Context: an optimization exercise on an open-source flow, tuned for small area, a short achievable clock period and few clock cycles. The choices shown serve that exercise and are no tape-out recipe.
Function was checked by simulation only, so behaviour that the tests miss may differ from the original.
The series may have gaps, and a smaller design here may also do less where the tests do not look.

==> design/flow/design.v <==
module DnCNN (
    input wire clk,
    input wire rst_n,
    input wire compute_start,
    output reg compute_finish,
    input wire [31:0] scale_C1,
    input wire [31:0] scale_C2,
    input wire [31:0] scale_C3,
    input wire [31:0] scale_C4,
    input wire [31:0] scale_C5,
    input wire [31:0] scale_C6,
    input wire [31:0] scale_C7,
    output wire [ 3:0] sram_weight_wea0,
    output reg [15:0] sram_weight_addr0,
    output wire [31:0] sram_weight_wdata0,
    input wire [31:0] sram_weight_rdata0,
    output wire [ 3:0] sram_weight_wea1,
    output reg [15:0] sram_weight_addr1,
    output wire [31:0] sram_weight_wdata1,
    input wire [31:0] sram_weight_rdata1,
    output reg [ 3:0] sram_act_wea0,
    output reg [15:0] sram_act_addr0,
    output reg [31:0] sram_act_wdata0,
    input wire [31:0] sram_act_rdata0,
    output reg [ 3:0] sram_act_wea1,
    output reg [15:0] sram_act_addr1,
    output reg [31:0] sram_act_wdata1,
    input wire [31:0] sram_act_rdata1
);
localparam ROT_IDLE = 2'd0, ROT_PASS = 2'd1, ROT_WRITE = 2'd2;
assign sram_weight_wdata0 = 32'd0;
assign sram_weight_wdata1 = 32'd0;
assign sram_weight_wea0 = 4'd0;
assign sram_weight_wea1 = 4'd0;
function [11:0] benc8;           
    input [7:0] w;
    integer i;
    reg b2, b1, b0;
    begin
        for (i = 0; i < 4; i = i + 1) begin
            b2 = w[2*i+1];
            b1 = w[2*i];
            b0 = (i == 0) ? 1'b0 : w[2*i-1];
            benc8[3*i]   = b2 & ~(b1 & b0);
            benc8[3*i+1] = b1 ^ b0;
            benc8[3*i+2] = (b2 & ~b1 & ~b0) | (~b2 & b1 & b0);
        end
    end
endfunction
function [35:0] benc23;          
    input [22:0] x;
    integer i;
    reg b2, b1, b0;
    reg [23:0] xe;
    begin
        xe = {x[22], x};
        for (i = 0; i < 12; i = i + 1) begin
            b2 = xe[2*i+1];
            b1 = xe[2*i];
            b0 = (i == 0) ? 1'b0 : xe[2*i-1];
            benc23[3*i]   = b2 & ~(b1 & b0);
            benc23[3*i+1] = b1 ^ b0;
            benc23[3*i+2] = (b2 & ~b1 & ~b0) | (~b2 & b1 & b0);
        end
    end
endfunction
function [7:0] negs;             
    input [11:0] e;
    negs = {1'b0, e[9], 1'b0, e[6], 1'b0, e[3], 1'b0, e[0]};
endfunction
reg        run;                  
reg        init_rot;             
reg [1:0]  phi;                  
reg [1:0]  cur_type;
reg [2:0]  p_lay;
reg [4:0]  p_s;
reg [3:0]  p_c;
reg        p_flush, p_last, p_clr0, p_clr1;
reg [2:0]  n_lay;
reg [2:0]  n_g;
reg [4:0]  n_s;
reg [3:0]  n_c;
reg        n_flush, n_done;
reg [1:0]  nx_type;              
reg [4:0]  since_last;           
reg        ft_valid, ft_short, ft_final;
reg [2:0]  ft_lay, ft_g;
reg [4:0]  ft_row;
reg        pair_ready;
reg [7:0]  wt_hi;
reg [4:0]  wt_row;
reg        wt_final;
reg [31:0] bufA0, bufA1, bufA2, bufA3, bufB0, bufB1, bufB2, bufB3;
wire [3:0] n_nin1 = (n_lay == 3'd0) ? 4'd0 : 4'd15;
wire [2:0] n_ng1  = (n_lay == 3'd6) ? 3'd0 : 3'd7;
wire       n_islast = n_flush || (n_c == n_nin1);
reg [1:0] decide;
always @* begin
    if (pair_ready) decide = ROT_WRITE;
    else if (n_done) decide = ROT_IDLE;
    else if (n_islast && since_last < (ft_short ? 5'd7 : 5'd15)) decide = ROT_IDLE;
    else decide = ROT_PASS;
end
wire [2:0] prev_lay = (n_g != 3'd0) ? n_lay : n_lay - 3'd1;
wire [2:0] prev_g   = (n_g != 3'd0) ? n_g - 3'd1 : 3'd7;
wire       prev_ok  = (n_g != 3'd0) || (n_lay != 3'd0);
wire start_pass = run && phi == 2'd3 && nx_type == ROT_PASS;
always @(posedge clk or negedge rst_n) begin
    if (!rst_n) begin
        run <= 1'b0; init_rot <= 1'b0; phi <= 2'd0;
        cur_type <= ROT_IDLE; nx_type <= ROT_IDLE;
        p_lay <= 3'd0; p_s <= 5'd0; p_c <= 4'd0;
        p_flush <= 1'b0; p_last <= 1'b0; p_clr0 <= 1'b0; p_clr1 <= 1'b0;
        n_lay <= 3'd0; n_g <= 3'd0; n_s <= 5'd0; n_c <= 4'd0; n_flush <= 1'b0; n_done <= 1'b0;
        since_last <= 5'd31;
        ft_valid <= 1'b0; ft_short <= 1'b0; ft_final <= 1'b0;
        ft_lay <= 3'd0; ft_g <= 3'd0; ft_row <= 5'd0;
    end else if (!run) begin
        phi <= 2'd0;
        cur_type <= ROT_IDLE; nx_type <= ROT_IDLE;
        if (compute_start) begin
            run <= 1'b1; init_rot <= 1'b1;
            n_lay <= 3'd0; n_g <= 3'd0; n_s <= 5'd0; n_c <= 4'd0; n_flush <= 1'b0; n_done <= 1'b0;
            since_last <= 5'd31;
            ft_short <= 1'b0;
        end
    end else begin
        phi <= phi + 2'd1;
        if (phi == 2'd2) nx_type <= decide;
        if (phi == 2'd3) begin
            init_rot <= 1'b0;
            cur_type <= nx_type;
            if (start_pass && n_islast) since_last <= 5'd0;
            else if (since_last != 5'd31) since_last <= since_last + 5'd1;
            if (start_pass) begin
                p_lay <= n_lay; p_s <= n_s; p_c <= n_c;
                p_flush <= n_flush; p_last <= n_islast;
                p_clr0 <= !n_flush && n_c == 4'd0;
                p_clr1 <= !n_flush && n_c == 4'd0 && n_s == 5'd0;
                if (n_islast) begin
                    ft_final <= n_flush;
                    ft_short <= n_flush || (n_s != 5'd0 && n_lay == 3'd6);
                    if (n_flush) begin
                        ft_valid <= 1'b1; ft_lay <= 3'd6; ft_g <= 3'd0; ft_row <= 5'd31;
                    end else if (n_s != 5'd0) begin
                        ft_valid <= 1'b1; ft_lay <= n_lay; ft_g <= n_g; ft_row <= n_s - 5'd1;
                    end else begin
                        ft_valid <= prev_ok; ft_lay <= prev_lay; ft_g <= prev_g; ft_row <= 5'd31;
                    end
                end
                if (n_flush) n_done <= 1'b1;
                else if (n_c != n_nin1) n_c <= n_c + 4'd1;
                else begin
                    n_c <= 4'd0;
                    if (n_s != 5'd31) n_s <= n_s + 5'd1;
                    else begin
                        n_s <= 5'd0;
                        if (n_g != n_ng1) n_g <= n_g + 3'd1;
                        else begin
                            n_g <= 3'd0;
                            if (n_lay != 3'd6) n_lay <= n_lay + 3'd1;
                            else n_flush <= 1'b1;
                        end
                    end
                end
            end
        end
        if (compute_finish) run <= 1'b0;
    end
end
reg [15:0] wbn;                  
reg [15:0] wbn_off;
always @(posedge clk) begin
    wbn <= (n_lay == 3'd0) ? {10'd0, n_g, 1'b0} + {11'd0, n_g, 2'b0}
                           : 16'd48 + {6'd0, n_lay - 3'd1, 8'd0} + {5'd0, n_lay - 3'd1, 9'd0}
                             + {7'd0, n_g, 5'd0} + {6'd0, n_g, 6'd0} + {12'd0, n_c} + {11'd0, n_c, 1'b0};
    wbn_off <= (n_lay == 3'd0) ? 16'd3 : 16'd48;
end
wire fetch = run && (init_rot || cur_type == ROT_PASS);
reg [1:0] wcap;                  
reg       wcap_v;
reg [1:0] wreq;
reg       wreq_v;
always @(posedge clk or negedge rst_n) begin
    if (!rst_n) begin
        sram_weight_addr0 <= 16'd0; sram_weight_addr1 <= 16'd0;
        wreq_v <= 1'b0; wreq <= 2'd0; wcap_v <= 1'b0; wcap <= 2'd0;
    end else begin
        wreq_v <= 1'b0;
        if (fetch && phi == 2'd1) begin
            sram_weight_addr0 <= wbn; sram_weight_addr1 <= wbn + wbn_off; wreq_v <= 1'b1; wreq <= 2'd0;
        end else if (wreq_v && wreq != 2'd2) begin
            sram_weight_addr0 <= sram_weight_addr0 + 16'd1; sram_weight_addr1 <= sram_weight_addr1 + 16'd1;
            wreq_v <= 1'b1; wreq <= wreq + 2'd1;
        end
        wcap_v <= wreq_v; wcap <= wreq;
    end
end
reg [23:0] W00, W01, W02, W10, W11, W12;       
always @(posedge clk) begin
    if (wcap_v) begin
        case (wcap)
            2'd0: begin W00 <= sram_weight_rdata0[23:0]; W10 <= sram_weight_rdata1[23:0]; end
            2'd1: begin W01 <= sram_weight_rdata0[23:0]; W11 <= sram_weight_rdata1[23:0]; end
            default: begin W02 <= sram_weight_rdata0[23:0]; W12 <= sram_weight_rdata1[23:0]; end
        endcase
    end
end
reg [35:0] E00, E01, E10, E11, E20, E21;
reg [7:0]  N00, N01, N10, N11, N20, N21;
wire [35:0] e00 = {benc8(W00[23:16]), benc8(W00[15:8]), benc8(W00[7:0])};
wire [35:0] e01 = {benc8(W10[23:16]), benc8(W10[15:8]), benc8(W10[7:0])};
wire [35:0] e10 = {benc8(W01[23:16]), benc8(W01[15:8]), benc8(W01[7:0])};
wire [35:0] e11 = {benc8(W11[23:16]), benc8(W11[15:8]), benc8(W11[7:0])};
wire [35:0] e20 = {benc8(W02[23:16]), benc8(W02[15:8]), benc8(W02[7:0])};
wire [35:0] e21 = {benc8(W12[23:16]), benc8(W12[15:8]), benc8(W12[7:0])};
always @(posedge clk) begin
    if (run && cur_type == ROT_PASS && phi == 2'd2) begin
        E00 <= e00; N00 <= negs(e00[11:0]) + negs(e00[23:12]) + negs(e00[35:24]);
        E01 <= e01; N01 <= negs(e01[11:0]) + negs(e01[23:12]) + negs(e01[35:24]);
        E10 <= e10; N10 <= negs(e10[11:0]) + negs(e10[23:12]) + negs(e10[35:24]);
        E11 <= e11; N11 <= negs(e11[11:0]) + negs(e11[23:12]) + negs(e11[35:24]);
        if (p_s == 5'd0) begin
            E20 <= 36'd0; N20 <= 8'd0; E21 <= 36'd0; N21 <= 8'd0;
        end else begin
            E20 <= e20; N20 <= negs(e20[11:0]) + negs(e20[23:12]) + negs(e20[35:24]);
            E21 <= e21; N21 <= negs(e21[11:0]) + negs(e21[23:12]) + negs(e21[35:24]);
        end
    end
end
reg        c0_v, c1_v, c2_v, c3_v, c4_v;
reg [1:0]  c0_j, c1_j, c2_j, c3_j, c4_j;
reg        c0_last, c1_last, c2_last, c3_last, c4_last;
reg        c0_clr0, c1_clr0, c2_clr0, c3_clr0, c4_clr0;
reg        c0_clr1, c1_clr1, c2_clr1, c3_clr1, c4_clr1;
reg        wr_final;
wire [7:0] n_rdhi = (n_lay == 3'd0) ? 8'd0 : {1'b0, n_lay - 3'd1, 4'd0} + 8'd1 + {4'd0, n_c};
wire [7:0] p_rdhi = (p_lay == 3'd0) ? 8'd0 : {1'b0, p_lay - 3'd1, 4'd0} + 8'd1 + {4'd0, p_c};
wire [1:0] nt  = (phi == 2'd3) ? nx_type : cur_type;
wire [1:0] nj  = phi + 2'd1;
always @(posedge clk or negedge rst_n) begin
    if (!rst_n) begin
        sram_act_wea0 <= 4'd0; sram_act_wea1 <= 4'd0;
        sram_act_addr0 <= 16'd0; sram_act_addr1 <= 16'd0;
        sram_act_wdata0 <= 32'd0; sram_act_wdata1 <= 32'd0;
        c0_v <= 1'b0; c0_j <= 2'd0; c0_last <= 1'b0; c0_clr0 <= 1'b0; c0_clr1 <= 1'b0;
        compute_finish <= 1'b0;
        pair_ready <= 1'b0;
        wr_final <= 1'b0;
    end else begin
        sram_act_wea0 <= 4'd0; sram_act_wea1 <= 4'd0;
        c0_v <= 1'b0; c0_j <= nj; c0_last <= 1'b0; c0_clr0 <= 1'b0; c0_clr1 <= 1'b0;
        compute_finish <= 1'b0;
        if (run && nt == ROT_PASS) begin
            if (phi == 2'd3) begin
                c0_v <= !n_flush; c0_last <= n_islast;
                c0_clr0 <= !n_flush && n_c == 4'd0;
                c0_clr1 <= !n_flush && n_c == 4'd0 && n_s == 5'd0;
                sram_act_addr0 <= {n_rdhi, n_s, 2'd0, 1'b0};
                sram_act_addr1 <= {n_rdhi, n_s, 2'd0, 1'b1};
            end else begin
                c0_v <= !p_flush; c0_last <= p_last; c0_clr0 <= p_clr0; c0_clr1 <= p_clr1;
                sram_act_addr0 <= {p_rdhi, p_s, nj, 1'b0};
                sram_act_addr1 <= {p_rdhi, p_s, nj, 1'b1};
            end
        end else if (run && nt == ROT_WRITE) begin
            sram_act_wea0 <= 4'hf; sram_act_wea1 <= 4'hf;
            sram_act_addr0 <= {wt_hi, wt_row, nj, 1'b0};
            sram_act_addr1 <= {wt_hi, wt_row, nj, 1'b1};
            case (nj)
                2'd0: begin sram_act_wdata0 <= bufA0; sram_act_wdata1 <= bufB0; end
                2'd1: begin sram_act_wdata0 <= bufA1; sram_act_wdata1 <= bufB1; end
                2'd2: begin sram_act_wdata0 <= bufA2; sram_act_wdata1 <= bufB2; end
                default: begin sram_act_wdata0 <= bufA3; sram_act_wdata1 <= bufB3; end
            endcase
            if (phi == 2'd3) pair_ready <= 1'b0;
        end
        if (run && cur_type == ROT_WRITE && phi == 2'd3 && wt_final) compute_finish <= 1'b1;
        if (q_pair) pair_ready <= 1'b1;
    end
end
always @(posedge clk) begin
    c1_v <= c0_v; c1_j <= c0_j; c1_last <= c0_last; c1_clr0 <= c0_clr0; c1_clr1 <= c0_clr1;
    c2_v <= c1_v; c2_j <= c1_j; c2_last <= c1_last; c2_clr0 <= c1_clr0; c2_clr1 <= c1_clr1;
    c3_v <= c2_v; c3_j <= c2_j; c3_last <= c2_last; c3_clr0 <= c2_clr0; c3_clr1 <= c2_clr1;
    c4_v <= c3_v; c4_j <= c3_j; c4_last <= c3_last; c4_clr0 <= c3_clr0; c4_clr1 <= c3_clr1;
end
reg [63:0] in_r;                 
reg [63:0] cur_r;                
reg [7:0]  lb_r, rb_r;           
always @(posedge clk) begin
    in_r  <= {sram_act_rdata1, sram_act_rdata0};
    rb_r  <= (c1_v && c1_j != 2'd0) ? sram_act_rdata0[7:0] : 8'd0;
    cur_r <= c2_v ? in_r : 64'd0;
    lb_r  <= (c2_v && c2_j != 2'd0) ? cur_r[63:56] : 8'd0;
end
wire [79:0] av = {rb_r, cur_r, lb_r};    
wire [22:0] ps [0:47];
wire [22:0] pc [0:47];
reg  [22:0] psr [0:47];
reg  [22:0] pcr [0:47];
genvar gr, gf, gi;
generate
    for (gr = 0; gr < 3; gr = gr + 1) begin : g_row
        for (gf = 0; gf < 2; gf = gf + 1) begin : g_fil
            wire [35:0] e = (gr == 0) ? (gf == 0 ? E00 : E01) : (gr == 1) ? (gf == 0 ? E10 : E11) : (gf == 0 ? E20 : E21);
            wire [7:0]  n = (gr == 0) ? (gf == 0 ? N00 : N01) : (gr == 1) ? (gf == 0 ? N10 : N11) : (gf == 0 ? N20 : N21);
            for (gi = 0; gi < 8; gi = gi + 1) begin : g_col
                dn_pe3 pe (.a0(av[8*gi+7:8*gi]), .a1(av[8*gi+15:8*gi+8]), .a2(av[8*gi+23:8*gi+16]),
                           .e0(e[11:0]), .e1(e[23:12]), .e2(e[35:24]), .n(n),
                           .s(ps[gr*16+gf*8+gi]), .c(pc[gr*16+gf*8+gi]));
                always @(posedge clk) begin
                    psr[gr*16+gf*8+gi] <= ps[gr*16+gf*8+gi];
                    pcr[gr*16+gf*8+gi] <= pc[gr*16+gf*8+gi];
                end
            end
        end
    end
endgenerate
reg [367:0] r0s0, r0s1, r0s2, r0s3;
reg [367:0] r1s0, r1s1, r1s2, r1s3;
reg [367:0] r2s0, r2s1, r2s2, r2s3;
reg [367:0] ds0, ds1, ds2, ds3;
wire [367:0] sum0, sum1, sum2;
generate
    for (gi = 0; gi < 16; gi = gi + 1) begin : g_acc
        assign sum0[23*gi+22:23*gi] = (c4_clr0 ? 23'd0 : r0s3[23*gi+22:23*gi]) + psr[gi] + pcr[gi];
        assign sum1[23*gi+22:23*gi] = (c4_clr1 ? 23'd0 : r1s3[23*gi+22:23*gi]) + psr[16+gi] + pcr[16+gi];
        assign sum2[23*gi+22:23*gi] = r2s3[23*gi+22:23*gi] + psr[32+gi] + pcr[32+gi];
    end
endgenerate
always @(posedge clk) begin
    r0s0 <= sum0;
    r1s0 <= c4_last ? sum0 : sum1;
    r2s0 <= c4_last ? sum1 : sum2;
    ds0  <= c4_last ? sum2 : ds3;
    r0s1 <= r0s0; r0s2 <= r0s1; r0s3 <= r0s2;
    r1s1 <= r1s0; r1s2 <= r1s1; r1s3 <= r1s2;
    r2s1 <= r2s0; r2s2 <= r2s1; r2s3 <= r2s2;
    ds1  <= ds0;  ds2  <= ds1;  ds3  <= ds2;
end
reg        dr_on;
reg [5:0]  dt;
reg        d_short, d_final, d_relu;
reg [2:0]  d_lay, d_g;
reg [4:0]  d_row;
reg [31:0] scale_q;
wire drain_start = c4_last && c4_j == 2'd3;
always @(posedge clk or negedge rst_n) begin
    if (!rst_n) begin
        dr_on <= 1'b0; dt <= 6'd0;
    end else begin
        if (drain_start && ft_valid && run) begin
            dr_on <= 1'b1; dt <= 6'd0;
        end else if (dr_on) begin
            dt <= dt + 6'd1;
            if (dt == (d_short ? 6'd31 : 6'd63)) dr_on <= 1'b0;
        end
    end
end
always @(posedge clk) begin
    if (drain_start) begin
        d_short <= ft_short; d_final <= ft_final; d_lay <= ft_lay; d_g <= ft_g; d_row <= ft_row;
        d_relu <= ft_lay != 3'd6;
        case (ft_lay)
            3'd0: scale_q <= scale_C1;
            3'd1: scale_q <= scale_C2;
            3'd2: scale_q <= scale_C3;
            3'd3: scale_q <= scale_C4;
            3'd4: scale_q <= scale_C5;
            3'd5: scale_q <= scale_C6;
            default: scale_q <= scale_C7;
        endcase
    end
end
wire [3:0] qsel = {dt[5], dt[4], dt[3:2]};
reg  [22:0] qx;
always @* begin
    qx = ds3[22:0];
    case (qsel)
        4'd0:  qx = ds3[23*0+22:23*0];
        4'd1:  qx = ds3[23*1+22:23*1];
        4'd2:  qx = ds3[23*2+22:23*2];
        4'd3:  qx = ds3[23*3+22:23*3];
        4'd4:  qx = ds3[23*4+22:23*4];
        4'd5:  qx = ds3[23*5+22:23*5];
        4'd6:  qx = ds3[23*6+22:23*6];
        4'd7:  qx = ds3[23*7+22:23*7];
        4'd8:  qx = ds3[23*8+22:23*8];
        4'd9:  qx = ds3[23*9+22:23*9];
        4'd10: qx = ds3[23*10+22:23*10];
        4'd11: qx = ds3[23*11+22:23*11];
        4'd12: qx = ds3[23*12+22:23*12];
        4'd13: qx = ds3[23*13+22:23*13];
        4'd14: qx = ds3[23*14+22:23*14];
        default: qx = ds3[23*15+22:23*15];
    endcase
end
reg [35:0] qe;
reg        qv1, qv2, qv3, qv4;
reg [5:0]  qt1, qt2, qt3, qt4;
reg [31:0] qs, qc;
reg [15:0] qh;
reg [7:0]  qb;
reg        qr2, qr3;
wire [31:0] qms, qmc;
dn_qmul qm (.e(qe), .y(scale_q), .s(qms), .c(qmc));
wire [31:0] qp = qs + qc;
wire signed [15:0] qhs = qh;
always @(posedge clk or negedge rst_n) begin
    if (!rst_n) begin
        qv1 <= 1'b0; qv2 <= 1'b0; qv3 <= 1'b0; qv4 <= 1'b0;
    end else begin
        qv1 <= dr_on; qv2 <= qv1; qv3 <= qv2; qv4 <= qv3;
    end
end
always @(posedge clk) begin
    qe <= benc23(qx); qt1 <= dt;
    qs <= qms; qc <= qmc; qt2 <= qt1; qr2 <= d_relu;
    qh <= qp[31:16]; qt3 <= qt2; qr3 <= qr2;
    if (qhs > 16'sd127) qb <= 8'd127;
    else if (qhs < -16'sd128) qb <= qr3 ? 8'd0 : 8'h80;
    else if (qhs[15] && qr3) qb <= 8'd0;
    else qb <= qh[7:0];
    qt4 <= qt3;
end
reg [119:0] wsr;
wire [127:0] blk = {qb, wsr};
wire q_pair = qv4 && qt4[3:0] == 4'd15 && qt4[4];
reg [2:0] q_lay, q_g;
reg [4:0] q_row;
reg       q_final;
always @(posedge clk) begin
    if (qv4 && qt4 == 6'd0) begin
        q_lay <= d_lay; q_g <= d_g; q_row <= d_row; q_final <= d_final;
    end
end
always @(posedge clk) begin
    if (qv4) begin
        wsr <= blk[127:8];
        if (qt4[3:0] == 4'd15) begin
            if (!qt4[4]) begin
                bufA0 <= {blk[8*12+7:8*12], blk[8*8+7:8*8], blk[8*4+7:8*4], blk[8*0+7:8*0]};
                bufA1 <= {blk[8*13+7:8*13], blk[8*9+7:8*9], blk[8*5+7:8*5], blk[8*1+7:8*1]};
                bufA2 <= {blk[8*14+7:8*14], blk[8*10+7:8*10], blk[8*6+7:8*6], blk[8*2+7:8*2]};
                bufA3 <= {blk[8*15+7:8*15], blk[8*11+7:8*11], blk[8*7+7:8*7], blk[8*3+7:8*3]};
            end else begin
                bufB0 <= {blk[8*12+7:8*12], blk[8*8+7:8*8], blk[8*4+7:8*4], blk[8*0+7:8*0]};
                bufB1 <= {blk[8*13+7:8*13], blk[8*9+7:8*9], blk[8*5+7:8*5], blk[8*1+7:8*1]};
                bufB2 <= {blk[8*14+7:8*14], blk[8*10+7:8*10], blk[8*6+7:8*6], blk[8*2+7:8*2]};
                bufB3 <= {blk[8*15+7:8*15], blk[8*11+7:8*11], blk[8*7+7:8*7], blk[8*3+7:8*3]};
                wt_hi <= {1'b0, q_lay, 4'd0} + 8'd1 + {4'd0, q_g, qt4[5]};
                wt_row <= q_row;
                wt_final <= q_final;
            end
        end
    end
end
endmodule
module dn_pe3(input [7:0] a0, input [7:0] a1, input [7:0] a2, input [11:0] e0, input [11:0] e1, input [11:0] e2, input [7:0] n, output [22:0] s, output [22:0] c);
wire t0 = ((e0[1] & a0[0])) ^ e0[0];
wire t1 = ((e0[1] & a0[1]) | (e0[2] & a0[0])) ^ e0[0];
wire t2 = ((e0[1] & a0[2]) | (e0[2] & a0[1])) ^ e0[0];
wire t3 = ((e0[1] & a0[3]) | (e0[2] & a0[2])) ^ e0[0];
wire t4 = ((e0[1] & a0[4]) | (e0[2] & a0[3])) ^ e0[0];
wire t5 = ((e0[1] & a0[5]) | (e0[2] & a0[4])) ^ e0[0];
wire t6 = ((e0[1] & a0[6]) | (e0[2] & a0[5])) ^ e0[0];
wire t7 = ((e0[1] & a0[7]) | (e0[2] & a0[6])) ^ e0[0];
wire t8 = ~(((e0[1] & a0[7]) | (e0[2] & a0[7])) ^ e0[0]);
wire t9 = ((e0[4] & a0[0])) ^ e0[3];
wire t10 = ((e0[4] & a0[1]) | (e0[5] & a0[0])) ^ e0[3];
wire t11 = ((e0[4] & a0[2]) | (e0[5] & a0[1])) ^ e0[3];
wire t12 = ((e0[4] & a0[3]) | (e0[5] & a0[2])) ^ e0[3];
wire t13 = ((e0[4] & a0[4]) | (e0[5] & a0[3])) ^ e0[3];
wire t14 = ((e0[4] & a0[5]) | (e0[5] & a0[4])) ^ e0[3];
wire t15 = ((e0[4] & a0[6]) | (e0[5] & a0[5])) ^ e0[3];
wire t16 = ((e0[4] & a0[7]) | (e0[5] & a0[6])) ^ e0[3];
wire t17 = ~(((e0[4] & a0[7]) | (e0[5] & a0[7])) ^ e0[3]);
wire t18 = ((e0[7] & a0[0])) ^ e0[6];
wire t19 = ((e0[7] & a0[1]) | (e0[8] & a0[0])) ^ e0[6];
wire t20 = ((e0[7] & a0[2]) | (e0[8] & a0[1])) ^ e0[6];
wire t21 = ((e0[7] & a0[3]) | (e0[8] & a0[2])) ^ e0[6];
wire t22 = ((e0[7] & a0[4]) | (e0[8] & a0[3])) ^ e0[6];
wire t23 = ((e0[7] & a0[5]) | (e0[8] & a0[4])) ^ e0[6];
wire t24 = ((e0[7] & a0[6]) | (e0[8] & a0[5])) ^ e0[6];
wire t25 = ((e0[7] & a0[7]) | (e0[8] & a0[6])) ^ e0[6];
wire t26 = ~(((e0[7] & a0[7]) | (e0[8] & a0[7])) ^ e0[6]);
wire t27 = ((e0[10] & a0[0])) ^ e0[9];
wire t28 = ((e0[10] & a0[1]) | (e0[11] & a0[0])) ^ e0[9];
wire t29 = ((e0[10] & a0[2]) | (e0[11] & a0[1])) ^ e0[9];
wire t30 = ((e0[10] & a0[3]) | (e0[11] & a0[2])) ^ e0[9];
wire t31 = ((e0[10] & a0[4]) | (e0[11] & a0[3])) ^ e0[9];
wire t32 = ((e0[10] & a0[5]) | (e0[11] & a0[4])) ^ e0[9];
wire t33 = ((e0[10] & a0[6]) | (e0[11] & a0[5])) ^ e0[9];
wire t34 = ((e0[10] & a0[7]) | (e0[11] & a0[6])) ^ e0[9];
wire t35 = ~(((e0[10] & a0[7]) | (e0[11] & a0[7])) ^ e0[9]);
wire t36 = ((e1[1] & a1[0])) ^ e1[0];
wire t37 = ((e1[1] & a1[1]) | (e1[2] & a1[0])) ^ e1[0];
wire t38 = ((e1[1] & a1[2]) | (e1[2] & a1[1])) ^ e1[0];
wire t39 = ((e1[1] & a1[3]) | (e1[2] & a1[2])) ^ e1[0];
wire t40 = ((e1[1] & a1[4]) | (e1[2] & a1[3])) ^ e1[0];
wire t41 = ((e1[1] & a1[5]) | (e1[2] & a1[4])) ^ e1[0];
wire t42 = ((e1[1] & a1[6]) | (e1[2] & a1[5])) ^ e1[0];
wire t43 = ((e1[1] & a1[7]) | (e1[2] & a1[6])) ^ e1[0];
wire t44 = ~(((e1[1] & a1[7]) | (e1[2] & a1[7])) ^ e1[0]);
wire t45 = ((e1[4] & a1[0])) ^ e1[3];
wire t46 = ((e1[4] & a1[1]) | (e1[5] & a1[0])) ^ e1[3];
wire t47 = ((e1[4] & a1[2]) | (e1[5] & a1[1])) ^ e1[3];
wire t48 = ((e1[4] & a1[3]) | (e1[5] & a1[2])) ^ e1[3];
wire t49 = ((e1[4] & a1[4]) | (e1[5] & a1[3])) ^ e1[3];
wire t50 = ((e1[4] & a1[5]) | (e1[5] & a1[4])) ^ e1[3];
wire t51 = ((e1[4] & a1[6]) | (e1[5] & a1[5])) ^ e1[3];
wire t52 = ((e1[4] & a1[7]) | (e1[5] & a1[6])) ^ e1[3];
wire t53 = ~(((e1[4] & a1[7]) | (e1[5] & a1[7])) ^ e1[3]);
wire t54 = ((e1[7] & a1[0])) ^ e1[6];
wire t55 = ((e1[7] & a1[1]) | (e1[8] & a1[0])) ^ e1[6];
wire t56 = ((e1[7] & a1[2]) | (e1[8] & a1[1])) ^ e1[6];
wire t57 = ((e1[7] & a1[3]) | (e1[8] & a1[2])) ^ e1[6];
wire t58 = ((e1[7] & a1[4]) | (e1[8] & a1[3])) ^ e1[6];
wire t59 = ((e1[7] & a1[5]) | (e1[8] & a1[4])) ^ e1[6];
wire t60 = ((e1[7] & a1[6]) | (e1[8] & a1[5])) ^ e1[6];
wire t61 = ((e1[7] & a1[7]) | (e1[8] & a1[6])) ^ e1[6];
wire t62 = ~(((e1[7] & a1[7]) | (e1[8] & a1[7])) ^ e1[6]);
wire t63 = ((e1[10] & a1[0])) ^ e1[9];
wire t64 = ((e1[10] & a1[1]) | (e1[11] & a1[0])) ^ e1[9];
wire t65 = ((e1[10] & a1[2]) | (e1[11] & a1[1])) ^ e1[9];
wire t66 = ((e1[10] & a1[3]) | (e1[11] & a1[2])) ^ e1[9];
wire t67 = ((e1[10] & a1[4]) | (e1[11] & a1[3])) ^ e1[9];
wire t68 = ((e1[10] & a1[5]) | (e1[11] & a1[4])) ^ e1[9];
wire t69 = ((e1[10] & a1[6]) | (e1[11] & a1[5])) ^ e1[9];
wire t70 = ((e1[10] & a1[7]) | (e1[11] & a1[6])) ^ e1[9];
wire t71 = ~(((e1[10] & a1[7]) | (e1[11] & a1[7])) ^ e1[9]);
wire t72 = ((e2[1] & a2[0])) ^ e2[0];
wire t73 = ((e2[1] & a2[1]) | (e2[2] & a2[0])) ^ e2[0];
wire t74 = ((e2[1] & a2[2]) | (e2[2] & a2[1])) ^ e2[0];
wire t75 = ((e2[1] & a2[3]) | (e2[2] & a2[2])) ^ e2[0];
wire t76 = ((e2[1] & a2[4]) | (e2[2] & a2[3])) ^ e2[0];
wire t77 = ((e2[1] & a2[5]) | (e2[2] & a2[4])) ^ e2[0];
wire t78 = ((e2[1] & a2[6]) | (e2[2] & a2[5])) ^ e2[0];
wire t79 = ((e2[1] & a2[7]) | (e2[2] & a2[6])) ^ e2[0];
wire t80 = ~(((e2[1] & a2[7]) | (e2[2] & a2[7])) ^ e2[0]);
wire t81 = ((e2[4] & a2[0])) ^ e2[3];
wire t82 = ((e2[4] & a2[1]) | (e2[5] & a2[0])) ^ e2[3];
wire t83 = ((e2[4] & a2[2]) | (e2[5] & a2[1])) ^ e2[3];
wire t84 = ((e2[4] & a2[3]) | (e2[5] & a2[2])) ^ e2[3];
wire t85 = ((e2[4] & a2[4]) | (e2[5] & a2[3])) ^ e2[3];
wire t86 = ((e2[4] & a2[5]) | (e2[5] & a2[4])) ^ e2[3];
wire t87 = ((e2[4] & a2[6]) | (e2[5] & a2[5])) ^ e2[3];
wire t88 = ((e2[4] & a2[7]) | (e2[5] & a2[6])) ^ e2[3];
wire t89 = ~(((e2[4] & a2[7]) | (e2[5] & a2[7])) ^ e2[3]);
wire t90 = ((e2[7] & a2[0])) ^ e2[6];
wire t91 = ((e2[7] & a2[1]) | (e2[8] & a2[0])) ^ e2[6];
wire t92 = ((e2[7] & a2[2]) | (e2[8] & a2[1])) ^ e2[6];
wire t93 = ((e2[7] & a2[3]) | (e2[8] & a2[2])) ^ e2[6];
wire t94 = ((e2[7] & a2[4]) | (e2[8] & a2[3])) ^ e2[6];
wire t95 = ((e2[7] & a2[5]) | (e2[8] & a2[4])) ^ e2[6];
wire t96 = ((e2[7] & a2[6]) | (e2[8] & a2[5])) ^ e2[6];
wire t97 = ((e2[7] & a2[7]) | (e2[8] & a2[6])) ^ e2[6];
wire t98 = ~(((e2[7] & a2[7]) | (e2[8] & a2[7])) ^ e2[6]);
wire t99 = ((e2[10] & a2[0])) ^ e2[9];
wire t100 = ((e2[10] & a2[1]) | (e2[11] & a2[0])) ^ e2[9];
wire t101 = ((e2[10] & a2[2]) | (e2[11] & a2[1])) ^ e2[9];
wire t102 = ((e2[10] & a2[3]) | (e2[11] & a2[2])) ^ e2[9];
wire t103 = ((e2[10] & a2[4]) | (e2[11] & a2[3])) ^ e2[9];
wire t104 = ((e2[10] & a2[5]) | (e2[11] & a2[4])) ^ e2[9];
wire t105 = ((e2[10] & a2[6]) | (e2[11] & a2[5])) ^ e2[9];
wire t106 = ((e2[10] & a2[7]) | (e2[11] & a2[6])) ^ e2[9];
wire t107 = ~(((e2[10] & a2[7]) | (e2[11] & a2[7])) ^ e2[9]);
wire t108 = t4 ^ t11;
wire t109 = t4 & t11;
wire t110 = t5 ^ t12 ^ t19;
wire t111 = (t5 & t12) | (t5 & t19) | (t12 & t19);
wire t112 = t6 ^ t13 ^ t20;
wire t113 = (t6 & t13) | (t6 & t20) | (t13 & t20);
wire t114 = t27 ^ t42 ^ t49;
wire t115 = (t27 & t42) | (t27 & t49) | (t42 & t49);
wire t116 = t56 ^ t63;
wire t117 = t56 & t63;
wire t118 = t7 ^ t14 ^ t21;
wire t119 = (t7 & t14) | (t7 & t21) | (t14 & t21);
wire t120 = t28 ^ t43 ^ t50;
wire t121 = (t28 & t43) | (t28 & t50) | (t43 & t50);
wire t122 = t57 ^ t64 ^ t79;
wire t123 = (t57 & t64) | (t57 & t79) | (t64 & t79);
wire t124 = t86 ^ t93;
wire t125 = t86 & t93;
wire t126 = t8 ^ t15 ^ t22;
wire t127 = (t8 & t15) | (t8 & t22) | (t15 & t22);
wire t128 = t29 ^ t44 ^ t51;
wire t129 = (t29 & t44) | (t29 & t51) | (t44 & t51);
wire t130 = t58 ^ t65 ^ t80;
wire t131 = (t58 & t65) | (t58 & t80) | (t65 & t80);
wire t132 = t87 ^ t94 ^ t101;
wire t133 = (t87 & t94) | (t87 & t101) | (t94 & t101);
wire t134 = t16 ^ t23 ^ t30;
wire t135 = (t16 & t23) | (t16 & t30) | (t23 & t30);
wire t136 = t52 ^ t59 ^ t66;
wire t137 = (t52 & t59) | (t52 & t66) | (t59 & t66);
wire t138 = t17 ^ t24 ^ t31;
wire t139 = (t17 & t24) | (t17 & t31) | (t24 & t31);
wire t140 = t2 ^ t9;
wire t141 = t2 & t9;
wire t142 = t3 ^ t10 ^ t39;
wire t143 = (t3 & t10) | (t3 & t39) | (t10 & t39);
wire t144 = t108 ^ t18 ^ t40;
wire t145 = (t108 & t18) | (t108 & t40) | (t18 & t40);
wire t146 = t47 ^ t54 ^ t76;
wire t147 = (t47 & t54) | (t47 & t76) | (t54 & t76);
wire t148 = t109 ^ t110 ^ t41;
wire t149 = (t109 & t110) | (t109 & t41) | (t110 & t41);
wire t150 = t48 ^ t55 ^ t77;
wire t151 = (t48 & t55) | (t48 & t77) | (t55 & t77);
wire t152 = t84 ^ t91;
wire t153 = t84 & t91;
wire t154 = t111 ^ t112 ^ t114;
wire t155 = (t111 & t112) | (t111 & t114) | (t112 & t114);
wire t156 = t116 ^ t78 ^ t85;
wire t157 = (t116 & t78) | (t116 & t85) | (t78 & t85);
wire t158 = t92 ^ t99 ^ n[6];
wire t159 = (t92 & t99) | (t92 & n[6]) | (t99 & n[6]);
wire t160 = t113 ^ t115 ^ t117;
wire t161 = (t113 & t115) | (t113 & t117) | (t115 & t117);
wire t162 = t118 ^ t120 ^ t122;
wire t163 = (t118 & t120) | (t118 & t122) | (t120 & t122);
wire t164 = t124 ^ t100 ^ n[7];
wire t165 = (t124 & t100) | (t124 & n[7]) | (t100 & n[7]);
wire t166 = t119 ^ t121 ^ t123;
wire t167 = (t119 & t121) | (t119 & t123) | (t121 & t123);
wire t168 = t125 ^ t126 ^ t128;
wire t169 = (t125 & t126) | (t125 & t128) | (t126 & t128);
wire t170 = t130 ^ t132 ^ 1'b1;
wire t171 = (t130 & t132) | (t130 & 1'b1) | (t132 & 1'b1);
wire t172 = t127 ^ t129 ^ t131;
wire t173 = (t127 & t129) | (t127 & t131) | (t129 & t131);
wire t174 = t133 ^ t134 ^ t136;
wire t175 = (t133 & t134) | (t133 & t136) | (t134 & t136);
wire t176 = t88 ^ t95 ^ t102;
wire t177 = (t88 & t95) | (t88 & t102) | (t95 & t102);
wire t178 = t135 ^ t137 ^ t138;
wire t179 = (t135 & t137) | (t135 & t138) | (t137 & t138);
wire t180 = t53 ^ t60 ^ t67;
wire t181 = (t53 & t60) | (t53 & t67) | (t60 & t67);
wire t182 = t89 ^ t96 ^ t103;
wire t183 = (t89 & t96) | (t89 & t103) | (t96 & t103);
wire t184 = t139 ^ t25 ^ t32;
wire t185 = (t139 & t25) | (t139 & t32) | (t25 & t32);
wire t186 = t61 ^ t68 ^ t97;
wire t187 = (t61 & t68) | (t61 & t97) | (t68 & t97);
wire t188 = t26 ^ t33 ^ t62;
wire t189 = (t26 & t33) | (t26 & t62) | (t33 & t62);
wire t190 = t140 ^ t38 ^ t45;
wire t191 = (t140 & t38) | (t140 & t45) | (t38 & t45);
wire t192 = t141 ^ t142 ^ t46;
wire t193 = (t141 & t142) | (t141 & t46) | (t142 & t46);
wire t194 = t75 ^ t82;
wire t195 = t75 & t82;
wire t196 = t143 ^ t144 ^ t146;
wire t197 = (t143 & t144) | (t143 & t146) | (t144 & t146);
wire t198 = t83 ^ t90 ^ n[4];
wire t199 = (t83 & t90) | (t83 & n[4]) | (t90 & n[4]);
wire t200 = t145 ^ t147 ^ t148;
wire t201 = (t145 & t147) | (t145 & t148) | (t147 & t148);
wire t202 = t150 ^ t152 ^ n[5];
wire t203 = (t150 & t152) | (t150 & n[5]) | (t152 & n[5]);
wire t204 = t149 ^ t151 ^ t153;
wire t205 = (t149 & t151) | (t149 & t153) | (t151 & t153);
wire t206 = t154 ^ t156 ^ t158;
wire t207 = (t154 & t156) | (t154 & t158) | (t156 & t158);
wire t208 = t155 ^ t157 ^ t159;
wire t209 = (t155 & t157) | (t155 & t159) | (t157 & t159);
wire t210 = t160 ^ t162 ^ t164;
wire t211 = (t160 & t162) | (t160 & t164) | (t162 & t164);
wire t212 = t161 ^ t163 ^ t165;
wire t213 = (t161 & t163) | (t161 & t165) | (t163 & t165);
wire t214 = t166 ^ t168 ^ t170;
wire t215 = (t166 & t168) | (t166 & t170) | (t168 & t170);
wire t216 = t167 ^ t169 ^ t171;
wire t217 = (t167 & t169) | (t167 & t171) | (t169 & t171);
wire t218 = t172 ^ t174 ^ t176;
wire t219 = (t172 & t174) | (t172 & t176) | (t174 & t176);
wire t220 = t173 ^ t175 ^ t177;
wire t221 = (t173 & t175) | (t173 & t177) | (t175 & t177);
wire t222 = t178 ^ t180 ^ t182;
wire t223 = (t178 & t180) | (t178 & t182) | (t180 & t182);
wire t224 = t179 ^ t181 ^ t183;
wire t225 = (t179 & t181) | (t179 & t183) | (t181 & t183);
wire t226 = t184 ^ t186 ^ t104;
wire t227 = (t184 & t186) | (t184 & t104) | (t186 & t104);
wire t228 = t185 ^ t187 ^ t188;
wire t229 = (t185 & t187) | (t185 & t188) | (t187 & t188);
wire t230 = t69 ^ t98 ^ t105;
wire t231 = (t69 & t98) | (t69 & t105) | (t98 & t105);
wire t232 = t189 ^ t34 ^ t70;
wire t233 = (t189 & t34) | (t189 & t70) | (t34 & t70);
wire t234 = t0 ^ t36;
wire t235 = t0 & t36;
wire t236 = t1 ^ t37 ^ t73;
wire t237 = (t1 & t37) | (t1 & t73) | (t37 & t73);
wire t238 = t190 ^ t74 ^ t81;
wire t239 = (t190 & t74) | (t190 & t81) | (t74 & t81);
wire t240 = t191 ^ t192 ^ t194;
wire t241 = (t191 & t192) | (t191 & t194) | (t192 & t194);
wire t242 = t193 ^ t195 ^ t196;
wire t243 = (t193 & t195) | (t193 & t196) | (t195 & t196);
wire t244 = t197 ^ t199 ^ t200;
wire t245 = (t197 & t199) | (t197 & t200) | (t199 & t200);
wire t246 = t201 ^ t203 ^ t204;
wire t247 = (t201 & t203) | (t201 & t204) | (t203 & t204);
wire t248 = t205 ^ t207 ^ t208;
wire t249 = (t205 & t207) | (t205 & t208) | (t207 & t208);
wire t250 = t209 ^ t211 ^ t212;
wire t251 = (t209 & t211) | (t209 & t212) | (t211 & t212);
wire t252 = t213 ^ t215 ^ t216;
wire t253 = (t213 & t215) | (t213 & t216) | (t215 & t216);
wire t254 = t217 ^ t219 ^ t220;
wire t255 = (t217 & t219) | (t217 & t220) | (t219 & t220);
wire t256 = t221 ^ t223 ^ t224;
wire t257 = (t221 & t223) | (t221 & t224) | (t223 & t224);
wire t258 = t225 ^ t227 ^ t228;
wire t259 = (t225 & t227) | (t225 & t228) | (t227 & t228);
wire t260 = t229 ^ t231 ^ t232;
wire t261 = (t229 & t231) | (t229 & t232) | (t231 & t232);
wire t262 = t233 ^ t35 ^ t71;
wire t263 = (t233 & t35) | (t233 & t71) | (t35 & t71);
wire t264 = t234 ^ t72;
wire t265 = t234 & t72;
wire t266 = t235 ^ t236 ^ n[1];
wire t267 = (t235 & t236) | (t235 & n[1]) | (t236 & n[1]);
wire t268 = t237 ^ t238 ^ n[2];
wire t269 = (t237 & t238) | (t237 & n[2]) | (t238 & n[2]);
wire t270 = t239 ^ t240 ^ n[3];
wire t271 = (t239 & t240) | (t239 & n[3]) | (t240 & n[3]);
wire t272 = t241 ^ t242 ^ t198;
wire t273 = (t241 & t242) | (t241 & t198) | (t242 & t198);
wire t274 = t243 ^ t244 ^ t202;
wire t275 = (t243 & t244) | (t243 & t202) | (t244 & t202);
wire t276 = t245 ^ t246 ^ t206;
wire t277 = (t245 & t246) | (t245 & t206) | (t246 & t206);
wire t278 = t247 ^ t248 ^ t210;
wire t279 = (t247 & t248) | (t247 & t210) | (t248 & t210);
wire t280 = t249 ^ t250 ^ t214;
wire t281 = (t249 & t250) | (t249 & t214) | (t250 & t214);
wire t282 = t251 ^ t252 ^ t218;
wire t283 = (t251 & t252) | (t251 & t218) | (t252 & t218);
wire t284 = t253 ^ t254 ^ t222;
wire t285 = (t253 & t254) | (t253 & t222) | (t254 & t222);
wire t286 = t255 ^ t256 ^ t226;
wire t287 = (t255 & t256) | (t255 & t226) | (t256 & t226);
wire t288 = t257 ^ t258 ^ t230;
wire t289 = (t257 & t258) | (t257 & t230) | (t258 & t230);
wire t290 = t259 ^ t260 ^ t106;
wire t291 = (t259 & t260) | (t259 & t106) | (t260 & t106);
wire t292 = t261 ^ t262 ^ t107;
wire t293 = (t261 & t262) | (t261 & t107) | (t262 & t107);
assign s = {1'b1, 1'b1, 1'b1, 1'b1, 1'b1, 1'b1, 1'b1, t293, t291, t289, t287, t285, t283, t281, t279, t277, t275, t273, t271, t269, t267, t265, t264};
assign c = {1'b0, 1'b0, 1'b0, 1'b0, 1'b0, 1'b0, 1'b0, t263, t292, t290, t288, t286, t284, t282, t280, t278, t276, t274, t272, t270, t268, t266, n[0]};
endmodule
module dn_qmul(input [35:0] e, input [31:0] y, output [31:0] s, output [31:0] c);
wire u0 = ((e[1] & y[0])) ^ e[0];
wire u1 = ((e[1] & y[1]) | (e[2] & y[0])) ^ e[0];
wire u2 = ((e[1] & y[2]) | (e[2] & y[1])) ^ e[0];
wire u3 = ((e[1] & y[3]) | (e[2] & y[2])) ^ e[0];
wire u4 = ((e[1] & y[4]) | (e[2] & y[3])) ^ e[0];
wire u5 = ((e[1] & y[5]) | (e[2] & y[4])) ^ e[0];
wire u6 = ((e[1] & y[6]) | (e[2] & y[5])) ^ e[0];
wire u7 = ((e[1] & y[7]) | (e[2] & y[6])) ^ e[0];
wire u8 = ((e[1] & y[8]) | (e[2] & y[7])) ^ e[0];
wire u9 = ((e[1] & y[9]) | (e[2] & y[8])) ^ e[0];
wire u10 = ((e[1] & y[10]) | (e[2] & y[9])) ^ e[0];
wire u11 = ((e[1] & y[11]) | (e[2] & y[10])) ^ e[0];
wire u12 = ((e[1] & y[12]) | (e[2] & y[11])) ^ e[0];
wire u13 = ((e[1] & y[13]) | (e[2] & y[12])) ^ e[0];
wire u14 = ((e[1] & y[14]) | (e[2] & y[13])) ^ e[0];
wire u15 = ((e[1] & y[15]) | (e[2] & y[14])) ^ e[0];
wire u16 = ((e[1] & y[16]) | (e[2] & y[15])) ^ e[0];
wire u17 = ((e[1] & y[17]) | (e[2] & y[16])) ^ e[0];
wire u18 = ((e[1] & y[18]) | (e[2] & y[17])) ^ e[0];
wire u19 = ((e[1] & y[19]) | (e[2] & y[18])) ^ e[0];
wire u20 = ((e[1] & y[20]) | (e[2] & y[19])) ^ e[0];
wire u21 = ((e[1] & y[21]) | (e[2] & y[20])) ^ e[0];
wire u22 = ((e[1] & y[22]) | (e[2] & y[21])) ^ e[0];
wire u23 = ((e[1] & y[23]) | (e[2] & y[22])) ^ e[0];
wire u24 = ((e[1] & y[24]) | (e[2] & y[23])) ^ e[0];
wire u25 = ((e[1] & y[25]) | (e[2] & y[24])) ^ e[0];
wire u26 = ((e[1] & y[26]) | (e[2] & y[25])) ^ e[0];
wire u27 = ((e[1] & y[27]) | (e[2] & y[26])) ^ e[0];
wire u28 = ((e[1] & y[28]) | (e[2] & y[27])) ^ e[0];
wire u29 = ((e[1] & y[29]) | (e[2] & y[28])) ^ e[0];
wire u30 = ((e[1] & y[30]) | (e[2] & y[29])) ^ e[0];
wire u31 = ((e[1] & y[31]) | (e[2] & y[30])) ^ e[0];
wire u32 = ((e[4] & y[0])) ^ e[3];
wire u33 = ((e[4] & y[1]) | (e[5] & y[0])) ^ e[3];
wire u34 = ((e[4] & y[2]) | (e[5] & y[1])) ^ e[3];
wire u35 = ((e[4] & y[3]) | (e[5] & y[2])) ^ e[3];
wire u36 = ((e[4] & y[4]) | (e[5] & y[3])) ^ e[3];
wire u37 = ((e[4] & y[5]) | (e[5] & y[4])) ^ e[3];
wire u38 = ((e[4] & y[6]) | (e[5] & y[5])) ^ e[3];
wire u39 = ((e[4] & y[7]) | (e[5] & y[6])) ^ e[3];
wire u40 = ((e[4] & y[8]) | (e[5] & y[7])) ^ e[3];
wire u41 = ((e[4] & y[9]) | (e[5] & y[8])) ^ e[3];
wire u42 = ((e[4] & y[10]) | (e[5] & y[9])) ^ e[3];
wire u43 = ((e[4] & y[11]) | (e[5] & y[10])) ^ e[3];
wire u44 = ((e[4] & y[12]) | (e[5] & y[11])) ^ e[3];
wire u45 = ((e[4] & y[13]) | (e[5] & y[12])) ^ e[3];
wire u46 = ((e[4] & y[14]) | (e[5] & y[13])) ^ e[3];
wire u47 = ((e[4] & y[15]) | (e[5] & y[14])) ^ e[3];
wire u48 = ((e[4] & y[16]) | (e[5] & y[15])) ^ e[3];
wire u49 = ((e[4] & y[17]) | (e[5] & y[16])) ^ e[3];
wire u50 = ((e[4] & y[18]) | (e[5] & y[17])) ^ e[3];
wire u51 = ((e[4] & y[19]) | (e[5] & y[18])) ^ e[3];
wire u52 = ((e[4] & y[20]) | (e[5] & y[19])) ^ e[3];
wire u53 = ((e[4] & y[21]) | (e[5] & y[20])) ^ e[3];
wire u54 = ((e[4] & y[22]) | (e[5] & y[21])) ^ e[3];
wire u55 = ((e[4] & y[23]) | (e[5] & y[22])) ^ e[3];
wire u56 = ((e[4] & y[24]) | (e[5] & y[23])) ^ e[3];
wire u57 = ((e[4] & y[25]) | (e[5] & y[24])) ^ e[3];
wire u58 = ((e[4] & y[26]) | (e[5] & y[25])) ^ e[3];
wire u59 = ((e[4] & y[27]) | (e[5] & y[26])) ^ e[3];
wire u60 = ((e[4] & y[28]) | (e[5] & y[27])) ^ e[3];
wire u61 = ((e[4] & y[29]) | (e[5] & y[28])) ^ e[3];
wire u62 = ((e[7] & y[0])) ^ e[6];
wire u63 = ((e[7] & y[1]) | (e[8] & y[0])) ^ e[6];
wire u64 = ((e[7] & y[2]) | (e[8] & y[1])) ^ e[6];
wire u65 = ((e[7] & y[3]) | (e[8] & y[2])) ^ e[6];
wire u66 = ((e[7] & y[4]) | (e[8] & y[3])) ^ e[6];
wire u67 = ((e[7] & y[5]) | (e[8] & y[4])) ^ e[6];
wire u68 = ((e[7] & y[6]) | (e[8] & y[5])) ^ e[6];
wire u69 = ((e[7] & y[7]) | (e[8] & y[6])) ^ e[6];
wire u70 = ((e[7] & y[8]) | (e[8] & y[7])) ^ e[6];
wire u71 = ((e[7] & y[9]) | (e[8] & y[8])) ^ e[6];
wire u72 = ((e[7] & y[10]) | (e[8] & y[9])) ^ e[6];
wire u73 = ((e[7] & y[11]) | (e[8] & y[10])) ^ e[6];
wire u74 = ((e[7] & y[12]) | (e[8] & y[11])) ^ e[6];
wire u75 = ((e[7] & y[13]) | (e[8] & y[12])) ^ e[6];
wire u76 = ((e[7] & y[14]) | (e[8] & y[13])) ^ e[6];
wire u77 = ((e[7] & y[15]) | (e[8] & y[14])) ^ e[6];
wire u78 = ((e[7] & y[16]) | (e[8] & y[15])) ^ e[6];
wire u79 = ((e[7] & y[17]) | (e[8] & y[16])) ^ e[6];
wire u80 = ((e[7] & y[18]) | (e[8] & y[17])) ^ e[6];
wire u81 = ((e[7] & y[19]) | (e[8] & y[18])) ^ e[6];
wire u82 = ((e[7] & y[20]) | (e[8] & y[19])) ^ e[6];
wire u83 = ((e[7] & y[21]) | (e[8] & y[20])) ^ e[6];
wire u84 = ((e[7] & y[22]) | (e[8] & y[21])) ^ e[6];
wire u85 = ((e[7] & y[23]) | (e[8] & y[22])) ^ e[6];
wire u86 = ((e[7] & y[24]) | (e[8] & y[23])) ^ e[6];
wire u87 = ((e[7] & y[25]) | (e[8] & y[24])) ^ e[6];
wire u88 = ((e[7] & y[26]) | (e[8] & y[25])) ^ e[6];
wire u89 = ((e[7] & y[27]) | (e[8] & y[26])) ^ e[6];
wire u90 = ((e[10] & y[0])) ^ e[9];
wire u91 = ((e[10] & y[1]) | (e[11] & y[0])) ^ e[9];
wire u92 = ((e[10] & y[2]) | (e[11] & y[1])) ^ e[9];
wire u93 = ((e[10] & y[3]) | (e[11] & y[2])) ^ e[9];
wire u94 = ((e[10] & y[4]) | (e[11] & y[3])) ^ e[9];
wire u95 = ((e[10] & y[5]) | (e[11] & y[4])) ^ e[9];
wire u96 = ((e[10] & y[6]) | (e[11] & y[5])) ^ e[9];
wire u97 = ((e[10] & y[7]) | (e[11] & y[6])) ^ e[9];
wire u98 = ((e[10] & y[8]) | (e[11] & y[7])) ^ e[9];
wire u99 = ((e[10] & y[9]) | (e[11] & y[8])) ^ e[9];
wire u100 = ((e[10] & y[10]) | (e[11] & y[9])) ^ e[9];
wire u101 = ((e[10] & y[11]) | (e[11] & y[10])) ^ e[9];
wire u102 = ((e[10] & y[12]) | (e[11] & y[11])) ^ e[9];
wire u103 = ((e[10] & y[13]) | (e[11] & y[12])) ^ e[9];
wire u104 = ((e[10] & y[14]) | (e[11] & y[13])) ^ e[9];
wire u105 = ((e[10] & y[15]) | (e[11] & y[14])) ^ e[9];
wire u106 = ((e[10] & y[16]) | (e[11] & y[15])) ^ e[9];
wire u107 = ((e[10] & y[17]) | (e[11] & y[16])) ^ e[9];
wire u108 = ((e[10] & y[18]) | (e[11] & y[17])) ^ e[9];
wire u109 = ((e[10] & y[19]) | (e[11] & y[18])) ^ e[9];
wire u110 = ((e[10] & y[20]) | (e[11] & y[19])) ^ e[9];
wire u111 = ((e[10] & y[21]) | (e[11] & y[20])) ^ e[9];
wire u112 = ((e[10] & y[22]) | (e[11] & y[21])) ^ e[9];
wire u113 = ((e[10] & y[23]) | (e[11] & y[22])) ^ e[9];
wire u114 = ((e[10] & y[24]) | (e[11] & y[23])) ^ e[9];
wire u115 = ((e[10] & y[25]) | (e[11] & y[24])) ^ e[9];
wire u116 = ((e[13] & y[0])) ^ e[12];
wire u117 = ((e[13] & y[1]) | (e[14] & y[0])) ^ e[12];
wire u118 = ((e[13] & y[2]) | (e[14] & y[1])) ^ e[12];
wire u119 = ((e[13] & y[3]) | (e[14] & y[2])) ^ e[12];
wire u120 = ((e[13] & y[4]) | (e[14] & y[3])) ^ e[12];
wire u121 = ((e[13] & y[5]) | (e[14] & y[4])) ^ e[12];
wire u122 = ((e[13] & y[6]) | (e[14] & y[5])) ^ e[12];
wire u123 = ((e[13] & y[7]) | (e[14] & y[6])) ^ e[12];
wire u124 = ((e[13] & y[8]) | (e[14] & y[7])) ^ e[12];
wire u125 = ((e[13] & y[9]) | (e[14] & y[8])) ^ e[12];
wire u126 = ((e[13] & y[10]) | (e[14] & y[9])) ^ e[12];
wire u127 = ((e[13] & y[11]) | (e[14] & y[10])) ^ e[12];
wire u128 = ((e[13] & y[12]) | (e[14] & y[11])) ^ e[12];
wire u129 = ((e[13] & y[13]) | (e[14] & y[12])) ^ e[12];
wire u130 = ((e[13] & y[14]) | (e[14] & y[13])) ^ e[12];
wire u131 = ((e[13] & y[15]) | (e[14] & y[14])) ^ e[12];
wire u132 = ((e[13] & y[16]) | (e[14] & y[15])) ^ e[12];
wire u133 = ((e[13] & y[17]) | (e[14] & y[16])) ^ e[12];
wire u134 = ((e[13] & y[18]) | (e[14] & y[17])) ^ e[12];
wire u135 = ((e[13] & y[19]) | (e[14] & y[18])) ^ e[12];
wire u136 = ((e[13] & y[20]) | (e[14] & y[19])) ^ e[12];
wire u137 = ((e[13] & y[21]) | (e[14] & y[20])) ^ e[12];
wire u138 = ((e[13] & y[22]) | (e[14] & y[21])) ^ e[12];
wire u139 = ((e[13] & y[23]) | (e[14] & y[22])) ^ e[12];
wire u140 = ((e[16] & y[0])) ^ e[15];
wire u141 = ((e[16] & y[1]) | (e[17] & y[0])) ^ e[15];
wire u142 = ((e[16] & y[2]) | (e[17] & y[1])) ^ e[15];
wire u143 = ((e[16] & y[3]) | (e[17] & y[2])) ^ e[15];
wire u144 = ((e[16] & y[4]) | (e[17] & y[3])) ^ e[15];
wire u145 = ((e[16] & y[5]) | (e[17] & y[4])) ^ e[15];
wire u146 = ((e[16] & y[6]) | (e[17] & y[5])) ^ e[15];
wire u147 = ((e[16] & y[7]) | (e[17] & y[6])) ^ e[15];
wire u148 = ((e[16] & y[8]) | (e[17] & y[7])) ^ e[15];
wire u149 = ((e[16] & y[9]) | (e[17] & y[8])) ^ e[15];
wire u150 = ((e[16] & y[10]) | (e[17] & y[9])) ^ e[15];
wire u151 = ((e[16] & y[11]) | (e[17] & y[10])) ^ e[15];
wire u152 = ((e[16] & y[12]) | (e[17] & y[11])) ^ e[15];
wire u153 = ((e[16] & y[13]) | (e[17] & y[12])) ^ e[15];
wire u154 = ((e[16] & y[14]) | (e[17] & y[13])) ^ e[15];
wire u155 = ((e[16] & y[15]) | (e[17] & y[14])) ^ e[15];
wire u156 = ((e[16] & y[16]) | (e[17] & y[15])) ^ e[15];
wire u157 = ((e[16] & y[17]) | (e[17] & y[16])) ^ e[15];
wire u158 = ((e[16] & y[18]) | (e[17] & y[17])) ^ e[15];
wire u159 = ((e[16] & y[19]) | (e[17] & y[18])) ^ e[15];
wire u160 = ((e[16] & y[20]) | (e[17] & y[19])) ^ e[15];
wire u161 = ((e[16] & y[21]) | (e[17] & y[20])) ^ e[15];
wire u162 = ((e[19] & y[0])) ^ e[18];
wire u163 = ((e[19] & y[1]) | (e[20] & y[0])) ^ e[18];
wire u164 = ((e[19] & y[2]) | (e[20] & y[1])) ^ e[18];
wire u165 = ((e[19] & y[3]) | (e[20] & y[2])) ^ e[18];
wire u166 = ((e[19] & y[4]) | (e[20] & y[3])) ^ e[18];
wire u167 = ((e[19] & y[5]) | (e[20] & y[4])) ^ e[18];
wire u168 = ((e[19] & y[6]) | (e[20] & y[5])) ^ e[18];
wire u169 = ((e[19] & y[7]) | (e[20] & y[6])) ^ e[18];
wire u170 = ((e[19] & y[8]) | (e[20] & y[7])) ^ e[18];
wire u171 = ((e[19] & y[9]) | (e[20] & y[8])) ^ e[18];
wire u172 = ((e[19] & y[10]) | (e[20] & y[9])) ^ e[18];
wire u173 = ((e[19] & y[11]) | (e[20] & y[10])) ^ e[18];
wire u174 = ((e[19] & y[12]) | (e[20] & y[11])) ^ e[18];
wire u175 = ((e[19] & y[13]) | (e[20] & y[12])) ^ e[18];
wire u176 = ((e[19] & y[14]) | (e[20] & y[13])) ^ e[18];
wire u177 = ((e[19] & y[15]) | (e[20] & y[14])) ^ e[18];
wire u178 = ((e[19] & y[16]) | (e[20] & y[15])) ^ e[18];
wire u179 = ((e[19] & y[17]) | (e[20] & y[16])) ^ e[18];
wire u180 = ((e[19] & y[18]) | (e[20] & y[17])) ^ e[18];
wire u181 = ((e[19] & y[19]) | (e[20] & y[18])) ^ e[18];
wire u182 = ((e[22] & y[0])) ^ e[21];
wire u183 = ((e[22] & y[1]) | (e[23] & y[0])) ^ e[21];
wire u184 = ((e[22] & y[2]) | (e[23] & y[1])) ^ e[21];
wire u185 = ((e[22] & y[3]) | (e[23] & y[2])) ^ e[21];
wire u186 = ((e[22] & y[4]) | (e[23] & y[3])) ^ e[21];
wire u187 = ((e[22] & y[5]) | (e[23] & y[4])) ^ e[21];
wire u188 = ((e[22] & y[6]) | (e[23] & y[5])) ^ e[21];
wire u189 = ((e[22] & y[7]) | (e[23] & y[6])) ^ e[21];
wire u190 = ((e[22] & y[8]) | (e[23] & y[7])) ^ e[21];
wire u191 = ((e[22] & y[9]) | (e[23] & y[8])) ^ e[21];
wire u192 = ((e[22] & y[10]) | (e[23] & y[9])) ^ e[21];
wire u193 = ((e[22] & y[11]) | (e[23] & y[10])) ^ e[21];
wire u194 = ((e[22] & y[12]) | (e[23] & y[11])) ^ e[21];
wire u195 = ((e[22] & y[13]) | (e[23] & y[12])) ^ e[21];
wire u196 = ((e[22] & y[14]) | (e[23] & y[13])) ^ e[21];
wire u197 = ((e[22] & y[15]) | (e[23] & y[14])) ^ e[21];
wire u198 = ((e[22] & y[16]) | (e[23] & y[15])) ^ e[21];
wire u199 = ((e[22] & y[17]) | (e[23] & y[16])) ^ e[21];
wire u200 = ((e[25] & y[0])) ^ e[24];
wire u201 = ((e[25] & y[1]) | (e[26] & y[0])) ^ e[24];
wire u202 = ((e[25] & y[2]) | (e[26] & y[1])) ^ e[24];
wire u203 = ((e[25] & y[3]) | (e[26] & y[2])) ^ e[24];
wire u204 = ((e[25] & y[4]) | (e[26] & y[3])) ^ e[24];
wire u205 = ((e[25] & y[5]) | (e[26] & y[4])) ^ e[24];
wire u206 = ((e[25] & y[6]) | (e[26] & y[5])) ^ e[24];
wire u207 = ((e[25] & y[7]) | (e[26] & y[6])) ^ e[24];
wire u208 = ((e[25] & y[8]) | (e[26] & y[7])) ^ e[24];
wire u209 = ((e[25] & y[9]) | (e[26] & y[8])) ^ e[24];
wire u210 = ((e[25] & y[10]) | (e[26] & y[9])) ^ e[24];
wire u211 = ((e[25] & y[11]) | (e[26] & y[10])) ^ e[24];
wire u212 = ((e[25] & y[12]) | (e[26] & y[11])) ^ e[24];
wire u213 = ((e[25] & y[13]) | (e[26] & y[12])) ^ e[24];
wire u214 = ((e[25] & y[14]) | (e[26] & y[13])) ^ e[24];
wire u215 = ((e[25] & y[15]) | (e[26] & y[14])) ^ e[24];
wire u216 = ((e[28] & y[0])) ^ e[27];
wire u217 = ((e[28] & y[1]) | (e[29] & y[0])) ^ e[27];
wire u218 = ((e[28] & y[2]) | (e[29] & y[1])) ^ e[27];
wire u219 = ((e[28] & y[3]) | (e[29] & y[2])) ^ e[27];
wire u220 = ((e[28] & y[4]) | (e[29] & y[3])) ^ e[27];
wire u221 = ((e[28] & y[5]) | (e[29] & y[4])) ^ e[27];
wire u222 = ((e[28] & y[6]) | (e[29] & y[5])) ^ e[27];
wire u223 = ((e[28] & y[7]) | (e[29] & y[6])) ^ e[27];
wire u224 = ((e[28] & y[8]) | (e[29] & y[7])) ^ e[27];
wire u225 = ((e[28] & y[9]) | (e[29] & y[8])) ^ e[27];
wire u226 = ((e[28] & y[10]) | (e[29] & y[9])) ^ e[27];
wire u227 = ((e[28] & y[11]) | (e[29] & y[10])) ^ e[27];
wire u228 = ((e[28] & y[12]) | (e[29] & y[11])) ^ e[27];
wire u229 = ((e[28] & y[13]) | (e[29] & y[12])) ^ e[27];
wire u230 = ((e[31] & y[0])) ^ e[30];
wire u231 = ((e[31] & y[1]) | (e[32] & y[0])) ^ e[30];
wire u232 = ((e[31] & y[2]) | (e[32] & y[1])) ^ e[30];
wire u233 = ((e[31] & y[3]) | (e[32] & y[2])) ^ e[30];
wire u234 = ((e[31] & y[4]) | (e[32] & y[3])) ^ e[30];
wire u235 = ((e[31] & y[5]) | (e[32] & y[4])) ^ e[30];
wire u236 = ((e[31] & y[6]) | (e[32] & y[5])) ^ e[30];
wire u237 = ((e[31] & y[7]) | (e[32] & y[6])) ^ e[30];
wire u238 = ((e[31] & y[8]) | (e[32] & y[7])) ^ e[30];
wire u239 = ((e[31] & y[9]) | (e[32] & y[8])) ^ e[30];
wire u240 = ((e[31] & y[10]) | (e[32] & y[9])) ^ e[30];
wire u241 = ((e[31] & y[11]) | (e[32] & y[10])) ^ e[30];
wire u242 = ((e[34] & y[0])) ^ e[33];
wire u243 = ((e[34] & y[1]) | (e[35] & y[0])) ^ e[33];
wire u244 = ((e[34] & y[2]) | (e[35] & y[1])) ^ e[33];
wire u245 = ((e[34] & y[3]) | (e[35] & y[2])) ^ e[33];
wire u246 = ((e[34] & y[4]) | (e[35] & y[3])) ^ e[33];
wire u247 = ((e[34] & y[5]) | (e[35] & y[4])) ^ e[33];
wire u248 = ((e[34] & y[6]) | (e[35] & y[5])) ^ e[33];
wire u249 = ((e[34] & y[7]) | (e[35] & y[6])) ^ e[33];
wire u250 = ((e[34] & y[8]) | (e[35] & y[7])) ^ e[33];
wire u251 = ((e[34] & y[9]) | (e[35] & y[8])) ^ e[33];
wire u252 = u16 ^ u46;
wire u253 = u16 & u46;
wire u254 = u17 ^ u47;
wire u255 = u17 & u47;
wire u256 = u18 ^ u48 ^ u76;
wire u257 = (u18 & u48) | (u18 & u76) | (u48 & u76);
wire u258 = u102 ^ u126;
wire u259 = u102 & u126;
wire u260 = u19 ^ u49 ^ u77;
wire u261 = (u19 & u49) | (u19 & u77) | (u49 & u77);
wire u262 = u103 ^ u127;
wire u263 = u103 & u127;
wire u264 = u20 ^ u50 ^ u78;
wire u265 = (u20 & u50) | (u20 & u78) | (u50 & u78);
wire u266 = u104 ^ u128 ^ u150;
wire u267 = (u104 & u128) | (u104 & u150) | (u128 & u150);
wire u268 = u170 ^ u188;
wire u269 = u170 & u188;
wire u270 = u21 ^ u51 ^ u79;
wire u271 = (u21 & u51) | (u21 & u79) | (u51 & u79);
wire u272 = u105 ^ u129 ^ u151;
wire u273 = (u105 & u129) | (u105 & u151) | (u129 & u151);
wire u274 = u171 ^ u189;
wire u275 = u171 & u189;
wire u276 = u22 ^ u52 ^ u80;
wire u277 = (u22 & u52) | (u22 & u80) | (u52 & u80);
wire u278 = u106 ^ u130 ^ u152;
wire u279 = (u106 & u130) | (u106 & u152) | (u130 & u152);
wire u280 = u172 ^ u190 ^ u206;
wire u281 = (u172 & u190) | (u172 & u206) | (u190 & u206);
wire u282 = u220 ^ u232;
wire u283 = u220 & u232;
wire u284 = u23 ^ u53 ^ u81;
wire u285 = (u23 & u53) | (u23 & u81) | (u53 & u81);
wire u286 = u107 ^ u131 ^ u153;
wire u287 = (u107 & u131) | (u107 & u153) | (u131 & u153);
wire u288 = u173 ^ u191 ^ u207;
wire u289 = (u173 & u191) | (u173 & u207) | (u191 & u207);
wire u290 = u221 ^ u233;
wire u291 = u221 & u233;
wire u292 = u24 ^ u54 ^ u82;
wire u293 = (u24 & u54) | (u24 & u82) | (u54 & u82);
wire u294 = u108 ^ u132 ^ u154;
wire u295 = (u108 & u132) | (u108 & u154) | (u132 & u154);
wire u296 = u174 ^ u192 ^ u208;
wire u297 = (u174 & u192) | (u174 & u208) | (u192 & u208);
wire u298 = u222 ^ u234;
wire u299 = u222 & u234;
wire u300 = u25 ^ u55 ^ u83;
wire u301 = (u25 & u55) | (u25 & u83) | (u55 & u83);
wire u302 = u109 ^ u133 ^ u155;
wire u303 = (u109 & u133) | (u109 & u155) | (u133 & u155);
wire u304 = u175 ^ u193 ^ u209;
wire u305 = (u175 & u193) | (u175 & u209) | (u193 & u209);
wire u306 = u223 ^ u235;
wire u307 = u223 & u235;
wire u308 = u26 ^ u56 ^ u84;
wire u309 = (u26 & u56) | (u26 & u84) | (u56 & u84);
wire u310 = u110 ^ u134 ^ u156;
wire u311 = (u110 & u134) | (u110 & u156) | (u134 & u156);
wire u312 = u176 ^ u194 ^ u210;
wire u313 = (u176 & u194) | (u176 & u210) | (u194 & u210);
wire u314 = u224 ^ u236;
wire u315 = u224 & u236;
wire u316 = u27 ^ u57 ^ u85;
wire u317 = (u27 & u57) | (u27 & u85) | (u57 & u85);
wire u318 = u111 ^ u135 ^ u157;
wire u319 = (u111 & u135) | (u111 & u157) | (u135 & u157);
wire u320 = u177 ^ u195 ^ u211;
wire u321 = (u177 & u195) | (u177 & u211) | (u195 & u211);
wire u322 = u225 ^ u237;
wire u323 = u225 & u237;
wire u324 = u28 ^ u58 ^ u86;
wire u325 = (u28 & u58) | (u28 & u86) | (u58 & u86);
wire u326 = u112 ^ u136 ^ u158;
wire u327 = (u112 & u136) | (u112 & u158) | (u136 & u158);
wire u328 = u178 ^ u196 ^ u212;
wire u329 = (u178 & u196) | (u178 & u212) | (u196 & u212);
wire u330 = u226 ^ u238;
wire u331 = u226 & u238;
wire u332 = u29 ^ u59 ^ u87;
wire u333 = (u29 & u59) | (u29 & u87) | (u59 & u87);
wire u334 = u113 ^ u137 ^ u159;
wire u335 = (u113 & u137) | (u113 & u159) | (u137 & u159);
wire u336 = u179 ^ u197 ^ u213;
wire u337 = (u179 & u197) | (u179 & u213) | (u197 & u213);
wire u338 = u227 ^ u239;
wire u339 = u227 & u239;
wire u340 = u30 ^ u60 ^ u88;
wire u341 = (u30 & u60) | (u30 & u88) | (u60 & u88);
wire u342 = u114 ^ u138 ^ u160;
wire u343 = (u114 & u138) | (u114 & u160) | (u138 & u160);
wire u344 = u180 ^ u198 ^ u214;
wire u345 = (u180 & u198) | (u180 & u214) | (u198 & u214);
wire u346 = u228 ^ u240;
wire u347 = u228 & u240;
wire u348 = u31 ^ u61 ^ u89;
wire u349 = (u31 & u61) | (u31 & u89) | (u61 & u89);
wire u350 = u115 ^ u139 ^ u161;
wire u351 = (u115 & u139) | (u115 & u161) | (u139 & u161);
wire u352 = u181 ^ u199 ^ u215;
wire u353 = (u181 & u199) | (u181 & u215) | (u199 & u215);
wire u354 = u229 ^ u241;
wire u355 = u229 & u241;
wire u356 = u10 ^ u40;
wire u357 = u10 & u40;
wire u358 = u11 ^ u41;
wire u359 = u11 & u41;
wire u360 = u12 ^ u42 ^ u70;
wire u361 = (u12 & u42) | (u12 & u70) | (u42 & u70);
wire u362 = u96 ^ u120;
wire u363 = u96 & u120;
wire u364 = u13 ^ u43 ^ u71;
wire u365 = (u13 & u43) | (u13 & u71) | (u43 & u71);
wire u366 = u97 ^ u121;
wire u367 = u97 & u121;
wire u368 = u14 ^ u44 ^ u72;
wire u369 = (u14 & u44) | (u14 & u72) | (u44 & u72);
wire u370 = u98 ^ u122 ^ u144;
wire u371 = (u98 & u122) | (u98 & u144) | (u122 & u144);
wire u372 = u164 ^ u182;
wire u373 = u164 & u182;
wire u374 = u15 ^ u45 ^ u73;
wire u375 = (u15 & u45) | (u15 & u73) | (u45 & u73);
wire u376 = u99 ^ u123 ^ u145;
wire u377 = (u99 & u123) | (u99 & u145) | (u123 & u145);
wire u378 = u165 ^ u183;
wire u379 = u165 & u183;
wire u380 = u252 ^ u74 ^ u100;
wire u381 = (u252 & u74) | (u252 & u100) | (u74 & u100);
wire u382 = u124 ^ u146 ^ u166;
wire u383 = (u124 & u146) | (u124 & u166) | (u146 & u166);
wire u384 = u184 ^ u200 ^ e[24];
wire u385 = (u184 & u200) | (u184 & e[24]) | (u200 & e[24]);
wire u386 = u253 ^ u254 ^ u75;
wire u387 = (u253 & u254) | (u253 & u75) | (u254 & u75);
wire u388 = u101 ^ u125 ^ u147;
wire u389 = (u101 & u125) | (u101 & u147) | (u125 & u147);
wire u390 = u167 ^ u185 ^ u201;
wire u391 = (u167 & u185) | (u167 & u201) | (u185 & u201);
wire u392 = u255 ^ u256 ^ u258;
wire u393 = (u255 & u256) | (u255 & u258) | (u256 & u258);
wire u394 = u148 ^ u168 ^ u186;
wire u395 = (u148 & u168) | (u148 & u186) | (u168 & u186);
wire u396 = u202 ^ u216 ^ e[27];
wire u397 = (u202 & u216) | (u202 & e[27]) | (u216 & e[27]);
wire u398 = u257 ^ u259 ^ u260;
wire u399 = (u257 & u259) | (u257 & u260) | (u259 & u260);
wire u400 = u262 ^ u149 ^ u169;
wire u401 = (u262 & u149) | (u262 & u169) | (u149 & u169);
wire u402 = u187 ^ u203 ^ u217;
wire u403 = (u187 & u203) | (u187 & u217) | (u203 & u217);
wire u404 = u261 ^ u263 ^ u264;
wire u405 = (u261 & u263) | (u261 & u264) | (u263 & u264);
wire u406 = u266 ^ u268 ^ u204;
wire u407 = (u266 & u268) | (u266 & u204) | (u268 & u204);
wire u408 = u218 ^ u230 ^ e[30];
wire u409 = (u218 & u230) | (u218 & e[30]) | (u230 & e[30]);
wire u410 = u265 ^ u267 ^ u269;
wire u411 = (u265 & u267) | (u265 & u269) | (u267 & u269);
wire u412 = u270 ^ u272 ^ u274;
wire u413 = (u270 & u272) | (u270 & u274) | (u272 & u274);
wire u414 = u205 ^ u219 ^ u231;
wire u415 = (u205 & u219) | (u205 & u231) | (u219 & u231);
wire u416 = u271 ^ u273 ^ u275;
wire u417 = (u271 & u273) | (u271 & u275) | (u273 & u275);
wire u418 = u276 ^ u278 ^ u280;
wire u419 = (u276 & u278) | (u276 & u280) | (u278 & u280);
wire u420 = u282 ^ u242 ^ e[33];
wire u421 = (u282 & u242) | (u282 & e[33]) | (u242 & e[33]);
wire u422 = u277 ^ u279 ^ u281;
wire u423 = (u277 & u279) | (u277 & u281) | (u279 & u281);
wire u424 = u283 ^ u284 ^ u286;
wire u425 = (u283 & u284) | (u283 & u286) | (u284 & u286);
wire u426 = u288 ^ u290 ^ u243;
wire u427 = (u288 & u290) | (u288 & u243) | (u290 & u243);
wire u428 = u285 ^ u287 ^ u289;
wire u429 = (u285 & u287) | (u285 & u289) | (u287 & u289);
wire u430 = u291 ^ u292 ^ u294;
wire u431 = (u291 & u292) | (u291 & u294) | (u292 & u294);
wire u432 = u296 ^ u298 ^ u244;
wire u433 = (u296 & u298) | (u296 & u244) | (u298 & u244);
wire u434 = u293 ^ u295 ^ u297;
wire u435 = (u293 & u295) | (u293 & u297) | (u295 & u297);
wire u436 = u299 ^ u300 ^ u302;
wire u437 = (u299 & u300) | (u299 & u302) | (u300 & u302);
wire u438 = u304 ^ u306 ^ u245;
wire u439 = (u304 & u306) | (u304 & u245) | (u306 & u245);
wire u440 = u301 ^ u303 ^ u305;
wire u441 = (u301 & u303) | (u301 & u305) | (u303 & u305);
wire u442 = u307 ^ u308 ^ u310;
wire u443 = (u307 & u308) | (u307 & u310) | (u308 & u310);
wire u444 = u312 ^ u314 ^ u246;
wire u445 = (u312 & u314) | (u312 & u246) | (u314 & u246);
wire u446 = u309 ^ u311 ^ u313;
wire u447 = (u309 & u311) | (u309 & u313) | (u311 & u313);
wire u448 = u315 ^ u316 ^ u318;
wire u449 = (u315 & u316) | (u315 & u318) | (u316 & u318);
wire u450 = u320 ^ u322 ^ u247;
wire u451 = (u320 & u322) | (u320 & u247) | (u322 & u247);
wire u452 = u317 ^ u319 ^ u321;
wire u453 = (u317 & u319) | (u317 & u321) | (u319 & u321);
wire u454 = u323 ^ u324 ^ u326;
wire u455 = (u323 & u324) | (u323 & u326) | (u324 & u326);
wire u456 = u328 ^ u330 ^ u248;
wire u457 = (u328 & u330) | (u328 & u248) | (u330 & u248);
wire u458 = u325 ^ u327 ^ u329;
wire u459 = (u325 & u327) | (u325 & u329) | (u327 & u329);
wire u460 = u331 ^ u332 ^ u334;
wire u461 = (u331 & u332) | (u331 & u334) | (u332 & u334);
wire u462 = u336 ^ u338 ^ u249;
wire u463 = (u336 & u338) | (u336 & u249) | (u338 & u249);
wire u464 = u333 ^ u335 ^ u337;
wire u465 = (u333 & u335) | (u333 & u337) | (u335 & u337);
wire u466 = u339 ^ u340 ^ u342;
wire u467 = (u339 & u340) | (u339 & u342) | (u340 & u342);
wire u468 = u344 ^ u346 ^ u250;
wire u469 = (u344 & u346) | (u344 & u250) | (u346 & u250);
wire u470 = u341 ^ u343 ^ u345;
wire u471 = (u341 & u343) | (u341 & u345) | (u343 & u345);
wire u472 = u347 ^ u348 ^ u350;
wire u473 = (u347 & u348) | (u347 & u350) | (u348 & u350);
wire u474 = u352 ^ u354 ^ u251;
wire u475 = (u352 & u354) | (u352 & u251) | (u354 & u251);
wire u476 = u6 ^ u36;
wire u477 = u6 & u36;
wire u478 = u7 ^ u37;
wire u479 = u7 & u37;
wire u480 = u8 ^ u38 ^ u66;
wire u481 = (u8 & u38) | (u8 & u66) | (u38 & u66);
wire u482 = u92 ^ u116;
wire u483 = u92 & u116;
wire u484 = u9 ^ u39 ^ u67;
wire u485 = (u9 & u39) | (u9 & u67) | (u39 & u67);
wire u486 = u93 ^ u117;
wire u487 = u93 & u117;
wire u488 = u356 ^ u68 ^ u94;
wire u489 = (u356 & u68) | (u356 & u94) | (u68 & u94);
wire u490 = u118 ^ u140 ^ e[15];
wire u491 = (u118 & u140) | (u118 & e[15]) | (u140 & e[15]);
wire u492 = u357 ^ u358 ^ u69;
wire u493 = (u357 & u358) | (u357 & u69) | (u358 & u69);
wire u494 = u95 ^ u119 ^ u141;
wire u495 = (u95 & u119) | (u95 & u141) | (u119 & u141);
wire u496 = u359 ^ u360 ^ u362;
wire u497 = (u359 & u360) | (u359 & u362) | (u360 & u362);
wire u498 = u142 ^ u162 ^ e[18];
wire u499 = (u142 & u162) | (u142 & e[18]) | (u162 & e[18]);
wire u500 = u361 ^ u363 ^ u364;
wire u501 = (u361 & u363) | (u361 & u364) | (u363 & u364);
wire u502 = u366 ^ u143 ^ u163;
wire u503 = (u366 & u143) | (u366 & u163) | (u143 & u163);
wire u504 = u365 ^ u367 ^ u368;
wire u505 = (u365 & u367) | (u365 & u368) | (u367 & u368);
wire u506 = u370 ^ u372 ^ e[21];
wire u507 = (u370 & u372) | (u370 & e[21]) | (u372 & e[21]);
wire u508 = u369 ^ u371 ^ u373;
wire u509 = (u369 & u371) | (u369 & u373) | (u371 & u373);
wire u510 = u374 ^ u376 ^ u378;
wire u511 = (u374 & u376) | (u374 & u378) | (u376 & u378);
wire u512 = u375 ^ u377 ^ u379;
wire u513 = (u375 & u377) | (u375 & u379) | (u377 & u379);
wire u514 = u380 ^ u382 ^ u384;
wire u515 = (u380 & u382) | (u380 & u384) | (u382 & u384);
wire u516 = u381 ^ u383 ^ u385;
wire u517 = (u381 & u383) | (u381 & u385) | (u383 & u385);
wire u518 = u386 ^ u388 ^ u390;
wire u519 = (u386 & u388) | (u386 & u390) | (u388 & u390);
wire u520 = u387 ^ u389 ^ u391;
wire u521 = (u387 & u389) | (u387 & u391) | (u389 & u391);
wire u522 = u392 ^ u394 ^ u396;
wire u523 = (u392 & u394) | (u392 & u396) | (u394 & u396);
wire u524 = u393 ^ u395 ^ u397;
wire u525 = (u393 & u395) | (u393 & u397) | (u395 & u397);
wire u526 = u398 ^ u400 ^ u402;
wire u527 = (u398 & u400) | (u398 & u402) | (u400 & u402);
wire u528 = u399 ^ u401 ^ u403;
wire u529 = (u399 & u401) | (u399 & u403) | (u401 & u403);
wire u530 = u404 ^ u406 ^ u408;
wire u531 = (u404 & u406) | (u404 & u408) | (u406 & u408);
wire u532 = u405 ^ u407 ^ u409;
wire u533 = (u405 & u407) | (u405 & u409) | (u407 & u409);
wire u534 = u410 ^ u412 ^ u414;
wire u535 = (u410 & u412) | (u410 & u414) | (u412 & u414);
wire u536 = u411 ^ u413 ^ u415;
wire u537 = (u411 & u413) | (u411 & u415) | (u413 & u415);
wire u538 = u416 ^ u418 ^ u420;
wire u539 = (u416 & u418) | (u416 & u420) | (u418 & u420);
wire u540 = u417 ^ u419 ^ u421;
wire u541 = (u417 & u419) | (u417 & u421) | (u419 & u421);
wire u542 = u422 ^ u424 ^ u426;
wire u543 = (u422 & u424) | (u422 & u426) | (u424 & u426);
wire u544 = u423 ^ u425 ^ u427;
wire u545 = (u423 & u425) | (u423 & u427) | (u425 & u427);
wire u546 = u428 ^ u430 ^ u432;
wire u547 = (u428 & u430) | (u428 & u432) | (u430 & u432);
wire u548 = u429 ^ u431 ^ u433;
wire u549 = (u429 & u431) | (u429 & u433) | (u431 & u433);
wire u550 = u434 ^ u436 ^ u438;
wire u551 = (u434 & u436) | (u434 & u438) | (u436 & u438);
wire u552 = u435 ^ u437 ^ u439;
wire u553 = (u435 & u437) | (u435 & u439) | (u437 & u439);
wire u554 = u440 ^ u442 ^ u444;
wire u555 = (u440 & u442) | (u440 & u444) | (u442 & u444);
wire u556 = u441 ^ u443 ^ u445;
wire u557 = (u441 & u443) | (u441 & u445) | (u443 & u445);
wire u558 = u446 ^ u448 ^ u450;
wire u559 = (u446 & u448) | (u446 & u450) | (u448 & u450);
wire u560 = u447 ^ u449 ^ u451;
wire u561 = (u447 & u449) | (u447 & u451) | (u449 & u451);
wire u562 = u452 ^ u454 ^ u456;
wire u563 = (u452 & u454) | (u452 & u456) | (u454 & u456);
wire u564 = u453 ^ u455 ^ u457;
wire u565 = (u453 & u455) | (u453 & u457) | (u455 & u457);
wire u566 = u458 ^ u460 ^ u462;
wire u567 = (u458 & u460) | (u458 & u462) | (u460 & u462);
wire u568 = u459 ^ u461 ^ u463;
wire u569 = (u459 & u461) | (u459 & u463) | (u461 & u463);
wire u570 = u464 ^ u466 ^ u468;
wire u571 = (u464 & u466) | (u464 & u468) | (u466 & u468);
wire u572 = u465 ^ u467 ^ u469;
wire u573 = (u465 & u467) | (u465 & u469) | (u467 & u469);
wire u574 = u470 ^ u472 ^ u474;
wire u575 = (u470 & u472) | (u470 & u474) | (u472 & u474);
wire u576 = u4 ^ u34;
wire u577 = u4 & u34;
wire u578 = u5 ^ u35;
wire u579 = u5 & u35;
wire u580 = u476 ^ u64 ^ u90;
wire u581 = (u476 & u64) | (u476 & u90) | (u64 & u90);
wire u582 = u477 ^ u478 ^ u65;
wire u583 = (u477 & u478) | (u477 & u65) | (u478 & u65);
wire u584 = u479 ^ u480 ^ u482;
wire u585 = (u479 & u480) | (u479 & u482) | (u480 & u482);
wire u586 = u481 ^ u483 ^ u484;
wire u587 = (u481 & u483) | (u481 & u484) | (u483 & u484);
wire u588 = u485 ^ u487 ^ u488;
wire u589 = (u485 & u487) | (u485 & u488) | (u487 & u488);
wire u590 = u489 ^ u491 ^ u492;
wire u591 = (u489 & u491) | (u489 & u492) | (u491 & u492);
wire u592 = u493 ^ u495 ^ u496;
wire u593 = (u493 & u495) | (u493 & u496) | (u495 & u496);
wire u594 = u497 ^ u499 ^ u500;
wire u595 = (u497 & u499) | (u497 & u500) | (u499 & u500);
wire u596 = u501 ^ u503 ^ u504;
wire u597 = (u501 & u503) | (u501 & u504) | (u503 & u504);
wire u598 = u505 ^ u507 ^ u508;
wire u599 = (u505 & u507) | (u505 & u508) | (u507 & u508);
wire u600 = u509 ^ u511 ^ u512;
wire u601 = (u509 & u511) | (u509 & u512) | (u511 & u512);
wire u602 = u513 ^ u515 ^ u516;
wire u603 = (u513 & u515) | (u513 & u516) | (u515 & u516);
wire u604 = u517 ^ u519 ^ u520;
wire u605 = (u517 & u519) | (u517 & u520) | (u519 & u520);
wire u606 = u521 ^ u523 ^ u524;
wire u607 = (u521 & u523) | (u521 & u524) | (u523 & u524);
wire u608 = u525 ^ u527 ^ u528;
wire u609 = (u525 & u527) | (u525 & u528) | (u527 & u528);
wire u610 = u529 ^ u531 ^ u532;
wire u611 = (u529 & u531) | (u529 & u532) | (u531 & u532);
wire u612 = u533 ^ u535 ^ u536;
wire u613 = (u533 & u535) | (u533 & u536) | (u535 & u536);
wire u614 = u537 ^ u539 ^ u540;
wire u615 = (u537 & u539) | (u537 & u540) | (u539 & u540);
wire u616 = u541 ^ u543 ^ u544;
wire u617 = (u541 & u543) | (u541 & u544) | (u543 & u544);
wire u618 = u545 ^ u547 ^ u548;
wire u619 = (u545 & u547) | (u545 & u548) | (u547 & u548);
wire u620 = u549 ^ u551 ^ u552;
wire u621 = (u549 & u551) | (u549 & u552) | (u551 & u552);
wire u622 = u553 ^ u555 ^ u556;
wire u623 = (u553 & u555) | (u553 & u556) | (u555 & u556);
wire u624 = u557 ^ u559 ^ u560;
wire u625 = (u557 & u559) | (u557 & u560) | (u559 & u560);
wire u626 = u561 ^ u563 ^ u564;
wire u627 = (u561 & u563) | (u561 & u564) | (u563 & u564);
wire u628 = u565 ^ u567 ^ u568;
wire u629 = (u565 & u567) | (u565 & u568) | (u567 & u568);
wire u630 = u569 ^ u571 ^ u572;
wire u631 = (u569 & u571) | (u569 & u572) | (u571 & u572);
wire u632 = u2 ^ u32;
wire u633 = u2 & u32;
wire u634 = u3 ^ u33;
wire u635 = u3 & u33;
wire u636 = u576 ^ u62 ^ e[6];
wire u637 = (u576 & u62) | (u576 & e[6]) | (u62 & e[6]);
wire u638 = u577 ^ u578 ^ u63;
wire u639 = (u577 & u578) | (u577 & u63) | (u578 & u63);
wire u640 = u579 ^ u580 ^ e[9];
wire u641 = (u579 & u580) | (u579 & e[9]) | (u580 & e[9]);
wire u642 = u581 ^ u582 ^ u91;
wire u643 = (u581 & u582) | (u581 & u91) | (u582 & u91);
wire u644 = u583 ^ u584 ^ e[12];
wire u645 = (u583 & u584) | (u583 & e[12]) | (u584 & e[12]);
wire u646 = u585 ^ u586 ^ u486;
wire u647 = (u585 & u586) | (u585 & u486) | (u586 & u486);
wire u648 = u587 ^ u588 ^ u490;
wire u649 = (u587 & u588) | (u587 & u490) | (u588 & u490);
wire u650 = u589 ^ u590 ^ u494;
wire u651 = (u589 & u590) | (u589 & u494) | (u590 & u494);
wire u652 = u591 ^ u592 ^ u498;
wire u653 = (u591 & u592) | (u591 & u498) | (u592 & u498);
wire u654 = u593 ^ u594 ^ u502;
wire u655 = (u593 & u594) | (u593 & u502) | (u594 & u502);
wire u656 = u595 ^ u596 ^ u506;
wire u657 = (u595 & u596) | (u595 & u506) | (u596 & u506);
wire u658 = u597 ^ u598 ^ u510;
wire u659 = (u597 & u598) | (u597 & u510) | (u598 & u510);
wire u660 = u599 ^ u600 ^ u514;
wire u661 = (u599 & u600) | (u599 & u514) | (u600 & u514);
wire u662 = u601 ^ u602 ^ u518;
wire u663 = (u601 & u602) | (u601 & u518) | (u602 & u518);
wire u664 = u603 ^ u604 ^ u522;
wire u665 = (u603 & u604) | (u603 & u522) | (u604 & u522);
wire u666 = u605 ^ u606 ^ u526;
wire u667 = (u605 & u606) | (u605 & u526) | (u606 & u526);
wire u668 = u607 ^ u608 ^ u530;
wire u669 = (u607 & u608) | (u607 & u530) | (u608 & u530);
wire u670 = u609 ^ u610 ^ u534;
wire u671 = (u609 & u610) | (u609 & u534) | (u610 & u534);
wire u672 = u611 ^ u612 ^ u538;
wire u673 = (u611 & u612) | (u611 & u538) | (u612 & u538);
wire u674 = u613 ^ u614 ^ u542;
wire u675 = (u613 & u614) | (u613 & u542) | (u614 & u542);
wire u676 = u615 ^ u616 ^ u546;
wire u677 = (u615 & u616) | (u615 & u546) | (u616 & u546);
wire u678 = u617 ^ u618 ^ u550;
wire u679 = (u617 & u618) | (u617 & u550) | (u618 & u550);
wire u680 = u619 ^ u620 ^ u554;
wire u681 = (u619 & u620) | (u619 & u554) | (u620 & u554);
wire u682 = u621 ^ u622 ^ u558;
wire u683 = (u621 & u622) | (u621 & u558) | (u622 & u558);
wire u684 = u623 ^ u624 ^ u562;
wire u685 = (u623 & u624) | (u623 & u562) | (u624 & u562);
wire u686 = u625 ^ u626 ^ u566;
wire u687 = (u625 & u626) | (u625 & u566) | (u626 & u566);
wire u688 = u627 ^ u628 ^ u570;
wire u689 = (u627 & u628) | (u627 & u570) | (u628 & u570);
wire u690 = u629 ^ u630 ^ u574;
wire u691 = (u629 & u630) | (u629 & u574) | (u630 & u574);
assign s = {u689, u687, u685, u683, u681, u679, u677, u675, u673, u671, u669, u667, u665, u663, u661, u659, u657, u655, u653, u651, u649, u647, u645, u643, u641, u639, u637, u635, u633, u632, u1, u0};
assign c = {u690, u688, u686, u684, u682, u680, u678, u676, u674, u672, u670, u668, u666, u664, u662, u660, u658, u656, u654, u652, u650, u648, u646, u644, u642, u640, u638, u636, u634, e[3], 1'b0, e[0]};
endmodule
==> design/flow/run.sh <==
#!/bin/bash
# synth_recipe.tcl (not shown) runs the flow's synth.tcl, then flattens the netlist and writes it again
# the make line also repeats each setting of config.mk as NAME=value (left out here)
make -C /OpenROAD-flow-scripts/flow DESIGN_CONFIG=/design/flow/config.mk WORK_HOME=/design/flow/orfs CLKGATE_MAP_FILE= SYNTH_SCRIPT=/design/flow/synth_recipe.tcl finish
==> design/flow/config.mk <==
export PLATFORM = sky130hd
export DESIGN_NAME = DnCNN
export DESIGN_NICKNAME = DnCNN
export VERILOG_FILES = /design/flow/design.v
export SDC_FILE = /design/flow/constraint.sdc
export NUM_CORES = 8
export LEC_CHECK = 0
export CAP_MARGIN = 20
export CORE_MARGIN = 2
export CORE_UTILIZATION = 45
export SLEW_MARGIN = 20
==> design/flow/constraint.sdc <==
create_clock -name core_clock -period 12.0 [get_ports {clk}]
set_input_delay 2.4000 -clock core_clock [delete_from_list [all_inputs] [get_ports {clk}]]
set_output_delay 2.4000 -clock core_clock [all_outputs]
set_load 0.01 [all_outputs]
==> run_1/io_placement.png <==
Pins as bars across the die edge, other pins in gray.
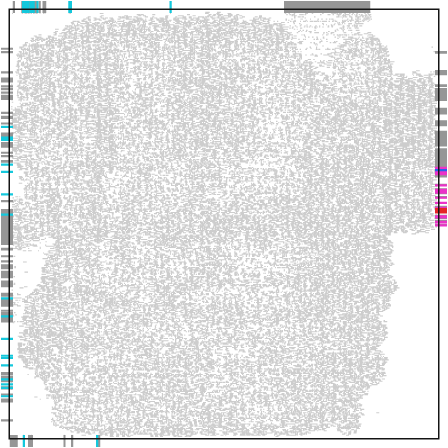
Key: cyan = sram_weight_wdata0 [pins 32, direction output, edge 17 west, 13 north, 2 south]; magenta = sram_act_addr1 [pins 16, direction output, edge east]; blue = compute_finish [pins 1, direction output, edge east]; red = sram_act_wea1 [pins 4, direction output, edge east]
DIE HEIGHT: 1.04 mm
PortBufs: 474
Die Width: 1.04 mm

==> run_1/layout.png <==
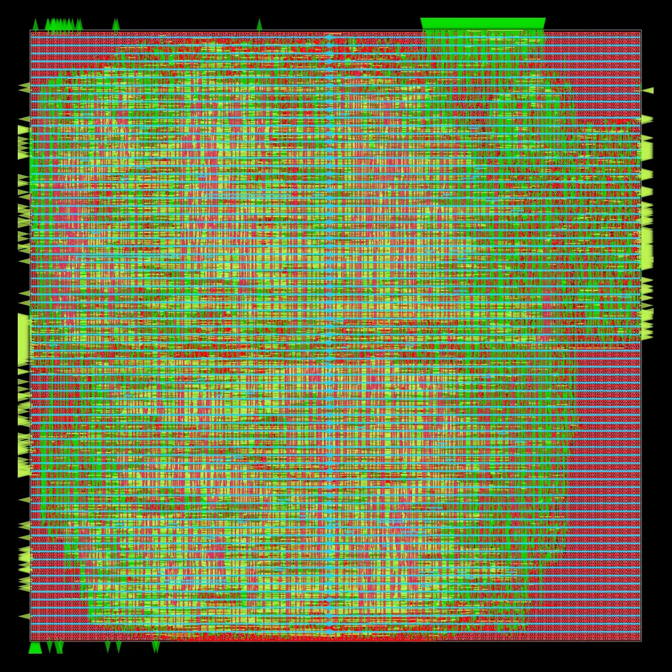
Die Area: 1,070,000 µm²
share of the core filled with cells: 50.2%
final instance count without filler cells: 57,700
io pins: 564
Design Area, Final: 532,000 µm²

==> run_1/detail.png <==
Scale bar: 10 µm. Window x 505 to 530, y 712 to 737 µm. Cells in gray, sequential cells in the stronger gray; small squares are vias.
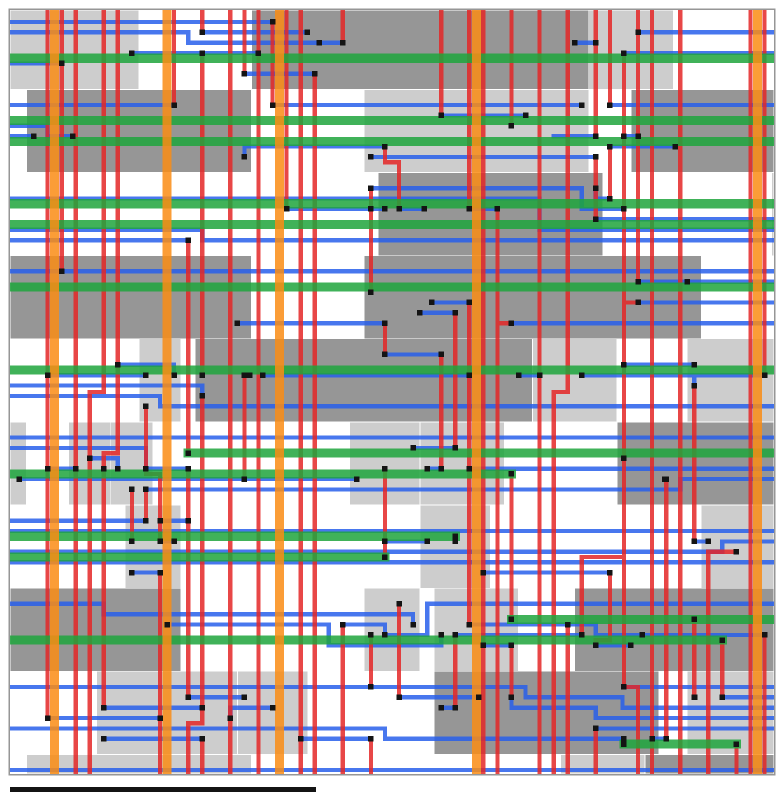
Key: green = metal 3; blue = metal 1; red = metal 2; orange = metal 4
Most frequent: edfxtp_1 (6), buf_4 (5), dfxtp_1 (5). Sequential cells in the window: 11. 27 logic cells have their middle in the window. Netlist names of flops here include E21 (5), r2s0 (2), r2s1 (2).

==> qor.yml, run 1 <==
outcome: "complete, no violations"
vias: 340000
synthAdderAreaFrac_pct: 25.3
initial_core_util_pct: 45.2
clk_latency_ps: 1260
worst_slack_ps: 5370
required_ps: 13100
dr.first_iter.drc_count: 43100
dp_hpwl_mm: 1350
startpoint: "c4_clr1$_DFF_P_"
drt-pass1-iter-count: 8
synth-compound-area-share_pct: 11.1
hold_depth: 0
post-route-min-period_ps: 6630
wl_met2_mm: 759
preCtsSetupSlack_ps: 5570
cp-start-kind: "flop"
synth.distinct_cells: 98
final_common_cell: "dfxtp_1"
setup_viol: 0
drt-total-wl_mm: 1960
met3WireLength_mm: 307
synth_area_leader_cell: "dfxtp_1"
cts_resized: 0
grt_max_degree: 115
globalplace.congestion: 0.982
sh_seq_area_pct: 34.9
seq_cells: 8765
h-tree-depth: 6
drt-wirelength-per-cell_um: 34.0
synth-simple-area-share_pct: 4.99
num_rows: 378
top_layer_used: "met5"
place_area_um2: 499000
whs_endpoint: "qt2[3]$_DFF_P_"
clkbuf_count: 1242
root_buffer: "clkbuf_16"
r2r_end: "r2s0[318]$_DFF_P_"
timing.rr.start: "c4_clr1$_DFF_P_"
fill_cells: 94000
timing.final.crit_share_pct: 55.2
r2r_setup_slack_ps: 5370
Testbench counts for the RTL of run 1, summed over its fixed seeds: cycles 443,032.
--- run 2: outline of the changes from run 1 ---
design/flow/design.v: 1453 -> 2177 lines; modules unchanged: 0
  DnCNN: edited, 459 -> 460 lines
  dn_quant: new, 55 lines
  dn_pe21: new, 320 lines
  dn_pe22: new, 322 lines
  dn_pe23: new, 324 lines
  dn_qmul: edited, 696 -> 696 lines
  removed: dn_pe3
==> module dn_quant as of run 2 <==
module dn_quant (
    input  wire         clk,
    input  wire [183:0] x,
    input  wire [2:0]   sel,
    input  wire [31:0]  scale,
    input  wire         relu,
    output reg  [7:0]   q
);
function [35:0] benc23;
    input [22:0] v;
    integer i;
    reg b2, b1, b0;
    reg [23:0] ve;
    begin
        ve = {v[22], v};
        for (i = 0; i < 12; i = i + 1) begin
            b2 = ve[2*i+1];
            b1 = ve[2*i];
            b0 = (i == 0) ? 1'b0 : ve[2*i-1];
            benc23[3*i]   = b2 & ~(b1 & b0);
            benc23[3*i+1] = b1 ^ b0;
            benc23[3*i+2] = (b2 & ~b1 & ~b0) | (~b2 & b1 & b0);
        end
    end
endfunction
reg  [22:0] xs;
always @* begin
    case (sel)
        3'd0: xs = x[23*0+22:23*0];
        3'd1: xs = x[23*1+22:23*1];
        3'd2: xs = x[23*2+22:23*2];
        3'd3: xs = x[23*3+22:23*3];
        3'd4: xs = x[23*4+22:23*4];
        3'd5: xs = x[23*5+22:23*5];
        3'd6: xs = x[23*6+22:23*6];
        default: xs = x[23*7+22:23*7];
    endcase
end
reg  [35:0] e;
reg  [31:0] ps, pc;
reg  [15:0] h;
wire [31:0] ms, mc;
dn_qmul m (.e(e), .y(scale), .s(ms), .c(mc));
wire [31:0] p = ps + pc;
wire signed [15:0] hs = h;
always @(posedge clk) begin
    e <= benc23(xs);
    ps <= ms; pc <= mc;
    h <= p[31:16];
    if (hs > 16'sd127) q <= 8'd127;
    else if (hs < -16'sd128) q <= relu ? 8'd0 : 8'h80;
    else if (hs[15] && relu) q <= 8'd0;
    else q <= h[7:0];
end
endmodule
==> design/flow/flow/run.sh (new file) <==
#!/bin/bash
# The standard layout (standard.sh, unchanged synthesis and steps),
# with timing repair asked to leave extra setup slack so that the layout runs
# well below the 12 ns clock period.
set -euo pipefail
bash standard.sh SETUP_SLACK_MARGIN=7.5 finish > layout.log 2>&1
==> design/flow/standard.sh (new file) <==
#!/bin/bash
# synth_recipe.tcl (not shown) runs the flow's synth.tcl, then flattens the netlist and writes it again
# the make line also repeats each setting of config.mk as NAME=value (left out here)
make -C /OpenROAD-flow-scripts/flow DESIGN_CONFIG=/design/flow/config.mk WORK_HOME=/design/flow/orfs CLKGATE_MAP_FILE= SYNTH_SCRIPT=/design/flow/synth_recipe.tcl "${@:-finish}"
--- a/design/flow/config.mk
+++ b/design/flow/config.mk
@@ -8,4 +8,4 @@
 export CAP_MARGIN = 20
 export CORE_MARGIN = 2
-export CORE_UTILIZATION = 45
+export CORE_UTILIZATION = 40
 export SLEW_MARGIN = 20
removed: design/flow/run.sh
==> run_2/clocks.png <==
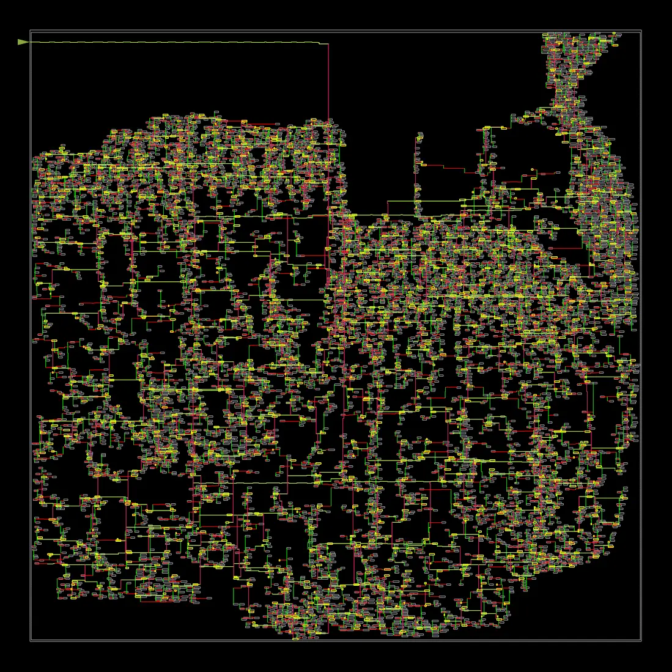
number of buffers created by CTS: 909
# clk buffers: 1,252
Num Clock Sinks: 8,427
worst skew pair latency: 1280 ps

==> run_2/by_instance.png <==
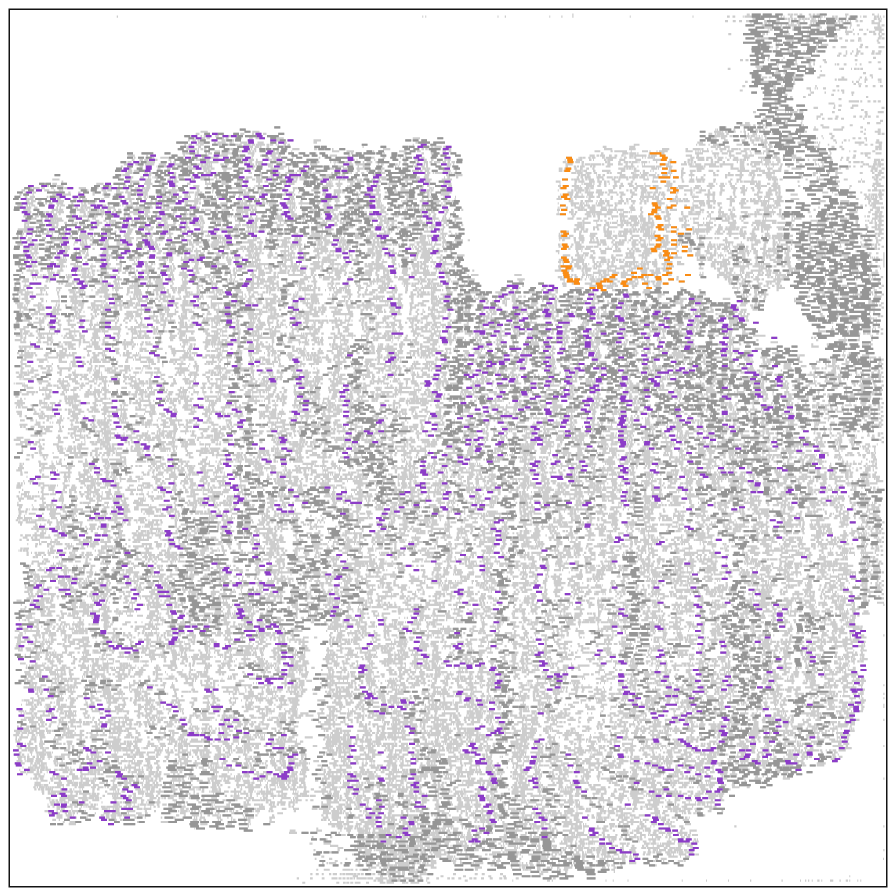
Key: purple = g_fil [sequential cells 2,112, where all over the die]; orange = quA [sequential cells 122, where north-east]
Another 6,193 sequential cells are not colored.
final instance count without filler cells: 61,100
share of the core filled with cells: 45.7%
Die Area: 1,210,000 µm²

==> run 2 against run 1 <==
Compared with the run above: global-route usage shrank 2.0 points; largest cell class unchanged; now fails the layout checks on max-capacitance violations, max-slew violations; critical path type unchanged; critical path depth shrank 6; maximum frequency grew 44%; synthesized area is essentially flat; via count grew 3.8%.
==> qor.yml, run 2 <==
timing.final.crit_share_pct: 38.4  # -17 points
synth-simple-area-share_pct: 5.28  # +0.29 points
outcome: "failed layout checks"
setup_viol: 0  # unchanged
sh_seq_area_pct: 33.1  # -1.8 points
seq_cells: 8427  # -3.9%
drt-pass1-iter-count: 10  # +2
r2r_setup_slack_ps: 7390  # +2020 ps
cp-start-kind: "flop"
grt_max_degree: 150  # +30%
cts_resized: 794  # +794
num_rows: 401  # +6.1%
r2r_end: "g_fil[1].g_col[1].k1[11]$_DFF_P_"
fill_cells: 109000  # +16%
finalMaxSlewViolations: 4
met3WireLength_mm: 242  # -21%
required_ps: 13100  # about the same
io_pins: 564  # unchanged
whs_endpoint: "r1s1[308]$_DFF_P_"
place.port_buffers: 475  # +0.21%
post-route-min-period_ps: 4610  # -2020 ps
dieHeight_mm: 1.10  # +6.0%
synthAdderAreaFrac_pct: 26.0  # +0.66 points
max-cap-violations: 2
wl_met2_mm: 887  # +17%
final_area_um2: 545000  # +2.6%
dp_hpwl_mm: 1340  # -0.55%
drt-wirelength-per-cell_um: 34.3  # +0.77%
timing.rr.start: "cur_r[5]$_SDFF_PP0_"
preCtsSetupSlack_ps: 6160  # +586 ps
globalplace.congestion: 0.970  # -1.3%
synth-compound-area-share_pct: 10.7  # -0.36 points
synth.distinct_cells: 106  # +8.2%
so_faults: "max-capacitance violations, max-slew violations"
die_x_mm: 1.10  # +6.0%
top_layer_used: "met5"
place_area_um2: 502000  # +0.68%
h-tree-depth: 6  # unchanged
dr.first_iter.drc_count: 39700  # -7.7%
synth_area_leader_cell: "dfxtp_1"
hold_depth: 0  # unchanged
Testbench counts for the RTL of run 2, summed over its fixed seeds: cycles 410,936.
==> run_2/detail.png <==
Scale bar: 10 µm. Window x 536 to 561, y 756 to 781 µm. Cells in gray, sequential cells in the stronger gray; small squares are vias.
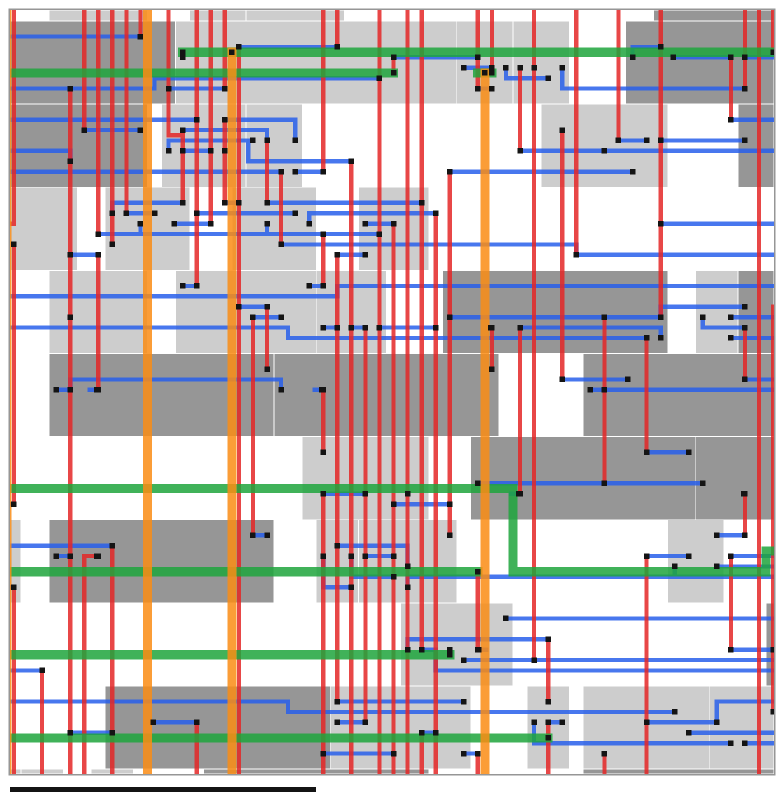
Key: orange = metal 4; green = metal 3; red = metal 2; blue = metal 1
Sequential cells in the window: 10. Netlist names of flops here include g_fil.g_col.k2 (3), g_fil.g_col.s2 (2). 32 logic cells have their middle in the window. Most frequent: dfxtp_1 (10), o21ai_0 (4), mux2_2 (3).

## static timing again, ports no longer ideal
In the flow no input, the clock included, has a driving cell. The finished layouts below were timed again as built, in two steps.
Step 1 (the two cells are an assumption about what drives the block):
set clk [get_ports {clk}]
set_driving_cell -lib_cell sky130_fd_sc_hd__clkbuf_16 $clk
set_driving_cell -lib_cell sky130_fd_sc_hd__buf_2 [delete_from_list [all_inputs] $clk]
Step 2 moves the port delays by t, midway between the first and last clock arrival at a register: inputs arrive t later, outputs are due t later. That takes back most of the time a late clock gives input paths.
a / b / c = ideal ports / drivers / drivers and shift; a / b = the first two.
run	t, ns	slack for setup (ns)	slew at the worst register clock pin (ns)	cell pins on the clock port's net
run 1	1.366	5.372 / 5.372 / 5.372	0.08 / 0.08	1
run 2	1.367	7.390 / 7.390 / 7.079	0.07 / 0.07	1
For run 2, which loses most, drivers alone change the setup slack by 0.000 ns; drivers and shift together by -0.311 ns.
